This design comes from an exercise in tuning for small area on the open sky130 flow, not from production work. Function was checked by simulation only, so behaviour that the tests miss may differ from the original. Some runs may be left out. An edit can pass the tests and still lose a function that they never use.

--- flow/design.v: outline only ---
// module fifo_fwft: 58 lines
// module blocking_channel: 27 lines
// module nonblocking_channel: 26 lines
// module neighbor_link: 40 lines
// module tree_compare_solver: 41 lines
// module tree_distance_3d_solver: 63 lines
// module processing_unit: 647 lines
// module duf_decoder: 1962 lines
module duf_decoder (
    input clk,
    input reset,
    input [2:0] stage,
    input [17:0] is_error_syndromes,
    output [107:0] roots,
    output [17:0] is_odd_clusters,
    output [17:0] is_odd_cardinalities,
    output [17:0] is_touching_boundaries,
    output has_message_flying
);
  // ...
==> flow/run.sh <==
#!/bin/bash
# synth_recipe.tcl (not shown) runs the flow's synth.tcl, then flattens the netlist and writes it again
# the make line also repeats each setting of config.mk as NAME=value (left out here)
make -C /OpenROAD-flow-scripts/flow DESIGN_CONFIG=/design/flow/config.mk WORK_HOME=/design/flow/orfs CLKGATE_MAP_FILE= SYNTH_SCRIPT=/design/flow/synth_recipe.tcl finish
==> flow/config.mk <==
export PLATFORM = sky130hd
export DESIGN_NAME = duf_decoder
export DESIGN_NICKNAME = duf_decoder
export VERILOG_FILES = /design/flow/design.v
export SDC_FILE = /design/flow/constraint.sdc
export NUM_CORES = 4
export LEC_CHECK = 0
export CAP_MARGIN = 20
export CORE_MARGIN = 2
export CORE_UTILIZATION = 40
export SLEW_MARGIN = 20
==> flow/constraint.sdc <==
create_clock -name core_clock -period 12.0 [get_ports {clk}]
set_input_delay 2.4000 -clock core_clock [delete_from_list [all_inputs] [get_ports {clk}]]
set_output_delay 2.4000 -clock core_clock [all_outputs]
set_load 0.01 [all_outputs]
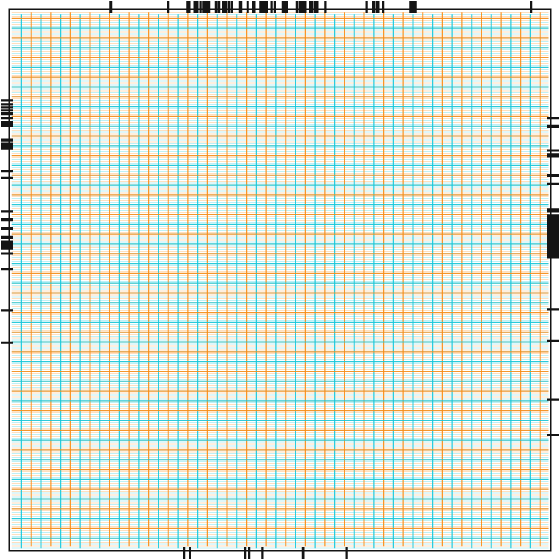
Figure 1: run 1, supply network.
Pins as bars on the die edge.
VDD -> orange
VSS -> cyan
met1 rails = 274
signal pins = 186
rows = 273
met4 straps = 54
met5 straps = 54
Die Y: 749 um
DIE WIDTH: 749 um
core area: 553000 um2

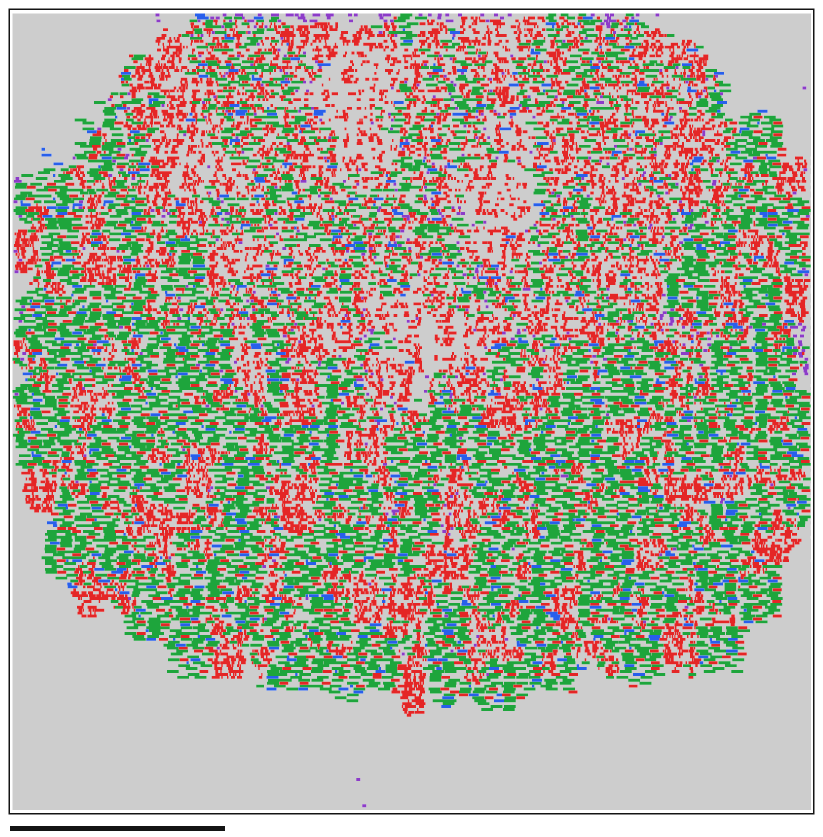
Figure 2: run 1, placement by cell class.
Bar = 200 um. Fill, decap, tap and diode cells in grey.
clock drivers and dummy loads -> blue  # cells 860
other buffers and delay cells -> purple  # cells 560
all other logic -> red  # cells 12423
flip-flops -> green  # cells 4401

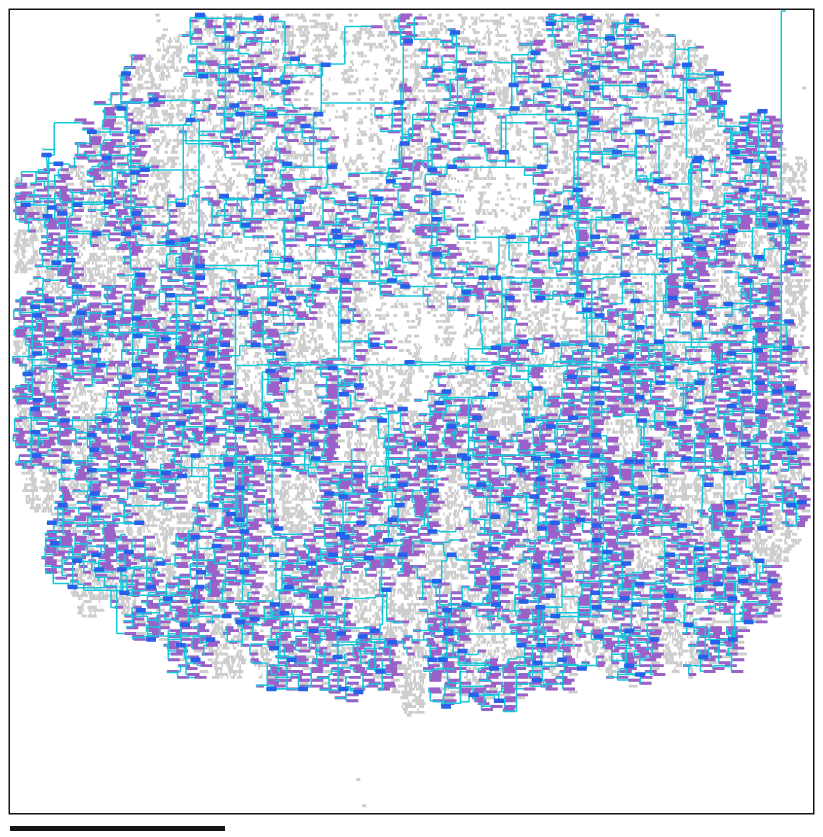
Figure 3: run 1, clock wires, drivers and flops.
Bar = 200 um.
cells driving clock nets -> blue  # count 452
clock wires -> cyan  # length 55.5 mm
flip-flops -> purple  # count 4401
routed clock nets = 453
Clock Skews: 0.0921 ns

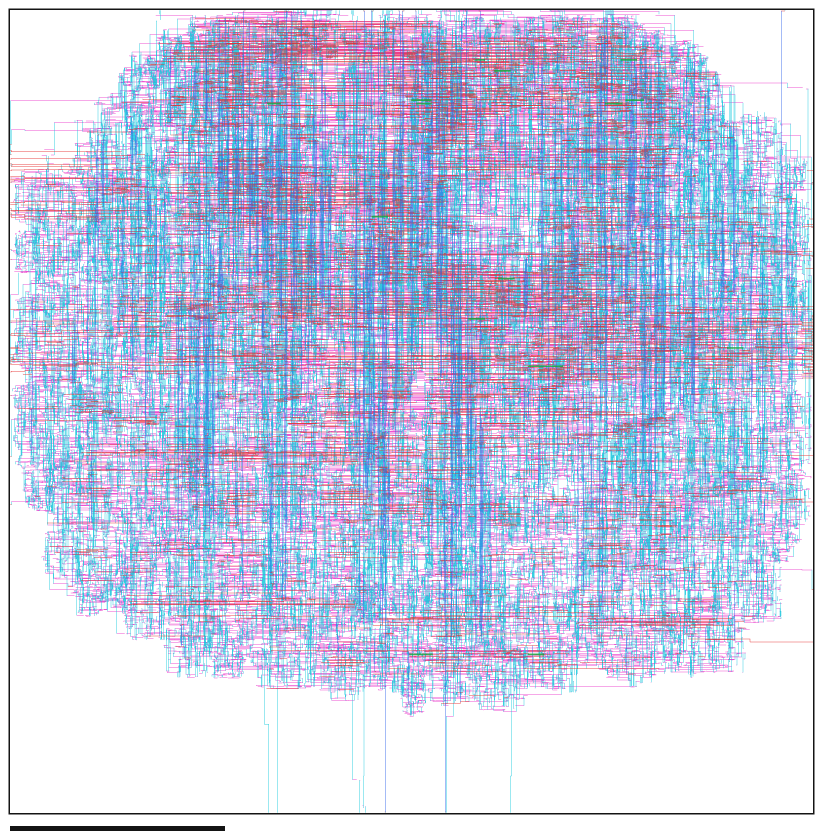
Figure 4: run 1, metal layers overlaid.
Bar = 200 um.
met5 -> green  # wire length 227 um
met4 -> blue  # wire length 46.7 mm
met3 -> red  # wire length 97.2 mm
met2 -> cyan  # wire length 356 mm
met1 -> magenta  # wire length 340 mm
Via Count: 154000
Tot GR Track Use: 0.290
total routed wirelength: 840000 um
drt wl/cell: 32.8 um

==> results.yml, run 1 <==
layout:
  stdcell_area_um2: 248000
  fill_cells: 50100
  fin_util: 0.448
global_routing:
  grt_pass1_wl_um: 1150000
  grt_start_max_net_pins: 168
  antenna_found_initial: 90
place:
  dpl_cell_area_um2: 232000
  gp_congestion: 1.03
  dp_hpwl_um: 636000
  port_buffers: 185
setup_path:
  path_delay_family: "compound AO/OA/AOI/OAI gates"
  cp_slowest_stage_delay_ns: 0.85
  cp_slowest_cell: "o22ai_1"
  worst-r2r-setup-slack_ns: 0.75
  reg2reg_depth: 37
  path_max_fanout: 12
  criticalPathCategory: "register to register"
  path_depth: 37
  cp.arrival_ns: 11.93
  crit_buf_inv: 1
  cp_common_cell: "a21oi_1"
logic_synthesis:
  yosys.area.top_type: "edfxtp_1"
  async_reset_ff_frac: 0
  ys_ff_latch: 4401
  ys_seq_area_frac: 0.548
  synth_top_family_by_area: "multiplexers"
  muxShareOfSynthArea: 0.124
  yosysTopAreaCellShare: 0.452
  yosys.area_share.simple: 0.0956
  yosys-top-cells-area: "edfxtp_1, dfxtp_1, mux4_2"
  netlist_top_cells_count: "edfxtp_1, nor2_1, a21oi_1"
  synthCells: 17700
  synth_xor_xnor_area_share: 0.0421
  ys.flop_type: "edfxtp_1"
  synth_compound_area_frac: 0.0834
  yosysMostFrequentCell: "edfxtp_1"
  yosysWarnings: 230
floorplan:
  num_io_pins: 186
  start_util: 0.401
  dieArea_um2: 560000
  num_rows: 273
timing:
  slew_headroom: 0.0737
  setup_violations: 0
  worst_slew_pin_slew_ns: 1.38
  setup_tns_ns: 0
  slew_viol_final: 0
  timing.hold.ws_ns: 0.462
  finalHoldViolCount: 0
  rsz0062_at_grt: "no"
  period_minus_slack_ns: 11.25
clock_tree:
  clk_pin_slew_ns: 0.06
  holdBufCountCts: 0
  cts_tree: "yes"
  clk_latency_ns: 1.09
  postCtsSetupBuffers: 0
  htreeDepth: 5
  cts-root-buf: "clkbuf_16"
run_status:
  status: "complete, no violations"
min_path:
  hp-class: "register to register"
  whs_path_depth: 2
detailed_routing:
  via_per_inst: 6.01
  postRouteAntennaNets: 0
  drc: 0
  first_pass_iters: 6
job:
  drv_cap: 0
-- run 1: cell usage in the layout, fill, tap and decap left out, types with 504 or more instances in the layout --
cell type  Yosys  layout
o21ai_0      514     504
inv_1       1062    1061
nor2_1      1388    1380
mux4_2       693     693
nand2_1     1006    1000
a21oi_1     1098    1096
mux2i_1      849     848
dfxtp_1     1065    1065
ha_1        1037    1037
edfxtp_1    3336    3336
xnor2_1      711     708
-- run 1: layout make-up --
| type | instances | area, um2 | share of cell area |
|---|---|---|---|
| Sequential cell | 4401 | 121000 | 0.490 |
| Antenna cell | 70 | 175 | 0.000707 |
| Tap cell | 7287 | 9120 | 0.0368 |
| Clock buffer | 591 | 12300 | 0.0496 |
| Timing Repair Buffer | 560 | 4760 | 0.0192 |
| Multi-Input combinational cell | 11400 | 92900 | 0.375 |
| Inverter | 1063 | 4000 | 0.0161 |
| Clock inverter | 269 | 3100 | 0.0125 |
-- run 1: through the flow --
stage               instances  worst slack (ns)
global placement        24700              1.06
floorplan               17700              1.80
global route            25600             0.216
CTS                     25500              1.08
finish                  25600             0.755
detailed placement      24700              1.10
-- run 1: layer usage --
layer / track usage / wire [um] / part of all wire / up-vias
met5: 0 / 227 / 0.00027 / -
met4: 0.136 / 46700 / 0.056 / 30
met3: 0.0786 / 97200 / 0.12 / 1605
met2: 0.423 / 356000 / 0.42 / 8477
met1: 0.401 / 340000 / 0.40 / 78300
li1: - / - / - / 65500
-- run 1: worst min-delay path, stage by stage, from the launching register on --
cell and delay (ns):
dfxtp_1 0.31, nand2_1 0.05, a21oi_1 0.05
-- run 1: logic make-up after synthesis --
logic type / after synthesis
muxes: 1839
adders and majority gates: 1190
buffers and inverters: 1942
and+or+nand+nor: 4344
AOI/OAI and AO/OA: 2923
xor gates and xnor gates: 1064
DFF: 4401
Figure 5. Wires after detailed routing (run 1).
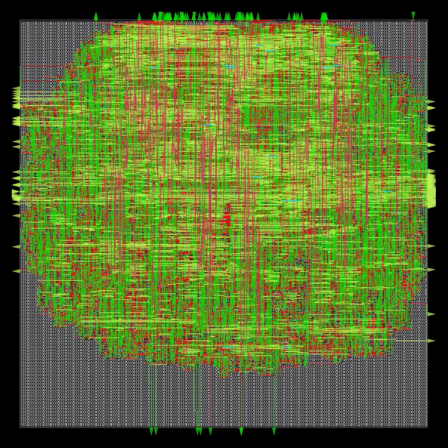

## Run 2: large edit since run 1, in outline
flow/design.v: 2878 -> 2325 lines; modules unchanged: 0
  fifo_fwft: edited, 58 -> 34 lines
  duf_decoder: edited, 1962 -> 2283 lines
  removed: blocking_channel, nonblocking_channel, neighbor_link, tree_compare_solver, tree_distance_3d_solver, processing_unit
==> module fifo_fwft as of run 2 <==
module fifo_fwft #(
    parameter WIDTH = 4
) (
    input  wire             clk,
    input  wire             srst,
    input  wire             wr_en,
    input  wire [WIDTH-1:0] din,
    output wire             full,
    output wire             empty,
    output wire [WIDTH-1:0] dout,
    input  wire             rd_en
);
reg [1:0] cnt;
reg [1:0] tail;
reg [WIDTH-1:0] e0, e1, e2;
assign empty = cnt == 2'd0;
assign full = (cnt == 2'd3) && (tail != 2'd3);
assign dout = e0;
wire w = wr_en && !full;
wire r = rd_en && !empty;
wire [1:0] pos = cnt - {1'b0, r};
always @(posedge clk) begin
    if (srst) begin
        cnt <= 2'd0;
        tail <= 2'd0;
    end else begin
        cnt <= cnt + {1'b0, w} - {1'b0, r};
        tail <= tail + {1'b0, w};
    end
    e0 <= (w && pos == 2'd0) ? din : (r ? e1 : e0);
    e1 <= (w && pos == 2'd1) ? din : (r ? e2 : e1);
    if (w && pos == 2'd2) e2 <= din;
end
endmodule
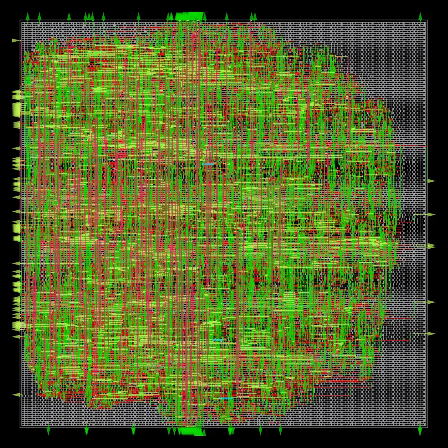
Figure 6: run 2, wires after detailed routing.
Via Count: 92000
Tot GR Track Use: 0.303
met3 WL: 36100 um
total routed wirelength: 461000 um
drt wl/cell: 29.4 um

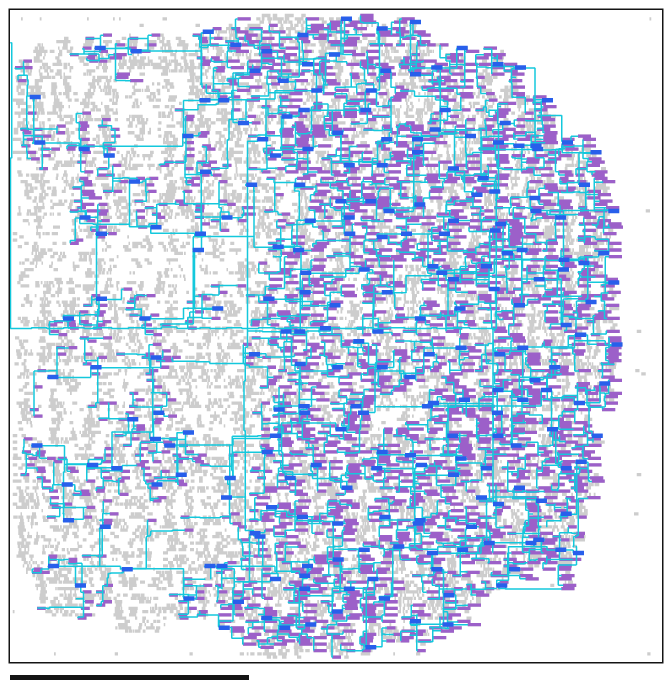
Figure 7: run 2, clock wires, drivers and flops.
Bar = 200 um.
flip-flops -> purple  # count 2137
cells driving clock nets -> blue  # count 234
clock wires -> cyan  # length 29.1 mm
routed clock nets = 235
flops lie = all over the die

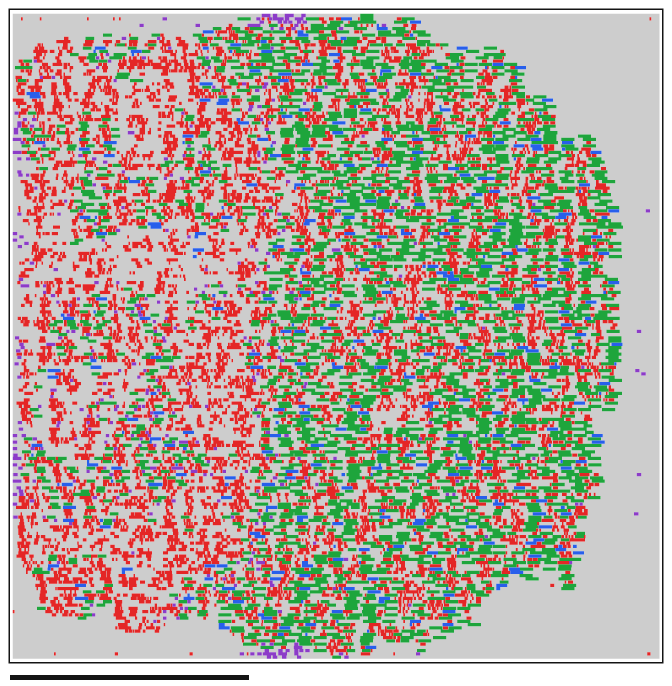
Figure 8: run 2, placement by cell class.
Bar = 200 um. Fill, decap, tap and diode cells in grey.
all other logic -> red  # cells 8794
flip-flops -> green  # cells 2137
other buffers and delay cells -> purple  # cells 424
clock drivers and dummy loads -> blue  # cells 433

==> results.yml, run 2 <==
run_status:
  status: "complete, no violations"
layout:
  synthToLayoutAreaGrowth_pct: 12.3
  layout.cells.most_common_list: "edfxtp_1, nand2_1, nor2_1, dfxtp_1, mux2_2"
  layout_commonest_cell: "edfxtp_1"
  fin_util: 0.451
  nets: 12200
  drive_gt1_frac: 0.135
clock_tree:
  clk_path_buf_depth: 4
  clk_latency_ns: 0.96
  cts_tree: "yes"
  clk_pin_slew_ns: 0.06
  htreeDepth: 4
  cts_inserted_buffers: 234
  cts-root-buf: "clkbuf_16"
  cts_sinks: 2137
setup_path:
  cp_slowest_cell: "a2111oi_1"
  cp_common_cell: "a21o_1"
  endpoint_kind: "register"
  cp.arrival_ns: 12.29
  cp_data_required_time_ns: 12.78
  path_max_fanout: 5
  cp-start-kind: "register"
  worst-r2r-setup-slack_ns: 0.49
  cp_slowest_stage_delay_ns: 0.46
  criticalPathCategory: "register to register"
  reg2reg_depth: 49
logic_synthesis:
  netlist_top_cells_count: "edfxtp_1, nand2_1, nor2_1"
  ys_ff_latch: 2137
  ys.flop_type: "edfxtp_1"
  syn_area_per_cell_um2: 10.2
  yosysTopAreaCellShare: 0.333
  yosys-top-cells-area: "edfxtp_1, dfxtp_1, mux2_2"
  synthDistinctLibCells: 111
  synthCells: 11400
  yosysWarnings: 7
  syn_area_um2: 117000
  synth_edf_count: 1296
  ys_seq_area_frac: 0.477
  async_reset_ff_frac: 0
  yosys.area.top_type: "edfxtp_1"
  yosysMostFrequentCell: "edfxtp_1"
detailed_routing:
  first_pass_iters: 8
  drt_iter0_drc: 9892
  postRouteAntennaNets: 0
  via_per_inst: 5.86
  drc: 0
floorplan:
  start_util: 0.402
  num_io_pins: 186
  die_h_um: 545
  num_rows: 198
  fp.dieW_um: 545
  core-area_um2: 291000
  dieArea_um2: 296000
global_routing:
  gr-total-overflow: 0
  grt_pass1_vias: 88100
  antenna_found_initial: 38
  grt_pass1_wl_um: 644000
  grt_start_max_net_pins: 116
timing:
  period_minus_slack_ns: 11.51
  slew_viol_final: 0
  slew_headroom: 0.184
  worst_slack_ns: 0.487
  layout_worst_path_cycle_share: 0.959
  fin_worst_skew_ns: 0.103
  worst_slew_pin_slew_ns: 1.22
  setup_violations: 0
  finalHoldViolCount: 0
  max_freq_mhz: 86.9
  setup_tns_ns: 0
min_path:
  hp-class: "register to register"
  whs_path_depth: 2
place:
  dp_slack_ns: 0.251
  port_buffers: 167
  gp_congestion: 0.999
  dp_hpwl_um: 358000
job:
  drv_cap: 0
run 2: changes by cell type in the layout (fill, tap and decap cells not counted), sizes merged, moves of 275 or more:
cell    before   now
a21oi     1101   436
mux2       296   781
inv       1081   690
edfxtp    3336  1296
nor2      1397  1065
ha        1037   532
clkbuf     592   317
mux4       693     0
mux2i      850   274
run 2: routing by layer:
layer / up-vias / wire length [um] / GRT usage
li1: 41200 / - / -
met1: 45400 / 182000 / 0.382
met2: 4273 / 204000 / 0.474
met3: 1106 / 36100 / 0.0450
met4: 6 / 38800 / 0.217
met5: - / 39 / 0
run 2: cells by family after synthesis:
family | count (synthesis) | share of synthesized area
compound gates | 2040 | 0.114
mux | 1055 | 0.0989
other cells | 1 | 0.0000321
simple gates | 3726 | 0.153
fa+ha+maj | 565 | 0.0626
xor+xnor | 691 | 0.0520
buf+inv | 1220 | 0.0431
flops | 2137 | 0.477
run 2: stage by stage:
step                      hold slack [ns]  cell area [um2]  cells
after floorplan                     0.436           117000  11500
after global placement              0.442           123000  15300
after detailed placement            0.450           123000  15300
after CTS                           0.457           131000  15700
after global routing                0.477           131000  15700
final                               0.461           131000  15700
run 2: cell type report:
type / instances / area, um2
diodes: 8 / 20.0
well taps: 3900 / 4880
repair buffers: 424 / 3660
clock inverters: 116 / 1320
flip-flops and latches: 2137 / 55800
fillers: 27300 / 160000
inverters: 699 / 2630
clock buffers: 317 / 6560
multi-input cells: 8095 / 56400
run 2: critical path, delay by kind of cell (launching register included):
family	cells	cell delay (ns)
AO/OA/AOI/OAI	22	5.03
XOR/XNOR	1	0.19
adder cells (fa/ha/maj)	5	1.47
buffers and inverters	3	0.27
flip-flops	1	0.33
multiplexers	5	1.69
AND/OR/NAND/NOR	13	2.36
run 2: what timing repair did:
action | 4_1_cts | 5_1_grt
setup buffers | 0 | 3
hold buffers | 0 | 0
setup endpoints to repair | 0 | 47
resized for setup | 0 | 34
Figure 9. Metal layers overlaid (run 2).
Bar = 200 um.
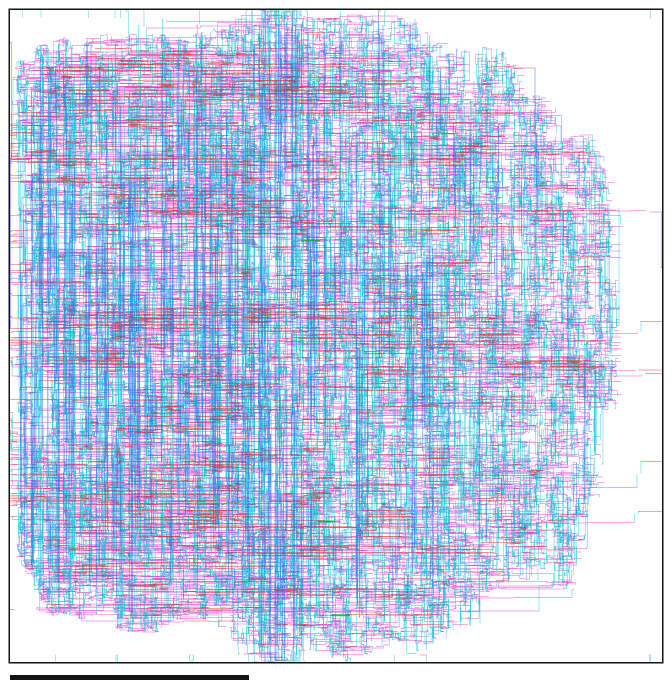

## Run 3: large edit since run 2, in outline
flow/design.v: 2325 -> 2788 lines; modules unchanged: 0
  fifo_fwft: edited, 34 -> 38 lines
  duf_decoder: edited, 2283 -> 2742 lines
==> module fifo_fwft as of run 3 <==
module fifo_fwft #(
    parameter WIDTH = 4
) (
    input  wire             clk,
    input  wire             srst,
    input  wire             wr_en,
    input  wire [WIDTH-1:0] din,
    output wire             full,
    output wire             empty,
    output wire [WIDTH-1:0] dout,
    input  wire             rd_en
);
reg c0, c1, t0, t1;
reg [WIDTH-1:0] e0, e1, e2;
assign empty = !c0 && !c1;
assign full = c0 && c1 && !(t0 && t1);
assign dout = e0;
wire w = wr_en && !full;
wire r = rd_en && !empty;
wire inc = w && !r;
wire dec = r && !w;
wire l0 = !c1 && (!c0 || r);
wire l1 = !c1 || (!c0 && r);
wire h2 = c1 && c0 && !r;
wire k0 = !l0 && !r;
wire s0 = !l0 && r;
wire k1 = !l1 && !r;
wire s1 = !l1 && r;
always @(posedge clk) begin
    c0 <= !srst && (c0 ^ (inc || dec));
    c1 <= !srst && (c1 ^ ((inc && c0) || (dec && !c0)));
    t0 <= !srst && (t0 ^ w);
    t1 <= !srst && (t1 ^ (w && t0));
    e0 <= ({WIDTH{l0}} & din) | ({WIDTH{s0}} & e1) | ({WIDTH{k0}} & e0);
    e1 <= ({WIDTH{l1}} & din) | ({WIDTH{s1}} & e2) | ({WIDTH{k1}} & e1);
    if (!h2) e2 <= din;
end
endmodule
==> flow/flow/run.sh (new file) <==
#!/bin/bash
# Own layout flow: the standard ORFS flow (standard.sh), with two changes:
#  - synthesis is synth_recipe.tcl unchanged except that ABC maps with flow/area.abc
#    (an area-oriented mapping) instead of ORFS's script; registers are untouched;
#  - CTS uses small clock buffers and no dummy loads.
# Each tool's output goes to a log file in this folder (and ORFS's own logs under orfs/logs).
set -euo pipefail
W=$(pwd)
cat > "$W/own_synth.tcl" <<EOT
proc abc {args} {
  set i [lsearch -exact \$args -script]
  if {\$i >= 0} { lset args [expr {\$i + 1}] {$W/flow/area.abc} }
  yosys abc {*}\$args
}
source {$W/synth_recipe.tcl}
EOT
CTS="-sink_clustering_enable -repair_clock_nets -dont_use_dummy_load"
if [[ -f flow/cts_bufs.txt ]]; then CTS="$CTS -buf_list {$(cat flow/cts_bufs.txt)}"; fi
bash standard.sh "SYNTH_SCRIPT=$W/own_synth.tcl" "CTS_ARGS=$CTS" finish > "$W/orfs_make.log" 2>&1
==> flow/flow/area.abc (new file) <==
strash; &get -n; &dch; &nf -R 1000; &put; topo; dnsize -c
==> flow/flow/cts_bufs.txt (new file) <==
sky130_fd_sc_hd__clkbuf_4 sky130_fd_sc_hd__clkbuf_8
==> flow/standard.sh (new file) <==
#!/bin/bash
# synth_recipe.tcl (not shown) runs the flow's synth.tcl, then flattens the netlist and writes it again
# the make line also repeats each setting of config.mk as NAME=value (left out here)
make -C /OpenROAD-flow-scripts/flow DESIGN_CONFIG=/design/flow/config.mk WORK_HOME=/design/flow/orfs CLKGATE_MAP_FILE= SYNTH_SCRIPT=/design/flow/synth_recipe.tcl "${@:-finish}"
--- a/flow/config.mk
+++ b/flow/config.mk
@@ -8,4 +8,4 @@
 export CAP_MARGIN = 20
 export CORE_MARGIN = 2
-export CORE_UTILIZATION = 40
+export CORE_UTILIZATION = 65
 export SLEW_MARGIN = 20
removed: flow/run.sh
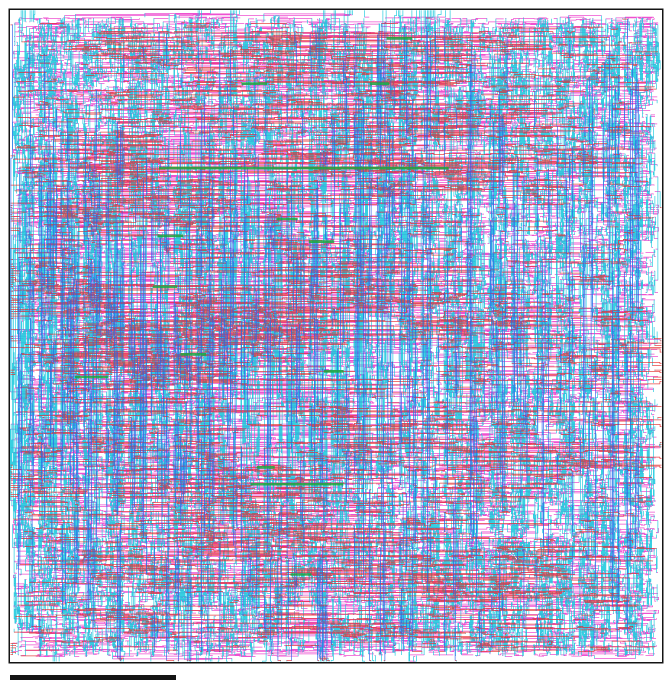
Figure 10: run 3, metal layers overlaid.
Bar = 100 um.
met5 -> green  # wire length 379 um
met4 -> blue  # wire length 32.2 mm
met3 -> red  # wire length 61.4 mm
met2 -> cyan  # wire length 154 mm
met1 -> magenta  # wire length 140 mm
total routed wirelength: 388000 um
Tot GR Track Use: 0.488
Via Count: 93200

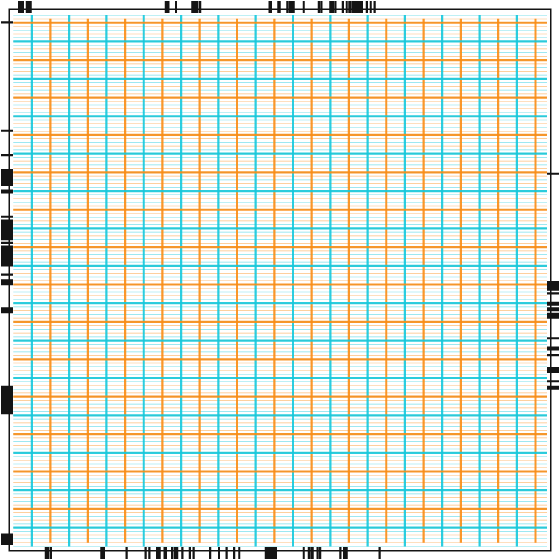
Figure 11: run 3, supply network.
Pins as bars on the die edge.
VDD -> orange
VSS -> cyan
met5 straps = 28
signal pins = 186
rows = 142
Die Y: 393 um
core area: 150000 um2
DIE WIDTH: 393 um

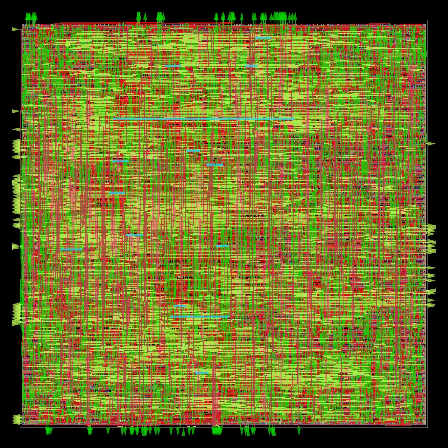
Figure 12: run 3, wires after detailed routing.
met3 WL: 61400 um
WL met2: 154000 um
met1 WL: 140000 um
drt wl/cell: 28.5 um

==> results.yml, run 3 <==
timing:
  timing.hold.ws_ns: 0.420
  layout_worst_path_cycle_share: 0.691
  slew_headroom: 0.145
  setup_violations: 0
  period_minus_slack_ns: 8.30
  worst_slew_pin_slew_ns: 1.28
  slew_viol_final: 0
  setup_tns_ns: 0
  max_freq_mhz: 121
  fin_worst_skew_ns: 0.0835
  finalHoldViolCount: 0
  rsz0062_at_grt: "no"
clock_tree:
  htreeDepth: 5
  holdBufCountCts: 0
  cts_sinks: 2137
  clk_pin_slew_ns: 0.06
  clk_latency_ns: 1.07
  cts-root-buf: "clkbuf_8"
  cts_tree: "yes"
  postCtsSetupBuffers: 0
  clk_path_buf_depth: 4
  cts-resized-gates: 0
  cts_inserted_buffers: 355
logic_synthesis:
  ys_ff_latch: 2137
  synthDistinctLibCells: 65
  synth_fa_ha_area_frac: 0.0344
  synth_compound_area_frac: 0.189
  yosys.area.top_type: "dfxtp_1"
  synthCells: 11000
  yosys-top-cells-area: "dfxtp_1, edfxtp_1, nand2_1"
  ys_seq_area_frac: 0.488
  async_reset_ff_frac: 0
  yosysWarnings: 7
  ys.flop_type: "dfxtp_1"
  synth_xor_xnor_area_share: 0.0436
  yosys.area_share.simple: 0.194
  syn_area_per_cell_um2: 8.97
  yosysMostFrequentCell: "nand2_1"
  syn_area_um2: 98300
  muxShareOfSynthArea: 0.0300
  netlist_top_cells_count: "nand2_1, dfxtp_1, nor2_1"
  synth_edf_count: 516
  synth_top_family_by_area: "simple AND/OR/NAND/NOR gates"
  yosysTopAreaCellShare: 0.330
floorplan:
  num_io_pins: 186
  start_util: 0.655
  dieArea_um2: 154000
  num_rows: 142
min_path:
  whs_path_depth: 2
  hp-class: "register to register"
setup_path:
  worst-r2r-setup-slack_ns: 3.70
  cp.arrival_ns: 8.93
  cp_slowest_cell: "buf_4"
  reg2reg_depth: 31
  cp_slowest_stage_delay_ns: 0.63
  cp-start-kind: "register"
  criticalPathCategory: "register to register"
  cp_data_required_time_ns: 12.63
  path_max_fanout: 63
  endpoint_kind: "register"
global_routing:
  grt_start_max_net_pins: 138
  grt_pass1_wl_um: 556000
  antenna_found_initial: 28
  gr-total-overflow: 0
  grt_pass1_vias: 86700
detailed_routing:
  drc: 0
  via_per_inst: 6.87
  drt_iter0_drc: 14000
  first_pass_iters: 9
  postRouteAntennaNets: 0
job:
  drv_cap: 0
layout:
  synthToLayoutAreaGrowth_pct: 10.1
  nets: 11800
  drive_gt1_frac: 0.0454
  layout_commonest_cell: "nand2_1"
  layout.cells.most_common_list: "nand2_1, dfxtp_1, nor2_1, a22oi_1, o21ai_0"
place:
  port_buffers: 167
  dp_hpwl_um: 284000
  gp_congestion: 1.07
run_status:
  status: "complete, no violations"
## run 3: cell types whose count changed after synthesis, moves of 262 or more
cell / previous run / this run
a22oi_1: 49 / 874
and2_1: 330 / 0
clkbuf_1: 348 / 0
clkinv_1: 16 / 397
dfxtp_1: 841 / 1621
edfxtp_1: 1296 / 516
ha_1: 532 / 270
inv_1: 683 / 0
mux2_2: 779 / 0
nand2_1: 1071 / 2026
## run 3: cell families (layout without fill, tap and decap cells)
kind of cell	after synthesis	after routing
AND/OR/NAND/NOR	4413	4413
XOR/XNOR	489	489
other	1	30
AO/OA/AOI/OAI	2891	2891
flip-flops	2137	2137
buffers and inverters	469	1053
adder cells (fa/ha/maj)	270	270
multiplexers	283	283
## run 3: layer usage
metal / wire length [um] / up-vias / share of wire / GRT usage
met3: 61400 / 1619 / 0.16 / 0.181
met1: 140000 / 44000 / 0.36 / 0.625
met2: 154000 / 7136 / 0.40 / 0.677
met4: 32200 / 28 / 0.083 / 0.340
li1: - / 40400 / - / -
met5: 379 / - / 0.00098 / 0
## run 3: layout make-up
cell class              count  area, um2
inverters                 397       1490
clock buffers             355       4890
repair buffers            301       2760
flip-flops and latches   2137      48000
diodes                     12       30.0
multi-input cells        8364      48500
fillers                 11200      41800
well taps                2016       2520
## run 3: critical path, delay by kind of cell (launching register included)
kind            cells  cell delay, ns
flops               1            0.34
compound gates     14            3.41
buf+inv             5            1.23
simple gates       12            2.87
## run 3: through the flow
step / worst slack [ns] / utilization / cells / area, um2
detailed placement: 3.98 / 0.688 / 13200 / 103000
global route: 3.22 / 0.721 / 13600 / 108000
floorplan: 2.05 / - / 11000 / 98300
global placement: 4.11 / 0.688 / 13200 / 103000
finish: 3.70 / 0.721 / 13600 / 108000
CTS: 3.94 / 0.721 / 13600 / 108000
Figure 13. Clock wires, drivers and flops (run 3).
Bar = 100 um.
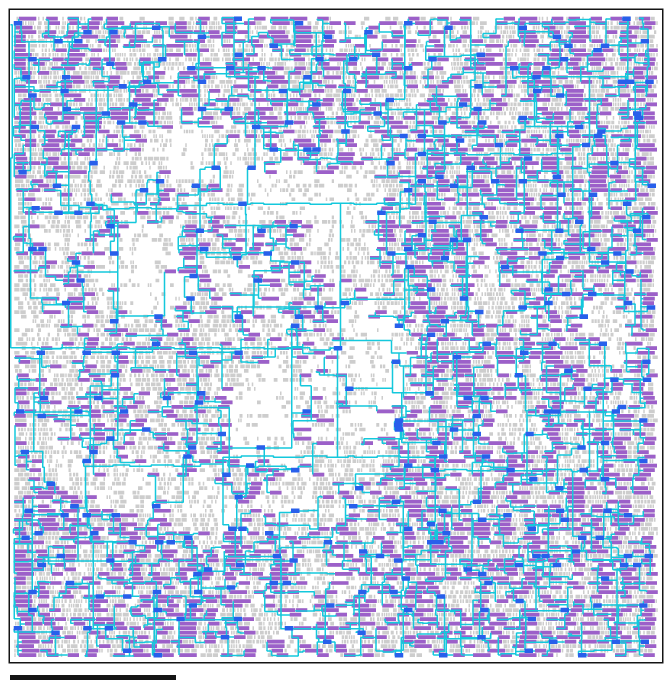

--- run 4 (diff from run 3) ---
--- a/flow/design.v
+++ b/flow/design.v
@@ -531,5 +531,5 @@
     else if (p0_iso && !p0_ev) p0_sv <= 1'b0;
     if (p0_gen) p0_sm <= {p0_nur, p0_tc, p0_tt};
-    p0_l <= clr ? 5'd0 : p0_or;
+    p0_l <= p0_or;   
     p0_g <= p0_l == p0_or;
     p0_uv <= !clr && p0_uov;
@@ -647,5 +647,5 @@
     else if (p1_iso && !p1_ev) p1_sv <= 1'b0;
     if (p1_gen) p1_sm <= {p1_nur, p1_tc, p1_tt};
-    p1_l <= clr ? 5'd0 : p1_or;
+    p1_l <= p1_or;   
     p1_g <= p1_l == p1_or;
     p1_uv <= !clr && p1_uov;
@@ -780,5 +780,5 @@
     else if (p2_iso && !p2_ev) p2_sv <= 1'b0;
     if (p2_gen) p2_sm <= {p2_nur, p2_tc, p2_tt};
-    p2_l <= clr ? 5'd0 : p2_or;
+    p2_l <= p2_or;   
     p2_g <= p2_l == p2_or;
     p2_uv <= !clr && p2_uov;
@@ -913,5 +913,5 @@
     else if (p3_iso && !p3_ev) p3_sv <= 1'b0;
     if (p3_gen) p3_sm <= {p3_nur, p3_tc, p3_tt};
-    p3_l <= clr ? 5'd0 : p3_or;
+    p3_l <= p3_or;   
     p3_g <= p3_l == p3_or;
     p3_uv <= !clr && p3_uov;
@@ -1029,5 +1029,5 @@
     else if (p4_iso && !p4_ev) p4_sv <= 1'b0;
     if (p4_gen) p4_sm <= {p4_nur, p4_tc, p4_tt};
-    p4_l <= clr ? 5'd0 : p4_or;
+    p4_l <= p4_or;   
     p4_g <= p4_l == p4_or;
     p4_uv <= !clr && p4_uov;
@@ -1145,5 +1145,5 @@
     else if (p5_iso && !p5_ev) p5_sv <= 1'b0;
     if (p5_gen) p5_sm <= {p5_nur, p5_tc, p5_tt};
-    p5_l <= clr ? 5'd0 : p5_or;
+    p5_l <= p5_or;   
     p5_g <= p5_l == p5_or;
     p5_uv <= !clr && p5_uov;
@@ -1278,5 +1278,5 @@
     else if (p6_iso && !p6_ev) p6_sv <= 1'b0;
     if (p6_gen) p6_sm <= {p6_nur, p6_tc, p6_tt};
-    p6_l <= clr ? 5'd0 : p6_or;
+    p6_l <= p6_or;   
     p6_g <= p6_l == p6_or;
     p6_uv <= !clr && p6_uov;
@@ -1411,5 +1411,5 @@
     else if (p7_iso && !p7_ev) p7_sv <= 1'b0;
     if (p7_gen) p7_sm <= {p7_nur, p7_tc, p7_tt};
-    p7_l <= clr ? 5'd0 : p7_or;
+    p7_l <= p7_or;   
     p7_g <= p7_l == p7_or;
     p7_uv <= !clr && p7_uov;
@@ -1561,5 +1561,5 @@
     else if (p8_iso && !p8_ev) p8_sv <= 1'b0;
     if (p8_gen) p8_sm <= {p8_nur, p8_tc, p8_tt};
-    p8_l <= clr ? 5'd0 : p8_or;
+    p8_l <= p8_or;   
     p8_g <= p8_l == p8_or;
     p8_uv <= !clr && p8_uov;
@@ -1711,5 +1711,5 @@
     else if (p9_iso && !p9_ev) p9_sv <= 1'b0;
     if (p9_gen) p9_sm <= {p9_nur, p9_tc, p9_tt};
-    p9_l <= clr ? 5'd0 : p9_or;
+    p9_l <= p9_or;   
     p9_g <= p9_l == p9_or;
     p9_uv <= !clr && p9_uov;
@@ -1844,5 +1844,5 @@
     else if (p10_iso && !p10_ev) p10_sv <= 1'b0;
     if (p10_gen) p10_sm <= {p10_nur, p10_tc, p10_tt};
-    p10_l <= clr ? 5'd0 : p10_or;
+    p10_l <= p10_or;   
     p10_g <= p10_l == p10_or;
     p10_uv <= !clr && p10_uov;
@@ -1977,5 +1977,5 @@
     else if (p11_iso && !p11_ev) p11_sv <= 1'b0;
     if (p11_gen) p11_sm <= {p11_nur, p11_tc, p11_tt};
-    p11_l <= clr ? 5'd0 : p11_or;
+    p11_l <= p11_or;   
     p11_g <= p11_l == p11_or;
     p11_uv <= !clr && p11_uov;
@@ -2093,5 +2093,5 @@
     else if (p12_iso && !p12_ev) p12_sv <= 1'b0;
     if (p12_gen) p12_sm <= {p12_nur, p12_tc, p12_tt};
-    p12_l <= clr ? 5'd0 : p12_or;
+    p12_l <= p12_or;   
     p12_g <= p12_l == p12_or;
     p12_uv <= !clr && p12_uov;
@@ -2209,5 +2209,5 @@
     else if (p13_iso && !p13_ev) p13_sv <= 1'b0;
     if (p13_gen) p13_sm <= {p13_nur, p13_tc, p13_tt};
-    p13_l <= clr ? 5'd0 : p13_or;
+    p13_l <= p13_or;   
     p13_g <= p13_l == p13_or;
     p13_uv <= !clr && p13_uov;
@@ -2342,5 +2342,5 @@
     else if (p14_iso && !p14_ev) p14_sv <= 1'b0;
     if (p14_gen) p14_sm <= {p14_nur, p14_tc, p14_tt};
-    p14_l <= clr ? 5'd0 : p14_or;
+    p14_l <= p14_or;   
     p14_g <= p14_l == p14_or;
     p14_uv <= !clr && p14_uov;
@@ -2475,5 +2475,5 @@
     else if (p15_iso && !p15_ev) p15_sv <= 1'b0;
     if (p15_gen) p15_sm <= {p15_nur, p15_tc, p15_tt};
-    p15_l <= clr ? 5'd0 : p15_or;
+    p15_l <= p15_or;   
     p15_g <= p15_l == p15_or;
     p15_uv <= !clr && p15_uov;
@@ -2591,5 +2591,5 @@
     else if (p16_iso && !p16_ev) p16_sv <= 1'b0;
     if (p16_gen) p16_sm <= {p16_nur, p16_tc, p16_tt};
-    p16_l <= clr ? 5'd0 : p16_or;
+    p16_l <= p16_or;   
     p16_g <= p16_l == p16_or;
     p16_uv <= !clr && p16_uov;
@@ -2707,5 +2707,5 @@
     else if (p17_iso && !p17_ev) p17_sv <= 1'b0;
     if (p17_gen) p17_sm <= {p17_nur, p17_tc, p17_tt};
-    p17_l <= clr ? 5'd0 : p17_or;
+    p17_l <= p17_or;   
     p17_g <= p17_l == p17_or;
     p17_uv <= !clr && p17_uov;
==> flow/flow/run.sh (replaced) <==
#!/bin/bash
# Own layout flow: the standard ORFS flow (standard.sh) with these changes:
#  - synthesis is synth_recipe.tcl unchanged except that ABC maps with flow/area.abc
#    (an area-oriented mapping) instead of ORFS's script; registers are untouched;
#  - CTS uses clkbuf_8 with larger sink clusters and no dummy loads (the clock tree
#    stays balanced: every register is reached through the same number of buffers);
#  - the port buffers that the standard flow inserts on every input and output are buf_1.
# Each tool's output goes to its own log under orfs/logs/ (ORFS), and make's to orfs_make.log.
set -euo pipefail
W=$(pwd)
cat > "$W/own_synth.tcl" <<EOT
proc abc {args} {
  set i [lsearch -exact \$args -script]
  if {\$i >= 0} { lset args [expr {\$i + 1}] {$W/flow/area.abc} }
  yosys abc {*}\$args
}
source {$W/synth_recipe.tcl}
EOT
CTS="-sink_clustering_enable -repair_clock_nets -dont_use_dummy_load -buf_list sky130_fd_sc_hd__clkbuf_8 -sink_clustering_size 16 -sink_clustering_max_diameter 60"
PORTS="-inputs -outputs -buffer_cell sky130_fd_sc_hd__buf_1"
bash standard.sh "SYNTH_SCRIPT=$W/own_synth.tcl" "CTS_ARGS=$CTS" "BUFFER_PORTS_ARGS=$PORTS" finish > "$W/orfs_make.log" 2>&1
--- a/flow/config.mk
+++ b/flow/config.mk
@@ -8,4 +8,4 @@
 export CAP_MARGIN = 20
 export CORE_MARGIN = 2
-export CORE_UTILIZATION = 65
+export CORE_UTILIZATION = 45
 export SLEW_MARGIN = 20
removed: flow/flow/cts_bufs.txt
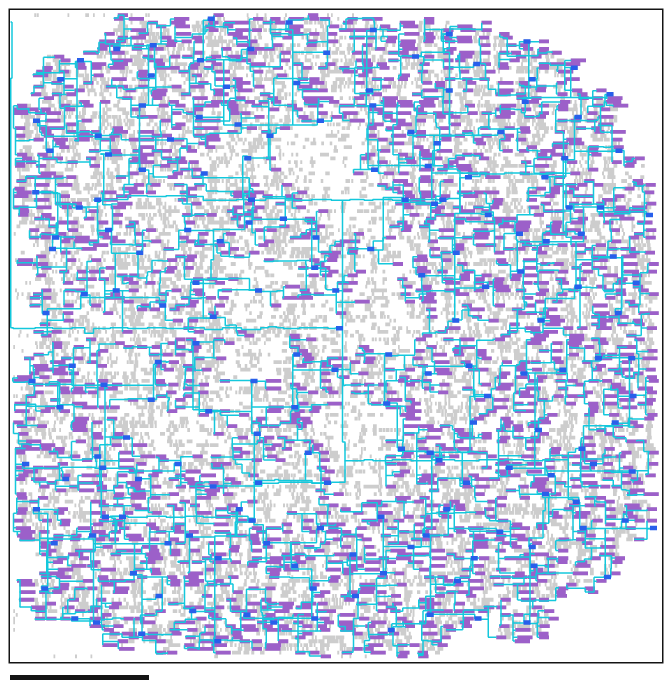
Figure 14: run 4, clock wires, drivers and flops.
Bar = 100 um.
clock wires -> cyan  # length 26.0 mm
flip-flops -> purple  # count 2137
cells driving clock nets -> blue  # count 184
flops lie = all over the die
Clock Skews: 0.130 ns

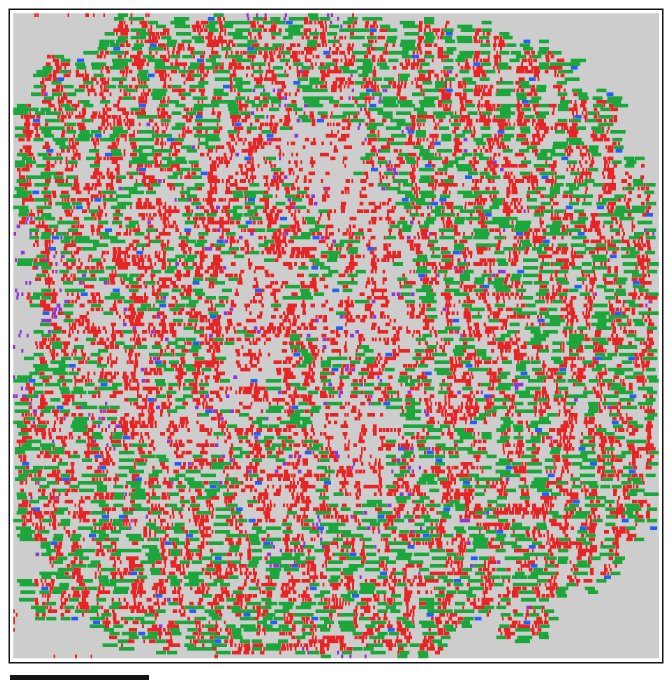
Figure 15: run 4, placement by cell class.
Bar = 100 um. Fill, decap, tap and diode cells in grey.
flip-flops -> green  # cells 2137
cells driving clock nets -> blue  # cells 184
other buffers and delay cells -> purple  # cells 308
all other logic -> red  # cells 8700

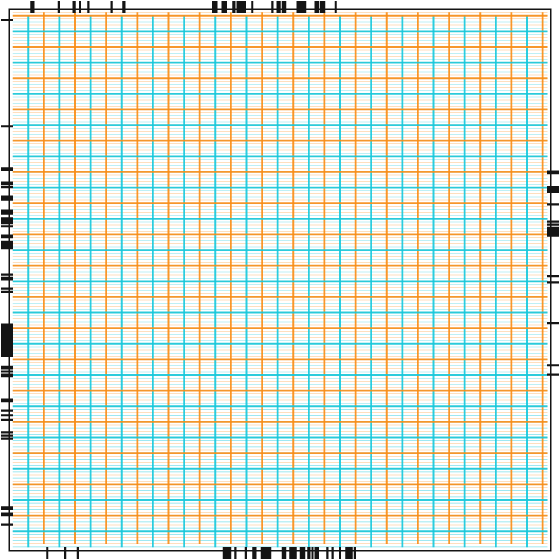
Figure 16: run 4, supply network.
Pins as bars on the die edge.
VDD -> orange
VSS -> cyan
met1 rails = 172
met4 straps = 34
rows = 171
met5 straps = 34
core area: 217000 um2
Die Y: 470 um

==> results.yml, run 4 <==
clock_tree:
  htreeDepth: 4
  cts_tree: "yes"
  clk_path_buf_depth: 3
  cts_sinks: 2137
  cts_inserted_buffers: 184
  postCtsSetupBuffers: 0
  holdBufCountCts: 0
  cts-resized-gates: 0
timing:
  slew_viol_final: 0
  worst_slew_pin_slew_ns: 1.25
  setup_violations: 0
  rsz0062_at_grt: "no"
  setup_tns_ns: 0
  period_minus_slack_ns: 8.89
  slew_headroom: 0.160
logic_synthesis:
  yosysMostFrequentCell: "nand2_1"
  yosys-top-cells-area: "dfxtp_1, edfxtp_1, nand2_1"
  ys.flop_type: "dfxtp_1"
  syn_area_um2: 97800
  synthDistinctLibCells: 63
  ys_seq_area_frac: 0.490
  async_reset_ff_frac: 0
  yosysTopAreaCellShare: 0.332
  ys_ff_latch: 2137
  yosys.area.top_type: "dfxtp_1"
place:
  dp_hpwl_um: 292000
setup_path:
  cp_slowest_cell: "dfxtp_4"
  path_delay_family: "compound AO/OA/AOI/OAI gates"
  reg2reg_depth: 26
  crit_buf_inv: 2
  criticalPathCategory: "register to register"
  cp-start-kind: "register"
  cp_common_cell: "o21ai_0"
  path_depth: 26
  endpoint_kind: "register"
  cp_slowest_stage_delay_ns: 0.87
  worst-r2r-setup-slack_ns: 3.11
global_routing:
  gr-total-overflow: 0
  gr-max-usage-layer: "met2"
  grt_pass1_wl_um: 560000
  grt_pass1_vias: 80900
  track_usage: 0.341
  antenna_found_initial: 27
  grt_use_met2: 0.510
  grt_start_max_net_pins: 144
layout:
  stdcell_area_um2: 105000
  layout_commonest_cell: "nand2_1"
  nets: 11600
  drive_gt1_frac: 0.0316
floorplan:
  num_io_pins: 186
  fp.dieW_um: 470
run_status:
  status: "complete, no violations"
detailed_routing:
  wire_per_inst_um: 27.5
  totalWireLength_um: 390000
run 4: worst register-to-register path: cells and delay by family (launching register included):
family                 cells  cell delay (ns)
AO/OA/AOI/OAI             13             3.53
buffers and inverters      2             0.93
flip-flops                 1             0.87
multiplexers               1             0.24
AND/OR/NAND/NOR           10             2.92
run 4: metal layers:
| metal | vias up | wire [um] |
|---|---|---|
| met5 | - | 90 |
| met4 | 14 | 24200 |
| met3 | 947 | 38000 |
| met2 | 4297 | 165000 |
| met1 | 42200 | 163000 |
| li1 | 40000 | - |
run 4: logic make-up (layout without fill, tap and decap cells):
| group | count (synthesis) | count (layout) | share of synthesized area |
|---|---|---|---|
| AND/OR/NAND/NOR | 4352 | 4352 | 0.191 |
| flip-flops | 2137 | 2137 | 0.490 |
| multiplexers | 272 | 272 | 0.0291 |
| adder cells (fa/ha/maj) | 270 | 270 | 0.0346 |
| XOR/XNOR | 485 | 485 | 0.0435 |
| buffers and inverters | 473 | 893 | 0.0209 |
| AO/OA/AOI/OAI | 2902 | 2902 | 0.190 |
| other | 1 | 38 | 0.0000384 |
run 4: cell type report:
type                            count  area [um2]  area share
Tap cell                         2854        3570      0.0339
Sequential cell                  2137       48000       0.455
Clock buffer                      184        2530      0.0240
Inverter                          401        1510      0.0143
Multi-Input combinational cell   8299       48000       0.456
Antenna cell                       20        50.0    0.000475
Timing Repair Buffer              308        1740      0.0165
run 4: stage by stage:
step | setup WS [ns] | hold WS (ns) | utilization | instances
global placement | 3.58 | 0.416 | 0.474 | 14000
detailed placement | 3.47 | 0.426 | 0.474 | 14000
finish | 3.11 | 0.394 | 0.486 | 14200
CTS | 3.44 | 0.386 | 0.486 | 14200
floorplan | 3.56 | 0.408 | - | 10900
global route | 2.78 | 0.408 | 0.486 | 14200
Figure 17. Wires after detailed routing (run 4).
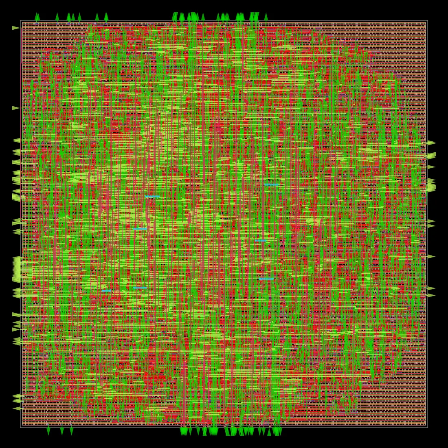

--- run 5 (diff from run 4) ---
--- a/flow/design.v
+++ b/flow/design.v
@@ -18,8 +18,13 @@
     input  wire             rd_en
 );
-reg c0, c1, t0, t1;
+reg c1, c0;    
+reg t1, t0;    
 reg [WIDTH-1:0] e0, e1, e2;
-assign empty = !c0 && !c1;
-assign full = c0 && c1 && !(t0 && t1);
+wire n0 = !c1 && !c0;
+wire n1 = !c1 && c0;
+wire n2 = c1 && c0;
+wire n3 = c1 && !c0;
+assign empty = n0;
+assign full = n3 && !(t1 && !t0);
 assign dout = e0;
 wire w = wr_en && !full;
@@ -27,7 +32,7 @@
 wire inc = w && !r;
 wire dec = r && !w;
-wire l0 = !c1 && (!c0 || r);
-wire l1 = !c1 || (!c0 && r);
-wire h2 = c1 && c0 && !r;
+wire l0 = n0 || (n1 && r);
+wire l1 = n0 || n1 || (n2 && r);
+wire h2 = n3 && !r;
 wire k0 = !l0 && !r;
 wire s0 = !l0 && r;
@@ -35,8 +40,12 @@
 wire s1 = !l1 && r;
 always @(posedge clk) begin
-    c0 <= !srst && (c0 ^ (inc || dec));
-    c1 <= !srst && (c1 ^ ((inc && c0) || (dec && !c0)));
-    t0 <= !srst && (t0 ^ w);
-    t1 <= !srst && (t1 ^ (w && t0));
+    if (srst) begin
+        c1 <= 1'b0; c0 <= 1'b0;
+        t1 <= 1'b0; t0 <= 1'b0;
+    end else begin
+        if (inc) begin c1 <= c0; c0 <= !c1; end
+        else if (dec) begin c1 <= !c0; c0 <= c1; end
+        if (w) begin t1 <= t0; t0 <= !t1; end
+    end
     e0 <= ({WIDTH{l0}} & din) | ({WIDTH{s0}} & e1) | ({WIDTH{k0}} & e0);
     e1 <= ({WIDTH{l1}} & din) | ({WIDTH{s1}} & e2) | ({WIDTH{k1}} & e1);
@@ -483,5 +492,5 @@
 wire p0_godd = (p0_lh0 & p0_di0[1]) ^ (p0_lh1 & p0_di1[1]) ^ (p0_lh2 & p0_di2[1]);
 wire p0_gtb = (p0_lh0 & p0_di0[0]) | (p0_lh1 & p0_di1[0]) | (p0_lh2 & p0_di2[0]);
-wire p0_utb = p0_tb || (p0_bi == 2'd2) || p0_gtb;
+wire p0_utb = p0_tb || p0_bi[1] || p0_gtb;
 wire p0_uocd = p0_ocd ^ p0_godd;
 wire p0_tc = p0_chg && p0_e;
@@ -519,5 +528,5 @@
         p0_tb <= p0_utb; p0_ocd <= p0_uocd; p0_ur <= p0_nur;
     end else if (s_grow) begin
-        if (p0_oc && !last_grow && p0_bi != 2'd2) p0_bi <= p0_bi + 2'd1;
+        if (p0_oc && !last_grow && !p0_bi[1]) p0_bi <= {p0_bi[0], 1'b1};
     end else if (s_sync) begin
         if (!last_sync) begin p0_oc <= p0_myself; p0_or <= p0_ur; end
@@ -599,5 +608,5 @@
 wire p1_godd = (p1_lh0 & p1_di0[1]) ^ (p1_lh1 & p1_di1[1]) ^ (p1_lh2 & p1_di2[1]);
 wire p1_gtb = (p1_lh0 & p1_di0[0]) | (p1_lh1 & p1_di1[0]) | (p1_lh2 & p1_di2[0]);
-wire p1_utb = p1_tb || (p1_bi == 2'd2) || p1_gtb;
+wire p1_utb = p1_tb || p1_bi[1] || p1_gtb;
 wire p1_uocd = p1_ocd ^ p1_godd;
 wire p1_tc = p1_chg && p1_e;
@@ -635,5 +644,5 @@
         p1_tb <= p1_utb; p1_ocd <= p1_uocd; p1_ur <= p1_nur;
     end else if (s_grow) begin
-        if (p1_oc && !last_grow && p1_bi != 2'd2) p1_bi <= p1_bi + 2'd1;
+        if (p1_oc && !last_grow && !p1_bi[1]) p1_bi <= {p1_bi[0], 1'b1};
     end else if (s_sync) begin
         if (!last_sync) begin p1_oc <= p1_myself; p1_or <= p1_ur; end
@@ -728,5 +737,5 @@
 wire p2_godd = (p2_lh0 & p2_di0[1]) ^ (p2_lh1 & p2_di1[1]) ^ (p2_lh2 & p2_di2[1]) ^ (p2_lh3 & p2_di3[1]);
 wire p2_gtb = (p2_lh0 & p2_di0[0]) | (p2_lh1 & p2_di1[0]) | (p2_lh2 & p2_di2[0]) | (p2_lh3 & p2_di3[0]);
-wire p2_utb = p2_tb || (p2_bi == 2'd2) || p2_gtb;
+wire p2_utb = p2_tb || p2_bi[1] || p2_gtb;
 wire p2_uocd = p2_ocd ^ p2_godd;
 wire p2_tc = p2_chg && p2_e;
@@ -768,5 +777,5 @@
         p2_tb <= p2_utb; p2_ocd <= p2_uocd; p2_ur <= p2_nur;
     end else if (s_grow) begin
-        if (p2_oc && !last_grow && p2_bi != 2'd2) p2_bi <= p2_bi + 2'd1;
+        if (p2_oc && !last_grow && !p2_bi[1]) p2_bi <= {p2_bi[0], 1'b1};
     end else if (s_sync) begin
         if (!last_sync) begin p2_oc <= p2_myself; p2_or <= p2_ur; end
@@ -861,5 +870,5 @@
 wire p3_godd = (p3_lh0 & p3_di0[1]) ^ (p3_lh1 & p3_di1[1]) ^ (p3_lh2 & p3_di2[1]) ^ (p3_lh3 & p3_di3[1]);
 wire p3_gtb = (p3_lh0 & p3_di0[0]) | (p3_lh1 & p3_di1[0]) | (p3_lh2 & p3_di2[0]) | (p3_lh3 & p3_di3[0]);
-wire p3_utb = p3_tb || (p3_bi == 2'd2) || p3_gtb;
+wire p3_utb = p3_tb || p3_bi[1] || p3_gtb;
 wire p3_uocd = p3_ocd ^ p3_godd;
 wire p3_tc = p3_chg && p3_e;
@@ -901,5 +910,5 @@
         p3_tb <= p3_utb; p3_ocd <= p3_uocd; p3_ur <= p3_nur;
     end else if (s_grow) begin
-        if (p3_oc && !last_grow && p3_bi != 2'd2) p3_bi <= p3_bi + 2'd1;
+        if (p3_oc && !last_grow && !p3_bi[1]) p3_bi <= {p3_bi[0], 1'b1};
     end else if (s_sync) begin
         if (!last_sync) begin p3_oc <= p3_myself; p3_or <= p3_ur; end
@@ -981,5 +990,5 @@
 wire p4_godd = (p4_lh0 & p4_di0[1]) ^ (p4_lh1 & p4_di1[1]) ^ (p4_lh2 & p4_di2[1]);
 wire p4_gtb = (p4_lh0 & p4_di0[0]) | (p4_lh1 & p4_di1[0]) | (p4_lh2 & p4_di2[0]);
-wire p4_utb = p4_tb || (p4_bi == 2'd2) || p4_gtb;
+wire p4_utb = p4_tb || p4_bi[1] || p4_gtb;
 wire p4_uocd = p4_ocd ^ p4_godd;
 wire p4_tc = p4_chg && p4_e;
@@ -1017,5 +1026,5 @@
         p4_tb <= p4_utb; p4_ocd <= p4_uocd; p4_ur <= p4_nur;
     end else if (s_grow) begin
-        if (p4_oc && !last_grow && p4_bi != 2'd2) p4_bi <= p4_bi + 2'd1;
+        if (p4_oc && !last_grow && !p4_bi[1]) p4_bi <= {p4_bi[0], 1'b1};
     end else if (s_sync) begin
         if (!last_sync) begin p4_oc <= p4_myself; p4_or <= p4_ur; end
@@ -1097,5 +1106,5 @@
 wire p5_godd = (p5_lh0 & p5_di0[1]) ^ (p5_lh1 & p5_di1[1]) ^ (p5_lh2 & p5_di2[1]);
 wire p5_gtb = (p5_lh0 & p5_di0[0]) | (p5_lh1 & p5_di1[0]) | (p5_lh2 & p5_di2[0]);
-wire p5_utb = p5_tb || (p5_bi == 2'd2) || p5_gtb;
+wire p5_utb = p5_tb || p5_bi[1] || p5_gtb;
 wire p5_uocd = p5_ocd ^ p5_godd;
 wire p5_tc = p5_chg && p5_e;
@@ -1133,5 +1142,5 @@
         p5_tb <= p5_utb; p5_ocd <= p5_uocd; p5_ur <= p5_nur;
     end else if (s_grow) begin
-        if (p5_oc && !last_grow && p5_bi != 2'd2) p5_bi <= p5_bi + 2'd1;
+        if (p5_oc && !last_grow && !p5_bi[1]) p5_bi <= {p5_bi[0], 1'b1};
     end else if (s_sync) begin
         if (!last_sync) begin p5_oc <= p5_myself; p5_or <= p5_ur; end
@@ -1226,5 +1235,5 @@
 wire p6_godd = (p6_lh0 & p6_di0[1]) ^ (p6_lh1 & p6_di1[1]) ^ (p6_lh2 & p6_di2[1]) ^ (p6_lh3 & p6_di3[1]);
 wire p6_gtb = (p6_lh0 & p6_di0[0]) | (p6_lh1 & p6_di1[0]) | (p6_lh2 & p6_di2[0]) | (p6_lh3 & p6_di3[0]);
-wire p6_utb = p6_tb || (p6_bi == 2'd2) || p6_gtb;
+wire p6_utb = p6_tb || p6_bi[1] || p6_gtb;
 wire p6_uocd = p6_ocd ^ p6_godd;
 wire p6_tc = p6_chg && p6_e;
@@ -1266,5 +1275,5 @@
         p6_tb <= p6_utb; p6_ocd <= p6_uocd; p6_ur <= p6_nur;
     end else if (s_grow) begin
-        if (p6_oc && !last_grow && p6_bi != 2'd2) p6_bi <= p6_bi + 2'd1;
+        if (p6_oc && !last_grow && !p6_bi[1]) p6_bi <= {p6_bi[0], 1'b1};
     end else if (s_sync) begin
         if (!last_sync) begin p6_oc <= p6_myself; p6_or <= p6_ur; end
@@ -1359,5 +1368,5 @@
 wire p7_godd = (p7_lh0 & p7_di0[1]) ^ (p7_lh1 & p7_di1[1]) ^ (p7_lh2 & p7_di2[1]) ^ (p7_lh3 & p7_di3[1]);
 wire p7_gtb = (p7_lh0 & p7_di0[0]) | (p7_lh1 & p7_di1[0]) | (p7_lh2 & p7_di2[0]) | (p7_lh3 & p7_di3[0]);
-wire p7_utb = p7_tb || (p7_bi == 2'd2) || p7_gtb;
+wire p7_utb = p7_tb || p7_bi[1] || p7_gtb;
 wire p7_uocd = p7_ocd ^ p7_godd;
 wire p7_tc = p7_chg && p7_e;
@@ -1399,5 +1408,5 @@
         p7_tb <= p7_utb; p7_ocd <= p7_uocd; p7_ur <= p7_nur;
     end else if (s_grow) begin
-        if (p7_oc && !last_grow && p7_bi != 2'd2) p7_bi <= p7_bi + 2'd1;
+        if (p7_oc && !last_grow && !p7_bi[1]) p7_bi <= {p7_bi[0], 1'b1};
     end else if (s_sync) begin
         if (!last_sync) begin p7_oc <= p7_myself; p7_or <= p7_ur; end
@@ -1505,5 +1514,5 @@
 wire p8_godd = (p8_lh0 & p8_di0[1]) ^ (p8_lh1 & p8_di1[1]) ^ (p8_lh2 & p8_di2[1]) ^ (p8_lh3 & p8_di3[1]) ^ (p8_lh4 & p8_di4[1]);
 wire p8_gtb = (p8_lh0 & p8_di0[0]) | (p8_lh1 & p8_di1[0]) | (p8_lh2 & p8_di2[0]) | (p8_lh3 & p8_di3[0]) | (p8_lh4 & p8_di4[0]);
-wire p8_utb = p8_tb || (p8_bi == 2'd2) || p8_gtb;
+wire p8_utb = p8_tb || p8_bi[1] || p8_gtb;
 wire p8_uocd = p8_ocd ^ p8_godd;
 wire p8_tc = p8_chg && p8_e;
@@ -1549,5 +1558,5 @@
         p8_tb <= p8_utb; p8_ocd <= p8_uocd; p8_ur <= p8_nur;
     end else if (s_grow) begin
-        if (p8_oc && !last_grow && p8_bi != 2'd2) p8_bi <= p8_bi + 2'd1;
+        if (p8_oc && !last_grow && !p8_bi[1]) p8_bi <= {p8_bi[0], 1'b1};
     end else if (s_sync) begin
         if (!last_sync) begin p8_oc <= p8_myself; p8_or <= p8_ur; end
@@ -1655,5 +1664,5 @@
 wire p9_godd = (p9_lh0 & p9_di0[1]) ^ (p9_lh1 & p9_di1[1]) ^ (p9_lh2 & p9_di2[1]) ^ (p9_lh3 & p9_di3[1]) ^ (p9_lh4 & p9_di4[1]);
 wire p9_gtb = (p9_lh0 & p9_di0[0]) | (p9_lh1 & p9_di1[0]) | (p9_lh2 & p9_di2[0]) | (p9_lh3 & p9_di3[0]) | (p9_lh4 & p9_di4[0]);
-wire p9_utb = p9_tb || (p9_bi == 2'd2) || p9_gtb;
+wire p9_utb = p9_tb || p9_bi[1] || p9_gtb;
 wire p9_uocd = p9_ocd ^ p9_godd;
 wire p9_tc = p9_chg && p9_e;
@@ -1699,5 +1708,5 @@
         p9_tb <= p9_utb; p9_ocd <= p9_uocd; p9_ur <= p9_nur;
     end else if (s_grow) begin
-        if (p9_oc && !last_grow && p9_bi != 2'd2) p9_bi <= p9_bi + 2'd1;
+        if (p9_oc && !last_grow && !p9_bi[1]) p9_bi <= {p9_bi[0], 1'b1};
     end else if (s_sync) begin
         if (!last_sync) begin p9_oc <= p9_myself; p9_or <= p9_ur; end
@@ -1792,5 +1801,5 @@
 wire p10_godd = (p10_lh0 & p10_di0[1]) ^ (p10_lh1 & p10_di1[1]) ^ (p10_lh2 & p10_di2[1]) ^ (p10_lh3 & p10_di3[1]);
 wire p10_gtb = (p10_lh0 & p10_di0[0]) | (p10_lh1 & p10_di1[0]) | (p10_lh2 & p10_di2[0]) | (p10_lh3 & p10_di3[0]);
-wire p10_utb = p10_tb || (p10_bi == 2'd2) || p10_gtb;
+wire p10_utb = p10_tb || p10_bi[1] || p10_gtb;
 wire p10_uocd = p10_ocd ^ p10_godd;
 wire p10_tc = p10_chg && p10_e;
@@ -1832,5 +1841,5 @@
         p10_tb <= p10_utb; p10_ocd <= p10_uocd; p10_ur <= p10_nur;
     end else if (s_grow) begin
-        if (p10_oc && !last_grow && p10_bi != 2'd2) p10_bi <= p10_bi + 2'd1;
+        if (p10_oc && !last_grow && !p10_bi[1]) p10_bi <= {p10_bi[0], 1'b1};
     end else if (s_sync) begin
         if (!last_sync) begin p10_oc <= p10_myself; p10_or <= p10_ur; end
@@ -1925,5 +1934,5 @@
 wire p11_godd = (p11_lh0 & p11_di0[1]) ^ (p11_lh1 & p11_di1[1]) ^ (p11_lh2 & p11_di2[1]) ^ (p11_lh3 & p11_di3[1]);
 wire p11_gtb = (p11_lh0 & p11_di0[0]) | (p11_lh1 & p11_di1[0]) | (p11_lh2 & p11_di2[0]) | (p11_lh3 & p11_di3[0]);
-wire p11_utb = p11_tb || (p11_bi == 2'd2) || p11_gtb;
+wire p11_utb = p11_tb || p11_bi[1] || p11_gtb;
 wire p11_uocd = p11_ocd ^ p11_godd;
 wire p11_tc = p11_chg && p11_e;
@@ -1965,5 +1974,5 @@
         p11_tb <= p11_utb; p11_ocd <= p11_uocd; p11_ur <= p11_nur;
     end else if (s_grow) begin
-        if (p11_oc && !last_grow && p11_bi != 2'd2) p11_bi <= p11_bi + 2'd1;
+        if (p11_oc && !last_grow && !p11_bi[1]) p11_bi <= {p11_bi[0], 1'b1};
     end else if (s_sync) begin
         if (!last_sync) begin p11_oc <= p11_myself; p11_or <= p11_ur; end
@@ -2045,5 +2054,5 @@
 wire p12_godd = (p12_lh0 & p12_di0[1]) ^ (p12_lh1 & p12_di1[1]) ^ (p12_lh2 & p12_di2[1]);
 wire p12_gtb = (p12_lh0 & p12_di0[0]) | (p12_lh1 & p12_di1[0]) | (p12_lh2 & p12_di2[0]);
-wire p12_utb = p12_tb || (p12_bi == 2'd2) || p12_gtb;
+wire p12_utb = p12_tb || p12_bi[1] || p12_gtb;
 wire p12_uocd = p12_ocd ^ p12_godd;
 wire p12_tc = p12_chg && p12_e;
@@ -2081,5 +2090,5 @@
         p12_tb <= p12_utb; p12_ocd <= p12_uocd; p12_ur <= p12_nur;
     end else if (s_grow) begin
-        if (p12_oc && !last_grow && p12_bi != 2'd2) p12_bi <= p12_bi + 2'd1;
+        if (p12_oc && !last_grow && !p12_bi[1]) p12_bi <= {p12_bi[0], 1'b1};
     end else if (s_sync) begin
         if (!last_sync) begin p12_oc <= p12_myself; p12_or <= p12_ur; end
@@ -2161,5 +2170,5 @@
 wire p13_godd = (p13_lh0 & p13_di0[1]) ^ (p13_lh1 & p13_di1[1]) ^ (p13_lh2 & p13_di2[1]);
 wire p13_gtb = (p13_lh0 & p13_di0[0]) | (p13_lh1 & p13_di1[0]) | (p13_lh2 & p13_di2[0]);
-wire p13_utb = p13_tb || (p13_bi == 2'd2) || p13_gtb;
+wire p13_utb = p13_tb || p13_bi[1] || p13_gtb;
 wire p13_uocd = p13_ocd ^ p13_godd;
 wire p13_tc = p13_chg && p13_e;
@@ -2197,5 +2206,5 @@
         p13_tb <= p13_utb; p13_ocd <= p13_uocd; p13_ur <= p13_nur;
     end else if (s_grow) begin
-        if (p13_oc && !last_grow && p13_bi != 2'd2) p13_bi <= p13_bi + 2'd1;
+        if (p13_oc && !last_grow && !p13_bi[1]) p13_bi <= {p13_bi[0], 1'b1};
     end else if (s_sync) begin
         if (!last_sync) begin p13_oc <= p13_myself; p13_or <= p13_ur; end
@@ -2290,5 +2299,5 @@
 wire p14_godd = (p14_lh0 & p14_di0[1]) ^ (p14_lh1 & p14_di1[1]) ^ (p14_lh2 & p14_di2[1]) ^ (p14_lh3 & p14_di3[1]);
 wire p14_gtb = (p14_lh0 & p14_di0[0]) | (p14_lh1 & p14_di1[0]) | (p14_lh2 & p14_di2[0]) | (p14_lh3 & p14_di3[0]);
-wire p14_utb = p14_tb || (p14_bi == 2'd2) || p14_gtb;
+wire p14_utb = p14_tb || p14_bi[1] || p14_gtb;
 wire p14_uocd = p14_ocd ^ p14_godd;
 wire p14_tc = p14_chg && p14_e;
@@ -2330,5 +2339,5 @@
         p14_tb <= p14_utb; p14_ocd <= p14_uocd; p14_ur <= p14_nur;
     end else if (s_grow) begin
-        if (p14_oc && !last_grow && p14_bi != 2'd2) p14_bi <= p14_bi + 2'd1;
+        if (p14_oc && !last_grow && !p14_bi[1]) p14_bi <= {p14_bi[0], 1'b1};
     end else if (s_sync) begin
         if (!last_sync) begin p14_oc <= p14_myself; p14_or <= p14_ur; end
@@ -2423,5 +2432,5 @@
 wire p15_godd = (p15_lh0 & p15_di0[1]) ^ (p15_lh1 & p15_di1[1]) ^ (p15_lh2 & p15_di2[1]) ^ (p15_lh3 & p15_di3[1]);
 wire p15_gtb = (p15_lh0 & p15_di0[0]) | (p15_lh1 & p15_di1[0]) | (p15_lh2 & p15_di2[0]) | (p15_lh3 & p15_di3[0]);
-wire p15_utb = p15_tb || (p15_bi == 2'd2) || p15_gtb;
+wire p15_utb = p15_tb || p15_bi[1] || p15_gtb;
 wire p15_uocd = p15_ocd ^ p15_godd;
 wire p15_tc = p15_chg && p15_e;
@@ -2463,5 +2472,5 @@
         p15_tb <= p15_utb; p15_ocd <= p15_uocd; p15_ur <= p15_nur;
     end else if (s_grow) begin
-        if (p15_oc && !last_grow && p15_bi != 2'd2) p15_bi <= p15_bi + 2'd1;
+        if (p15_oc && !last_grow && !p15_bi[1]) p15_bi <= {p15_bi[0], 1'b1};
     end else if (s_sync) begin
         if (!last_sync) begin p15_oc <= p15_myself; p15_or <= p15_ur; end
@@ -2543,5 +2552,5 @@
 wire p16_godd = (p16_lh0 & p16_di0[1]) ^ (p16_lh1 & p16_di1[1]) ^ (p16_lh2 & p16_di2[1]);
 wire p16_gtb = (p16_lh0 & p16_di0[0]) | (p16_lh1 & p16_di1[0]) | (p16_lh2 & p16_di2[0]);
-wire p16_utb = p16_tb || (p16_bi == 2'd2) || p16_gtb;
+wire p16_utb = p16_tb || p16_bi[1] || p16_gtb;
 wire p16_uocd = p16_ocd ^ p16_godd;
 wire p16_tc = p16_chg && p16_e;
@@ -2579,5 +2588,5 @@
         p16_tb <= p16_utb; p16_ocd <= p16_uocd; p16_ur <= p16_nur;
     end else if (s_grow) begin
-        if (p16_oc && !last_grow && p16_bi != 2'd2) p16_bi <= p16_bi + 2'd1;
+        if (p16_oc && !last_grow && !p16_bi[1]) p16_bi <= {p16_bi[0], 1'b1};
     end else if (s_sync) begin
         if (!last_sync) begin p16_oc <= p16_myself; p16_or <= p16_ur; end
@@ -2659,5 +2668,5 @@
 wire p17_godd = (p17_lh0 & p17_di0[1]) ^ (p17_lh1 & p17_di1[1]) ^ (p17_lh2 & p17_di2[1]);
 wire p17_gtb = (p17_lh0 & p17_di0[0]) | (p17_lh1 & p17_di1[0]) | (p17_lh2 & p17_di2[0]);
-wire p17_utb = p17_tb || (p17_bi == 2'd2) || p17_gtb;
+wire p17_utb = p17_tb || p17_bi[1] || p17_gtb;
 wire p17_uocd = p17_ocd ^ p17_godd;
 wire p17_tc = p17_chg && p17_e;
@@ -2695,5 +2704,5 @@
         p17_tb <= p17_utb; p17_ocd <= p17_uocd; p17_ur <= p17_nur;
     end else if (s_grow) begin
-        if (p17_oc && !last_grow && p17_bi != 2'd2) p17_bi <= p17_bi + 2'd1;
+        if (p17_oc && !last_grow && !p17_bi[1]) p17_bi <= {p17_bi[0], 1'b1};
     end else if (s_sync) begin
         if (!last_sync) begin p17_oc <= p17_myself; p17_or <= p17_ur; end
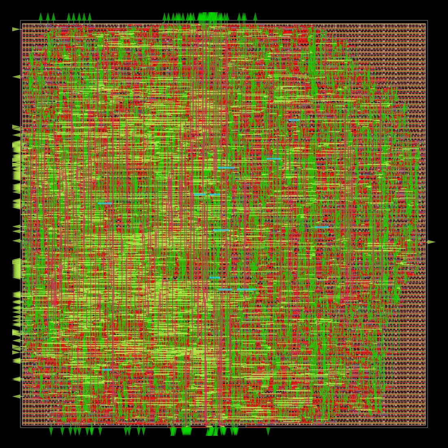
Figure 18: run 5, wires after detailed routing.
met3 WL: 39600 um
drt wl/cell: 26.8 um
Via Count: 87400

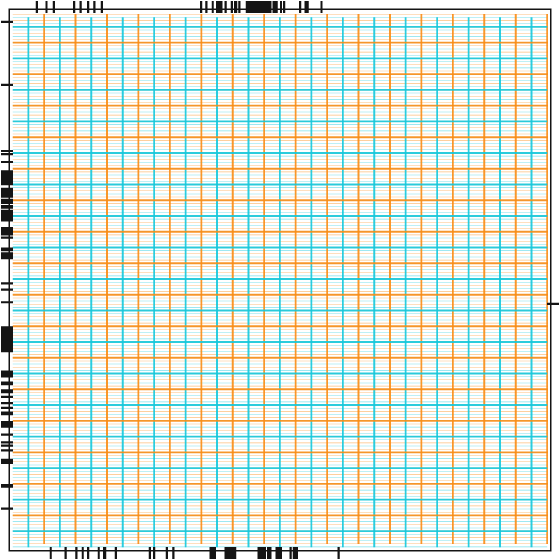
Figure 19: run 5, supply network.
Pins as bars on the die edge.
VDD -> orange
VSS -> cyan
signal pins = 186
met4 straps = 34
met1 rails = 170
rows = 169
met5 straps = 33
DIE WIDTH: 466 um
core area: 212000 um2
Die Y: 466 um

==> results.yml, run 5 <==
run_status:
  status: "complete, no violations"
setup_path:
  cp_data_required_time_ns: 12.56
  path_max_fanout: 56
  cp_slowest_stage_delay_ns: 0.82
  cp-start-kind: "register"
  worst-r2r-setup-slack_ns: 3.52
  path_depth: 31
  cp_slowest_cell: "dfxtp_4"
  path_delay_family: "simple AND/OR/NAND/NOR gates"
  crit_buf_inv: 5
  criticalPathCategory: "register to register"
  endpoint_kind: "register"
  cp.arrival_ns: 9.04
  reg2reg_depth: 31
layout:
  regArea_um2: 48000
  stdcell_area_um2: 103000
  multiInputGateArea_um2: 46500
  drive_gt1_frac: 0.0310
  nets: 11500
  fin_cells: 14200
  synthToLayoutAreaGrowth_pct: 7.66
  fill_cells: 20200
  layout_commonest_cell: "nand2_1"
  layout.cells.most_common_list: "nand2_1, dfxtp_1, nor2_1, a21oi_1, o21ai_0"
logic_synthesis:
  syn_area_um2: 96100
  yosys-top-cells-area: "dfxtp_1, edfxtp_1, nand2_1"
  yosys.area.top_type: "dfxtp_1"
  ys.flop_type: "dfxtp_1"
  synth_edf_count: 516
  yosysMostFrequentCell: "nand2_1"
  ys_seq_area_frac: 0.499
  synthDistinctLibCells: 64
  yosysWarnings: 7
  synthCells: 11000
  syn_area_per_cell_um2: 8.77
  yosysTopAreaCellShare: 0.338
  ys_ff_latch: 2137
  netlist_top_cells_count: "nand2_1, dfxtp_1, nor2_1"
  async_reset_ff_frac: 0
timing:
  fin_worst_skew_ns: 0.110
  setup_violations: 0
  slew_viol_final: 0
  worst_slack_ns: 3.52
  layout_worst_path_cycle_share: 0.707
  setup_tns_ns: 0
  finalHoldViolCount: 0
  slew_headroom: 0.214
  worst_slew_pin_slew_ns: 1.18
  rsz0062_at_grt: "no"
  max_freq_mhz: 118
  period_minus_slack_ns: 8.48
place:
  dpl_cell_area_um2: 101000
  port_buffers: 167
  dp_slack_ns: 3.76
  dp_hpwl_um: 288000
  dp_cells: 14000
  gp_congestion: 1.00
clock_tree:
  clk_latency_ns: 1.01
  clk_pin_slew_ns: 0.09
  holdBufCountCts: 0
  cts_inserted_buffers: 176
  cts_sinks: 2137
  postCtsSetupBuffers: 0
  htreeDepth: 4
  cts-root-buf: "clkbuf_8"
  cts_tree: "yes"
  clk_path_buf_depth: 3
  cts-resized-gates: 0
job:
  drv_cap: 0
detailed_routing:
  drt_iter0_drc: 10400
  drc: 0
  via_per_inst: 6.15
  postRouteAntennaNets: 0
  first_pass_iters: 8
  totalWireLength_um: 381000
global_routing:
  grt_start_max_net_pins: 131
  grt_pass1_wl_um: 545000
  grt_pass1_vias: 79900
  antenna_found_initial: 29
  gr-total-overflow: 0
  track_usage: 0.339
floorplan:
  num_rows: 169
  start_util: 0.453
  num_io_pins: 186
  dieArea_um2: 217000
min_path:
  whs_path_depth: 2
  hp-class: "register to register"
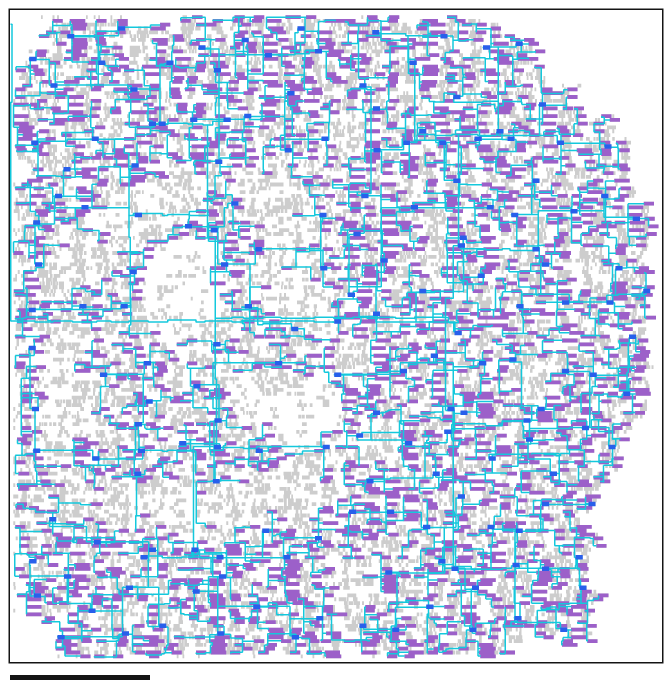
Figure 20: run 5, clock wires, drivers and flops.
Bar = 100 um.
cells driving clock nets -> blue  # count 176
clock wires -> cyan  # length 25.4 mm
flip-flops -> purple  # count 2137
flops lie = all over the die

[run 5: area by class of cell]
type / instances / area share
repair buffers: 311 / 0.0168
clock buffers: 176 / 0.0234
inverters: 349 / 0.0127
flip-flops and latches: 2137 / 0.463
multi-input cells: 8421 / 0.449
well taps: 2821 / 0.0341
diodes: 4 / 0.0000967
[run 5: cell families (layout without fill, tap and decap cells)]
logic type | after synthesis | in the layout | share of synthesized area
buffers and inverters | 421 | 836 | 0.0193
and+or+nand+nor | 4435 | 4435 | 0.196
AOI/OAI and AO/OA | 3198 | 3198 | 0.210
DFF | 2137 | 2137 | 0.499
xor gates and xnor gates | 489 | 489 | 0.0446
muxes | 197 | 197 | 0.0206
adders and majority gates | 84 | 84 | 0.0109
other | 1 | 22 | 0.0000390
[run 5: tightest hold or removal path: stages (launching register included)]
cell and delay (ns):
edfxtp_1 0.31, a22oi_1 0.08, nand2_1 0.07
[run 5: metal layers]
metal | part of all wire | GRT usage | up-vias | routed length (um)
met3 | 0.10 | 0.0768 | 887 | 39600
met4 | 0.067 | 0.197 | 24 | 25500
met5 | 0.00041 | 0 | - | 157
li1 | - | - | 40300 | -
met2 | 0.41 | 0.494 | 4386 | 158000
met1 | 0.41 | 0.460 | 41800 | 158000
[run 5: per-stage QoR]
stage | hold WS (ns) | utilization
final | 0.390 | 0.488
after global routing | 0.433 | 0.488
after CTS | 0.398 | 0.488
after detailed placement | 0.416 | 0.476
after global placement | 0.415 | 0.476
after floorplan | 0.408 | -
Figure 21. Metal layers overlaid (run 5).
Bar = 100 um.
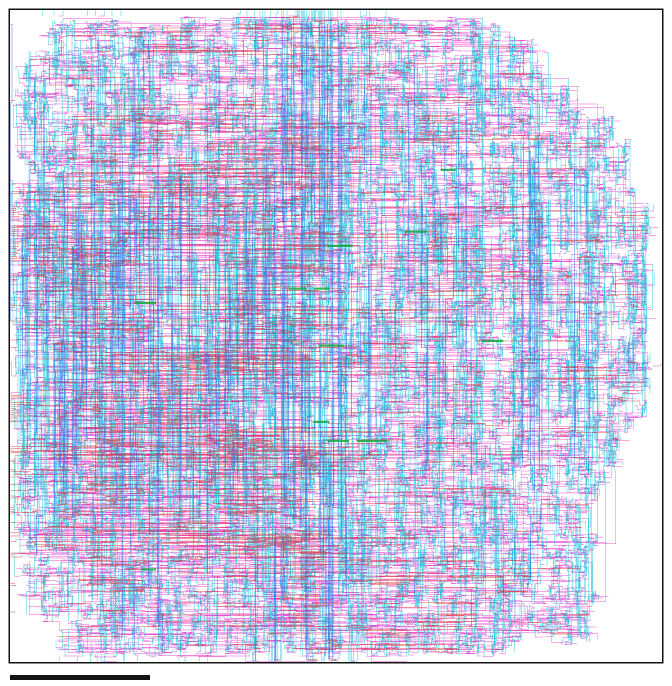

--- run 6 (diff from run 5) ---
--- a/flow/design.v
+++ b/flow/design.v
@@ -65,16 +65,15 @@
     output has_message_flying
 );
-reg [2:0] st;
+reg s_spread, s_grow, s_sync, s_load;
 reg spread_d, last_sync, last_grow;
 always @(posedge clk) begin
-    st <= reset ? 3'd0 : stage;
-    spread_d <= !reset && st == 3'd1;
-    last_sync <= !reset && st == 3'd3;
-    last_grow <= !reset && st == 3'd2;
+    s_spread <= !reset && stage == 3'd1;
+    s_grow <= !reset && stage == 3'd2;
+    s_sync <= !reset && stage == 3'd3;
+    s_load <= !reset && stage == 3'd4;
+    spread_d <= !reset && s_spread;
+    last_sync <= !reset && s_sync;
+    last_grow <= !reset && s_grow;
 end
-wire s_spread = st == 3'd1;
-wire s_grow = st == 3'd2;
-wire s_sync = st == 3'd3;
-wire s_load = st == 3'd4;
 wire clr = reset | s_load;
 reg [4:0] p0_or, p0_ur, p0_l;
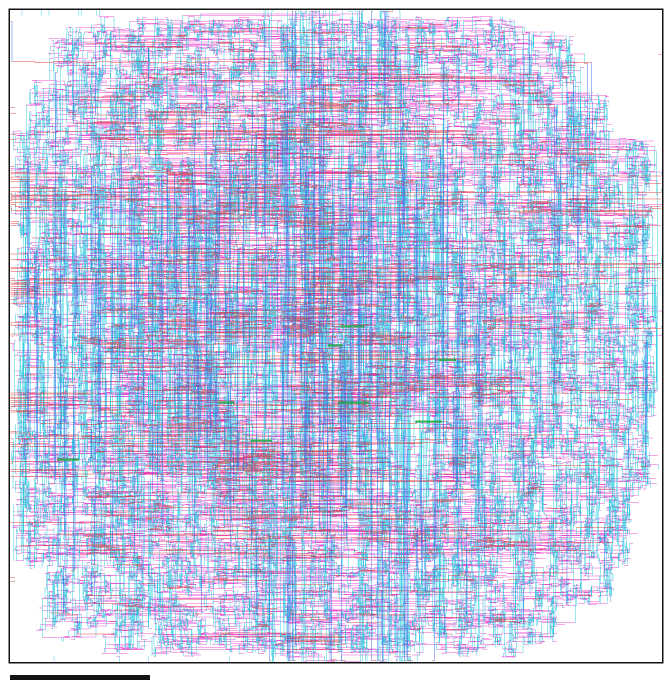
Figure 22: run 6, metal layers overlaid.
Bar = 100 um.
met4 -> blue  # wire length 25.2 mm
met2 -> cyan  # wire length 169 mm
met5 -> green  # wire length 111 um
met3 -> red  # wire length 39.3 mm
met1 -> magenta  # wire length 161 mm

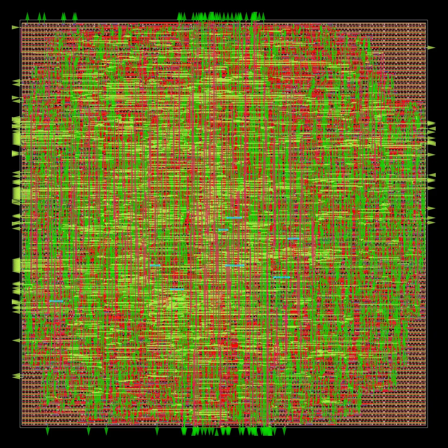
Figure 23: run 6, wires after detailed routing.
total routed wirelength: 395000 um
drt wl/cell: 27.9 um
Tot GR Track Use: 0.352
met3 WL: 39300 um

==> results.yml, run 6 <==
global_routing:
  grt_pass1_wl_um: 561000
  gr-max-usage-layer: "met2"
  grt_start_max_net_pins: 70
  groute.layer.met1.usage: 0.463
  antenna_found_initial: 25
  gr-total-overflow: 0
place:
  port_buffers: 167
  gp_congestion: 1.00
setup_path:
  endpoint_kind: "register"
  reg2reg_depth: 28
  cp-start-kind: "register"
  cp_common_cell: "o21ai_0"
  cp_slowest_stage_delay_ns: 0.91
  criticalPathCategory: "register to register"
clock_tree:
  cts_inserted_buffers: 180
  cts-resized-gates: 0
  clk_pin_slew_ns: 0.10
  cts-root-buf: "clkbuf_8"
  htreeDepth: 4
  clk_latency_ns: 1.01
  cts_tree: "yes"
  postCtsSetupBuffers: 0
detailed_routing:
  first_pass_iters: 21
  via_per_inst: 6.18
  drc: 0
  vias: 87400
  drt_iter0_drc: 10200
logic_synthesis:
  yosysWarnings: 7
  synthCells: 10900
  yosys-top-cells-area: "dfxtp_1, edfxtp_1, nand2_1"
  yosys.area.top_type: "dfxtp_1"
  netlist_top_cells_count: "nand2_1, dfxtp_1, nor2_1"
  async_reset_ff_frac: 0
  ys_ff_latch: 2138
  ys_seq_area_frac: 0.500
  yosysMostFrequentCell: "nand2_1"
  synth_edf_count: 516
  syn_area_per_cell_um2: 8.83
timing:
  max_freq_mhz: 115
  setup_violations: 0
  slew_viol_final: 0
  layout_worst_path_cycle_share: 0.727
  period_minus_slack_ns: 8.72
  fin_worst_skew_ns: 0.0970
  worst_slew_pin_slew_ns: 1.20
  slew_headroom: 0.190
layout:
  fin_util: 0.487
  drive_gt1_frac: 0.0320
  layout.cells.most_common_list: "nand2_1, dfxtp_1, nor2_1, a21oi_1, a22oi_1"
  layout_commonest_cell: "nand2_1"
  synthToLayoutAreaGrowth_pct: 7.75
  fill_cells: 20200
job:
  drv_cap: 0
min_path:
  hp-class: "register to register"
floorplan:
  die_h_um: 466
run_status:
  status: "complete, no violations"
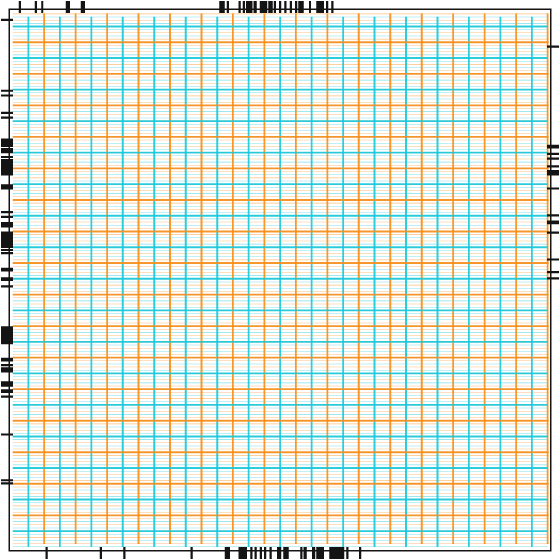
Figure 24: run 6, supply network.
Pins as bars on the die edge.
VDD -> orange
VSS -> cyan
met5 straps = 33
rows = 169
met4 straps = 34

run 6: worst max-delay path: cells and delay by family (launching register included):
family	cells	cell delay (ns)
AND/OR/NAND/NOR	12	3.00
flip-flops	1	0.91
multiplexers	1	0.27
AO/OA/AOI/OAI	12	3.05
buffers and inverters	3	1.10
run 6: cell families (layout without fill, tap and decap cells):
group / after synthesis / count (layout) / share of synthesized area
other: 1 / 33 / 0.0000391
adder cells (fa/ha/maj): 84 / 84 / 0.0110
multiplexers: 211 / 211 / 0.0221
XOR/XNOR: 486 / 486 / 0.0444
buffers and inverters: 441 / 856 / 0.0201
AO/OA/AOI/OAI: 3179 / 3179 / 0.211
flip-flops: 2138 / 2138 / 0.500
AND/OR/NAND/NOR: 4323 / 4323 / 0.192
run 6: cell type report:
type	count	area [um2]	area share
Antenna cell	15	37.5	0.000363
Clock buffer	180	2480	0.0240
Inverter	369	1390	0.0134
Multi-Input combinational cell	8301	46300	0.447
Sequential cell	2138	48000	0.464
Tap cell	2821	3530	0.0341
Timing Repair Buffer	307	1710	0.0166
run 6: per-stage QoR:
step / worst slack, ns / area [um2]
after floorplan: 1.85 / 96000
after global placement: 3.73 / 101000
after detailed placement: 3.61 / 101000
after CTS: 3.60 / 103000
after global routing: 2.84 / 103000
final: 3.28 / 103000
run 6: layer usage:
| metal | part of all wire | up-vias |
|---|---|---|
| li1 | - | 39900 |
| met1 | 0.41 | 42300 |
| met2 | 0.43 | 4291 |
| met3 | 0.099 | 883 |
| met4 | 0.064 | 16 |
| met5 | 0.00028 | - |
Figure 25. Clock wires, drivers and flops (run 6).
Bar = 100 um.
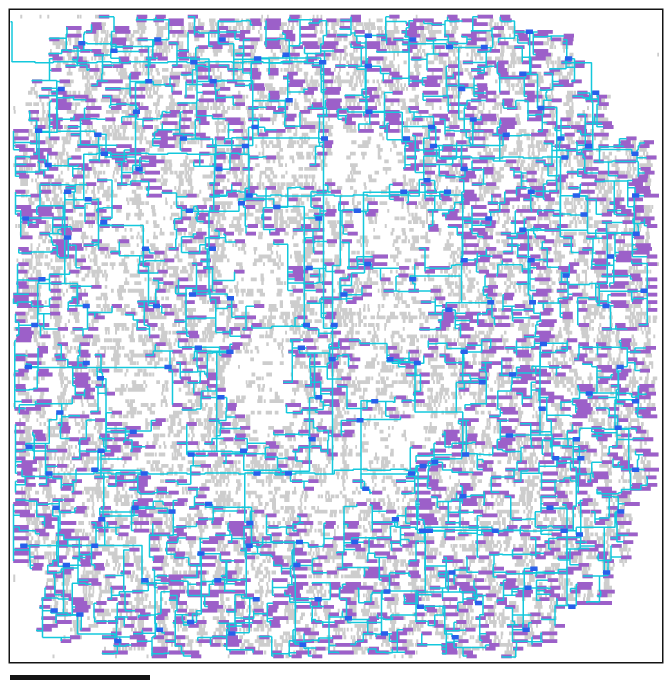

--- run 7 (diff from run 6) ---
--- a/flow/config.mk
+++ b/flow/config.mk
@@ -9,3 +9,4 @@
 export CORE_MARGIN = 2
 export CORE_UTILIZATION = 45
+export GPL_TIMING_DRIVEN = 0
 export SLEW_MARGIN = 20
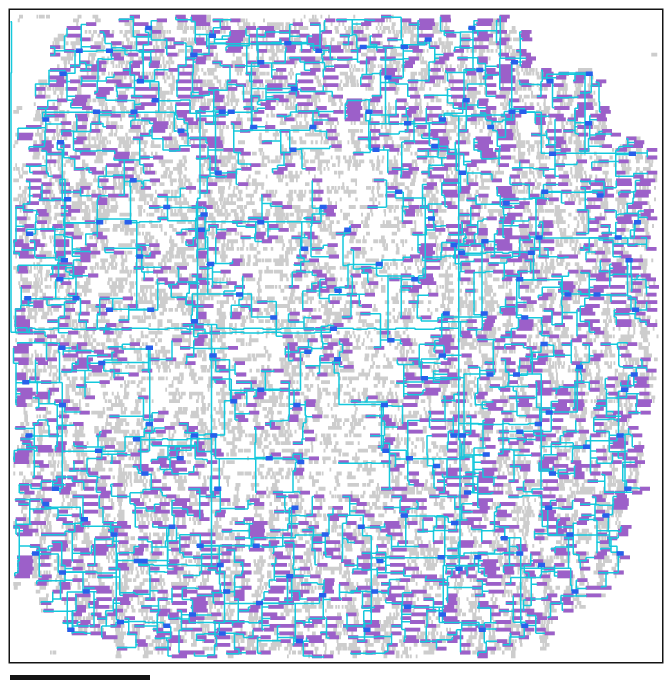
Figure 26: run 7, clock wires, drivers and flops.
Bar = 100 um.
cells driving clock nets -> blue  # count 184
flip-flops -> purple  # count 2138
clock wires -> cyan  # length 25.9 mm
routed clock nets = 185
flops lie = all over the die

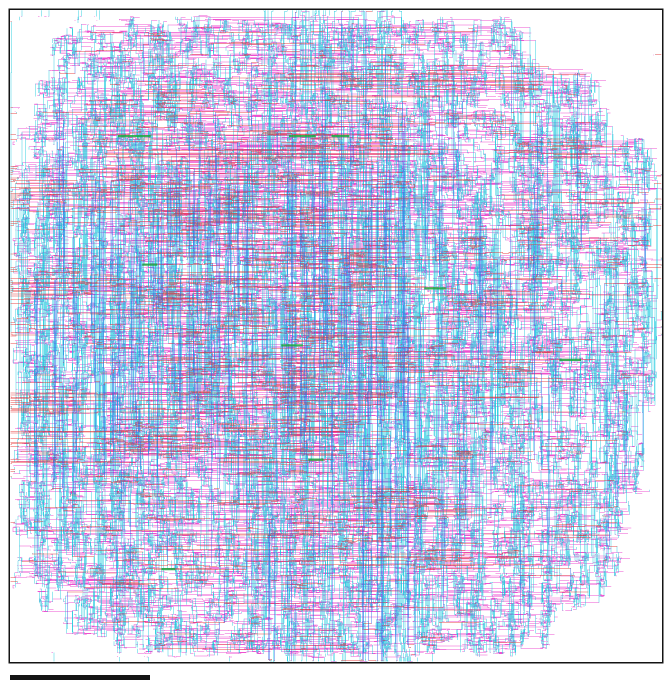
Figure 27: run 7, metal layers overlaid.
Bar = 100 um.
met4 -> blue  # wire length 22.5 mm
met5 -> green  # wire length 119 um
met1 -> magenta  # wire length 158 mm
met2 -> cyan  # wire length 167 mm
met3 -> red  # wire length 36.7 mm
Via Count: 87000
total routed wirelength: 384000 um
Tot GR Track Use: 0.341
drt wl/cell: 27.1 um

==> results.yml, run 7 <==
clock_tree:
  cts-root-buf: "clkbuf_8"
  htreeDepth: 4
  clk_latency_ns: 1.04
  cts_tree: "yes"
  cts_sinks: 2138
  holdBufCountCts: 0
  cts-resized-gates: 0
  clk_pin_slew_ns: 0.10
  postCtsSetupBuffers: 0
  clk_path_buf_depth: 3
  cts_inserted_buffers: 184
detailed_routing:
  met2_length_um: 167000
  postRouteAntennaNets: 0
  highest_layer: "met5"
  drt_iter0_drc: 9801
  via_per_inst: 6.14
  drc: 0
  wl_met1_um: 158000
  wl_met3_um: 36700
  first_pass_iters: 23
setup_path:
  cp_slowest_stage_delay_ns: 0.79
  endpoint_kind: "register"
  worst-r2r-setup-slack_ns: 2.49
  cp-start-kind: "register"
  cp.arrival_ns: 10.16
  criticalPathCategory: "register to register"
  cp_slowest_cell: "nor2_1"
  cp_data_required_time_ns: 12.65
  reg2reg_depth: 31
  path_max_fanout: 10
  cp_common_cell: "nand4_1"
timing:
  fin_worst_skew_ns: 0.0984
  period_minus_slack_ns: 9.51
  worst_slack_ns: 2.49
  worst_slew_pin_slew_ns: 1.21
  max_freq_mhz: 105
  slew_headroom: 0.182
  rsz0062_at_grt: "no"
  setup_violations: 0
  slew_viol_final: 0
  setup_tns_ns: 0
  layout_worst_path_cycle_share: 0.792
  finalHoldViolCount: 0
logic_synthesis:
  yosys.area.top_type: "dfxtp_1"
  yosysTopAreaCellShare: 0.338
  ys_seq_area_frac: 0.500
  yosysWarnings: 7
  ys.flop_type: "dfxtp_1"
  async_reset_ff_frac: 0
  yosysMostFrequentCell: "nand2_1"
  synthDistinctLibCells: 69
  syn_area_um2: 95900
  ys_ff_latch: 2138
  synthCells: 10900
  syn_area_per_cell_um2: 8.83
  yosys-top-cells-area: "dfxtp_1, edfxtp_1, nand2_1"
  synth_edf_count: 516
  netlist_top_cells_count: "nand2_1, dfxtp_1, nor2_1"
place:
  dp_slack_ns: 3.00
  gp_congestion: 0.998
  dpl_cell_area_um2: 102000
  dp_hpwl_um: 293000
  port_buffers: 167
global_routing:
  grt_pass1_wl_um: 546000
  gr-total-overflow: 0
  antenna_found_initial: 26
  grt_start_max_net_pins: 57
  grt_pass1_vias: 80000
layout:
  synthToLayoutAreaGrowth_pct: 9.22
  layout_commonest_cell: "nand2_1"
  fill_cells: 20200
  nets: 11400
  stdcell_area_um2: 105000
  fin_util: 0.494
  layout.cells.most_common_list: "nand2_1, dfxtp_1, nor2_1, a21oi_1, a22oi_1"
  drive_gt1_frac: 0.0390
floorplan:
  dieArea_um2: 217000
  fp.dieW_um: 466
  core-area_um2: 212000
  start_util: 0.452
  num_rows: 169
  num_io_pins: 186
  die_h_um: 466
min_path:
  hp-class: "register to register"
  whs_path_depth: 2
job:
  drv_cap: 0
run_status:
  status: "complete, no violations"
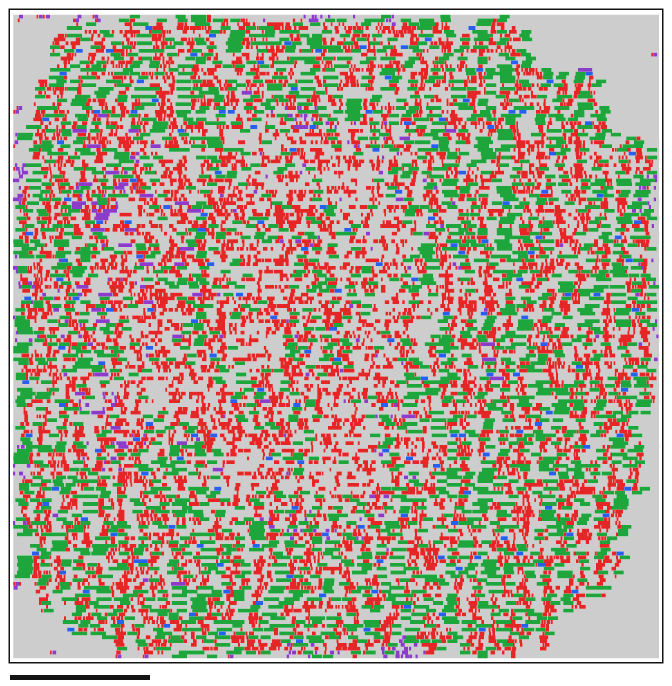
Figure 28: run 7, placement by cell class.
Bar = 100 um. Fill, decap, tap and diode cells in grey.
flip-flops -> green  # cells 2138
all other logic -> red  # cells 8670
cells driving clock nets -> blue  # cells 184
other buffers and delay cells -> purple  # cells 337

-- run 7: cell counts after synthesis --
No cell type changed its count.
-- run 7: final cells by class --
class | count | area (um2) | area share
Inverter | 369 | 1400 | 0.0133
Multi-Input combinational cell | 8301 | 46600 | 0.444
Antenna cell | 12 | 30.0 | 0.000287
Clock buffer | 184 | 2530 | 0.0242
Tap cell | 2821 | 3530 | 0.0337
Timing Repair Buffer | 265 | 2210 | 0.0211
Buffer | 72 | 541 | 0.00516
Sequential cell | 2138 | 48000 | 0.458
-- run 7: cells by family after synthesis --
group	Yosys count	share of synthesized area
other	1	0.0000391
AOI/OAI and AO/OA	3179	0.211
muxes	211	0.0221
DFF	2138	0.500
buffers and inverters	441	0.0201
adders and majority gates	84	0.0110
xor gates and xnor gates	486	0.0444
and+or+nand+nor	4323	0.192
-- run 7: worst max-delay path, delay by kind of cell (launching register included) --
kind / cells / cell delay, ns
and+or+nand+nor: 12 / 3.58
DFF: 1 / 0.77
buffers and inverters: 4 / 0.90
xor gates and xnor gates: 1 / 0.19
AOI/OAI and AO/OA: 14 / 3.68
-- run 7: metal layers --
metal  global-route usage  vias up
li1                     -    40000
met1                0.450    42100
met2                0.524     4058
met3               0.0763      850
met4                0.178       18
met5                    0        -
-- run 7: through the flow --
step	hold slack, ns	std cells
2_1_floorplan	0.408	10900
3_3_place_gp	0.419	13900
3_5_place_dp	0.417	14000
4_1_cts	0.420	14100
5_1_grt	0.441	14200
6_report	0.425	14200
Figure 29. Wires after detailed routing (run 7).
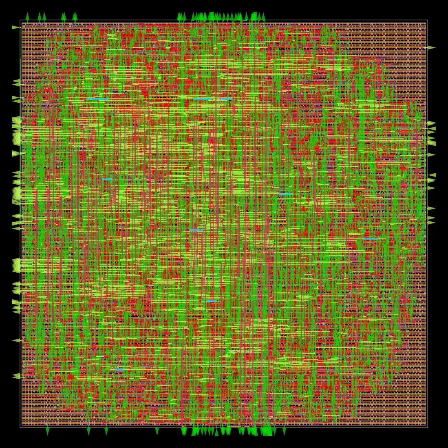

--- run 8 (diff from run 7) ---
--- a/flow/config.mk
+++ b/flow/config.mk
@@ -8,5 +8,4 @@
 export CAP_MARGIN = 20
 export CORE_MARGIN = 2
-export CORE_UTILIZATION = 45
-export GPL_TIMING_DRIVEN = 0
+export CORE_UTILIZATION = 55
 export SLEW_MARGIN = 20
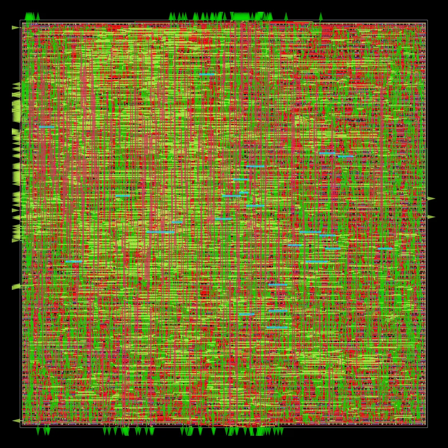
Figure 30: run 8, wires after detailed routing.
highest layer used for signal routing: met5
met1 WL: 149000 um
Via Count: 88600

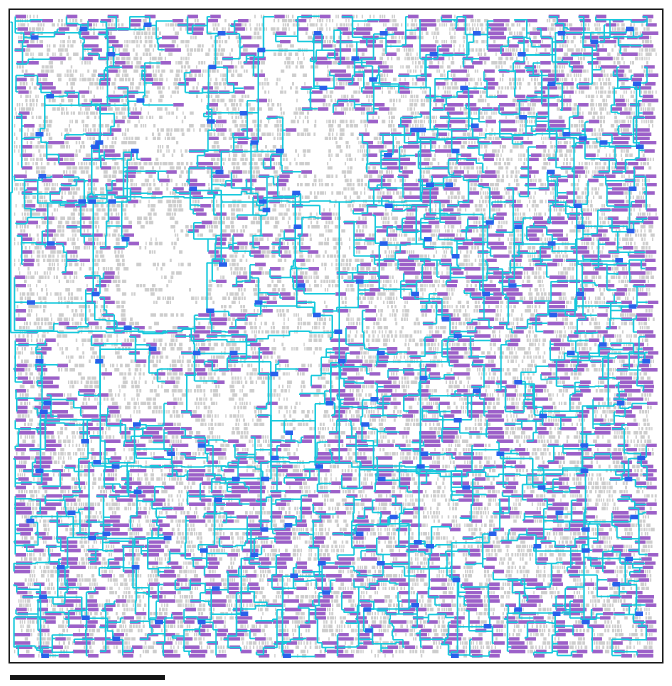
Figure 31: run 8, clock wires, drivers and flops.
Bar = 100 um.
flip-flops -> purple  # count 2138
cells driving clock nets -> blue  # count 178
clock wires -> cyan  # length 24.4 mm
routed clock nets = 179
flops lie = all over the die
Worst-Skew Late Latency: 1.02 ns

==> results.yml, run 8 <==
setup_path:
  cp_slowest_cell: "dfxtp_4"
  endpoint_kind: "register"
  worst-r2r-setup-slack_ns: 3.90
  cp-start-kind: "register"
  criticalPathCategory: "register to register"
  cp_slowest_stage_delay_ns: 0.90
  cp.arrival_ns: 8.76
  reg2reg_depth: 29
  cp_common_cell: "nor2_1"
timing:
  worst_slew_pin_slew_ns: 1.34
  max_freq_mhz: 123
  finalHoldViolCount: 0
  layout_worst_path_cycle_share: 0.675
  period_minus_slack_ns: 8.10
  rsz0062_at_grt: "no"
global_routing:
  track_usage: 0.421
  gr-total-overflow: 0
  gr-max-usage-layer: "met2"
  grt_pass1_vias: 80900
  groute.layer.met1.usage: 0.534
  antenna_found_initial: 52
  grt_use_met2: 0.613
  met3_usage: 0.127
clock_tree:
  htreeDepth: 4
  cts-resized-gates: 0
  cts_tree: "yes"
  cts_sinks: 2138
  cts-root-buf: "clkbuf_8"
  holdBufCountCts: 0
detailed_routing:
  via_per_inst: 6.50
  first_pass_iters: 6
  postRouteAntennaNets: 0
  wire_per_inst_um: 28.4
  drc: 0
  drt_iter0_drc: 10600
  totalWireLength_um: 387000
logic_synthesis:
  yosys.area.top_type: "dfxtp_1"
  yosysTopAreaCellShare: 0.338
  async_reset_ff_frac: 0
  yosys-top-cells-area: "dfxtp_1, edfxtp_1, nand2_1"
  yosysWarnings: 7
  syn_area_per_cell_um2: 8.83
layout:
  fill_cells: 15600
  drive_gt1_frac: 0.0310
  layout.cells.most_common_list: "nand2_1, dfxtp_1, nor2_1, a21oi_1, a22oi_1"
  stdcell_area_um2: 103000
  multiInputGateArea_um2: 46300
  fin_cells: 13600
  nets: 11400
  regArea_um2: 48000
run_status:
  status: "complete, no violations"
place:
  dpl_cell_area_um2: 100000
  port_buffers: 167
  gp_congestion: 1.03
floorplan:
  start_util: 0.553
  core-area_um2: 174000
  die_h_um: 422
min_path:
  hp-class: "register to register"
  whs_path_depth: 2
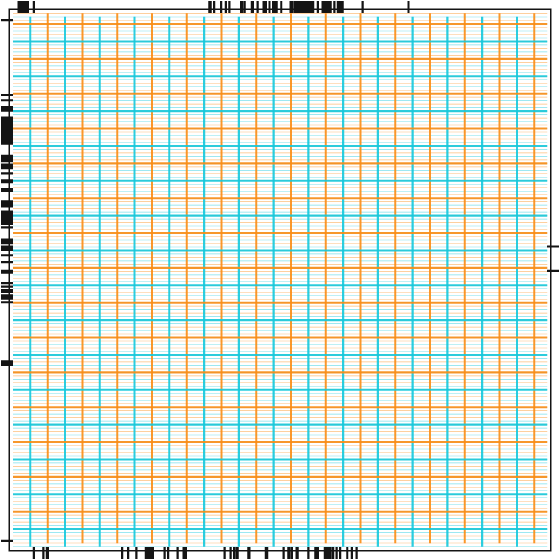
Figure 32: run 8, supply network.
Pins as bars on the die edge.
VSS -> cyan
VDD -> orange
met5 straps = 30
signal pins = 186
met1 rails = 154
met4 straps = 30
rows = 153

[run 8: cell counts after synthesis]
Identical to the previous run, type by type.
[run 8: cell families after synthesis]
family                   share of synthesized area
adder cells (fa/ha/maj)                     0.0110
XOR/XNOR                                    0.0444
other                                    0.0000391
AO/OA/AOI/OAI                                0.211
buffers and inverters                       0.0201
AND/OR/NAND/NOR                              0.192
flip-flops                                   0.500
multiplexers                                0.0221
[run 8: final cells by class]
type / count / area share
Clock buffer: 178 / 0.0238
Tap cell: 2325 / 0.0283
Sequential cell: 2138 / 0.467
Inverter: 369 / 0.0135
Antenna cell: 27 / 0.000658
Multi-Input combinational cell: 8301 / 0.450
Timing Repair Buffer: 303 / 0.0164
[run 8: critical path: cells and delay by family (launching register included)]
family | cells | cell delay [ns]
buffers and inverters | 3 | 0.74
AND/OR/NAND/NOR | 13 | 2.31
multiplexers | 1 | 0.25
flip-flops | 1 | 0.90
AO/OA/AOI/OAI | 12 | 3.56
[run 8: metal layers]
metal  vias to the layer above  wire length (um)  share of wire
li1                      39900                 -              -
met1                     42300            149000           0.38
met2                      5082            162000           0.42
met3                      1300             45600           0.12
met4                        48             31200          0.081
met5                         -               367        0.00095
[run 8: through the flow]
stage	hold slack [ns]	setup WS, ns
final	0.430	3.90
after detailed placement	0.425	4.15
after CTS	0.426	4.18
after global routing	0.446	3.31
after floorplan	0.408	1.85
after global placement	0.412	4.47
Figure 33. Placement by cell class (run 8).
Bar = 100 um. Fill, decap, tap and diode cells in grey.
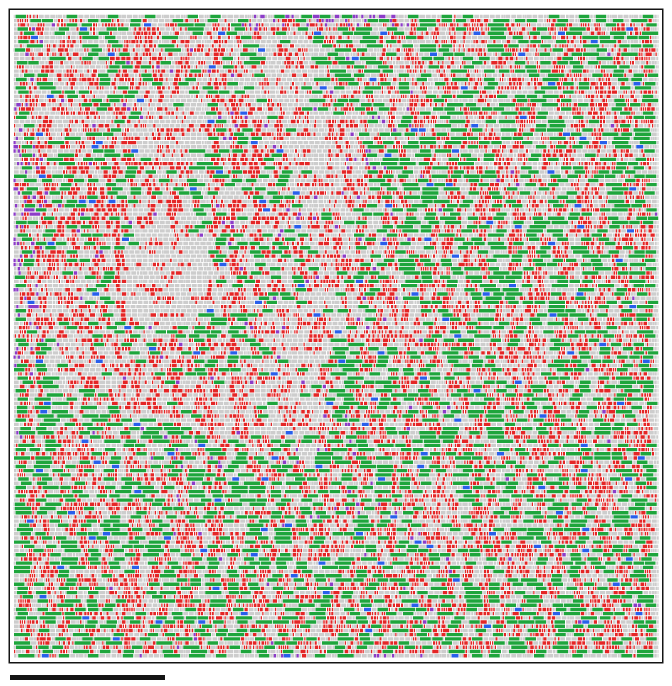

==> run 9: too many edits to list; what changed since run 8 <==
flow/design.v: 2796 -> 2995 lines; modules unchanged: 1
  duf_decoder: edited, 2741 -> 2940 lines
--- a/flow/config.mk
+++ b/flow/config.mk
@@ -8,4 +8,4 @@
 export CAP_MARGIN = 20
 export CORE_MARGIN = 2
-export CORE_UTILIZATION = 55
+export CORE_UTILIZATION = 45
 export SLEW_MARGIN = 20
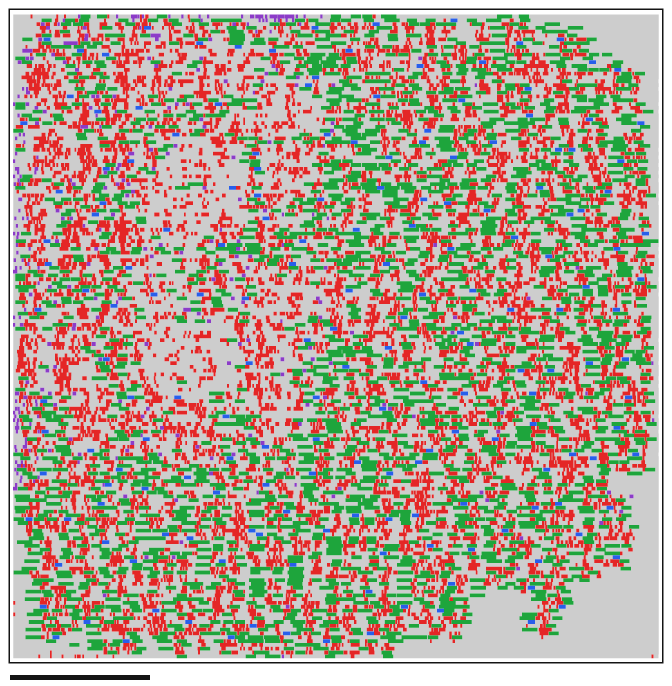
Figure 34: run 9, placement by cell class.
Bar = 100 um. Fill, decap, tap and diode cells in grey.
flip-flops -> green  # cells 2137
cells driving clock nets -> blue  # cells 184
other buffers and delay cells -> purple  # cells 352
all other logic -> red  # cells 8814

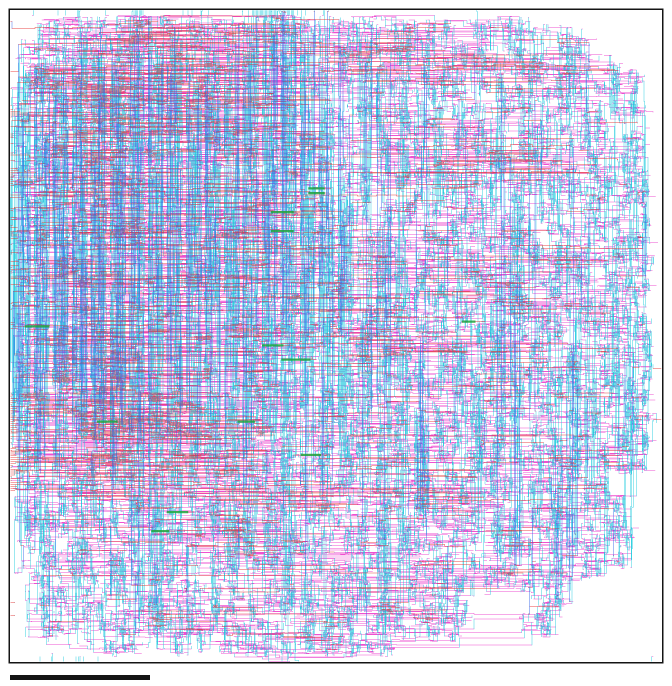
Figure 35: run 9, metal layers overlaid.
Bar = 100 um.
met3 -> red  # wire length 44.1 mm
met2 -> cyan  # wire length 171 mm
met1 -> magenta  # wire length 166 mm
met4 -> blue  # wire length 30.2 mm
met5 -> green  # wire length 169 um

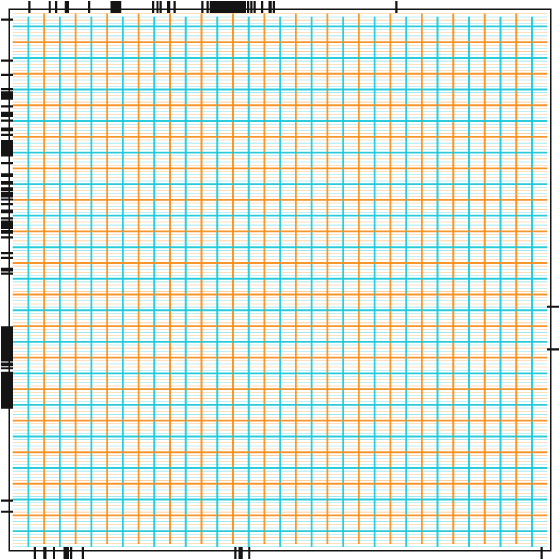
Figure 36: run 9, supply network.
Pins as bars on the die edge.
VDD -> orange
VSS -> cyan
signal pins = 186
met4 straps = 33

==> results.yml, run 9 <==
logic_synthesis:
  yosysWarnings: 7
  netlist_top_cells_count: "nand2_1, dfxtp_1, nor2_1"
  syn_area_um2: 95900
  ys_seq_area_frac: 0.500
  synth_edf_count: 516
  yosysMostFrequentCell: "nand2_1"
timing:
  setup_tns_ns: 0
  layout_worst_path_cycle_share: 0.802
  finalHoldViolCount: 0
  rsz0062_at_grt: "no"
  max_freq_mhz: 104
  period_minus_slack_ns: 9.63
setup_path:
  endpoint_kind: "register"
  reg2reg_depth: 33
  cp_slowest_cell: "o311ai_0"
  cp_slowest_stage_delay_ns: 1.02
  path_depth: 33
  cp.arrival_ns: 10.43
  cp-start-kind: "register"
  cp_data_required_time_ns: 12.80
layout:
  fill_cells: 20500
  multiInputGateArea_um2: 46000
  synthToLayoutAreaGrowth_pct: 8.15
  stdcell_area_um2: 104000
detailed_routing:
  totalWireLength_um: 412000
  vias: 90800
  via_per_inst: 6.33
  wire_per_inst_um: 28.8
clock_tree:
  clk_path_buf_depth: 3
  clk_pin_slew_ns: 0.11
  cts_sinks: 2137
  postCtsSetupBuffers: 0
  clk_latency_ns: 1.00
  holdBufCountCts: 0
global_routing:
  grt_pass1_vias: 83300
  grt_pass1_wl_um: 585000
  gr-total-overflow: 0
place:
  dp_slack_ns: 3.10
  port_buffers: 167
floorplan:
  num_rows: 169
  core-area_um2: 212000
  fp.dieW_um: 466
  die_h_um: 466
run_status:
  status: "complete, no violations"
job:
  drv_cap: 0
min_path:
  hp-class: "register to register"
run 9: kinds of logic (layout without fill, tap and decap cells):
logic type      Yosys count  in the layout  share of synthesized area
compound gates         3465           3465                      0.228
xor+xnor                489            489                     0.0447
fa+ha+maj                84             84                     0.0110
buf+inv                 486            950                     0.0218
flops                  2137           2137                      0.500
mux                       6              6                   0.000626
other cells               1             45                  0.0000391
simple gates           4338           4338                      0.194
run 9: cell type report:
| cell class | instances | share of cell area |
|---|---|---|
| sequential | 2137 | 0.462 |
| multi-input combinational | 8400 | 0.444 |
| tap | 2821 | 0.0340 |
| timing repair buffer | 352 | 0.0198 |
| inverter | 414 | 0.0150 |
| clock buffer | 184 | 0.0244 |
| antenna | 27 | 0.000651 |
run 9: per-layer routing:
| layer | part of all wire | global-route usage |
|---|---|---|
| met3 | 0.11 | 0.0923 |
| met4 | 0.073 | 0.234 |
| met2 | 0.42 | 0.539 |
| met5 | 0.00041 | 0 |
| met1 | 0.40 | 0.481 |
run 9: worst min-delay path, stage by stage (launching register included):
cell and delay (ns):
dfxtp_1 0.31, clkinv_1 0.05, a21oi_1 0.05
run 9: metrics by stage:
stage,std cells,utilization
finish,14300,0.490
detailed placement,14100,0.477
global placement,14100,0.477
CTS,14300,0.489
global route,14300,0.489
floorplan,11000,-

==> screenshots <==
Placement by cell class.
Bar = 100 um. Fill, decap, tap and diode cells in grey.
Plate I
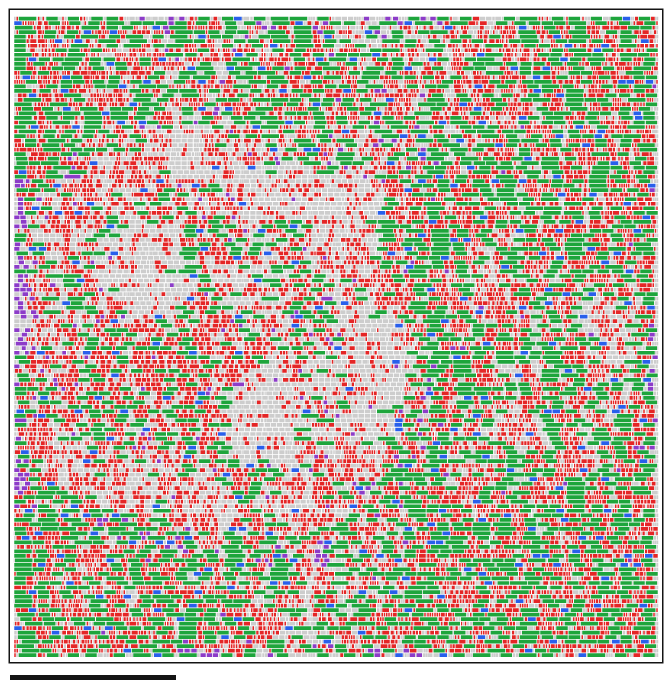
Plate II
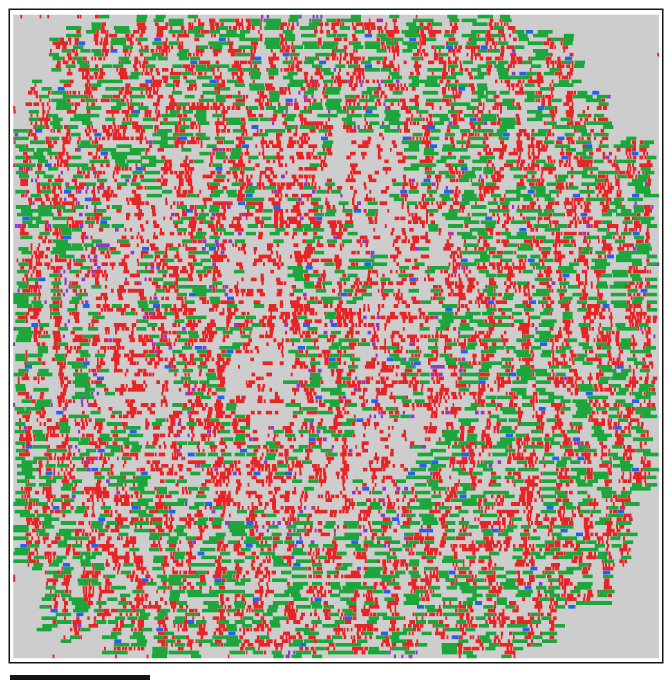
The one with the largest die is Plate II.
The one with the highest utilization is Plate I.
run 3: Plate I
run 6: Plate II

[port drivers added, routing unchanged]
Ports are ideal in the flow. The routed layouts listed here were re-timed in OpenROAD. Step 1, drivers: a clkbuf_16 drives clk and a buf_2 each remaining input, both assumed. Step 2 also shifts input and output timing later by t, the mid clock arrival at the registers, as if the neighbouring blocks saw the same clock. Slacks: ideal ports / drivers / drivers and shift; pairs: ideal ports / drivers.
| run | shift t [ns] | setup slack, ns | worst setup path at the end |
|---|---|---|---|
| run 1 | 1.188 | 0.755 / 0.755 / 0.755 | register to register |
| run 2 | 1.012 | 0.487 / 0.487 / 0.487 | register to register |
| run 3 | 1.123 | 3.702 / 3.702 / 3.702 | register to register |
| run 4 | 1.058 | 3.109 / 3.109 / 3.109 | register to register |
| run 5 | 1.054 | 3.519 / 3.519 / 3.519 | register to register |
| run 6 | 1.060 | 3.278 / 3.278 / 3.278 | register to register |
| run 7 | 1.083 | 2.492 / 2.492 / 2.492 | register to register |
| run 8 | 1.085 | 3.897 / 3.897 / 3.897 | register to register |
| run 9 | 1.083 | 2.374 / 2.374 / 2.374 | register to register |
After both steps every run listed still meets setup and hold.
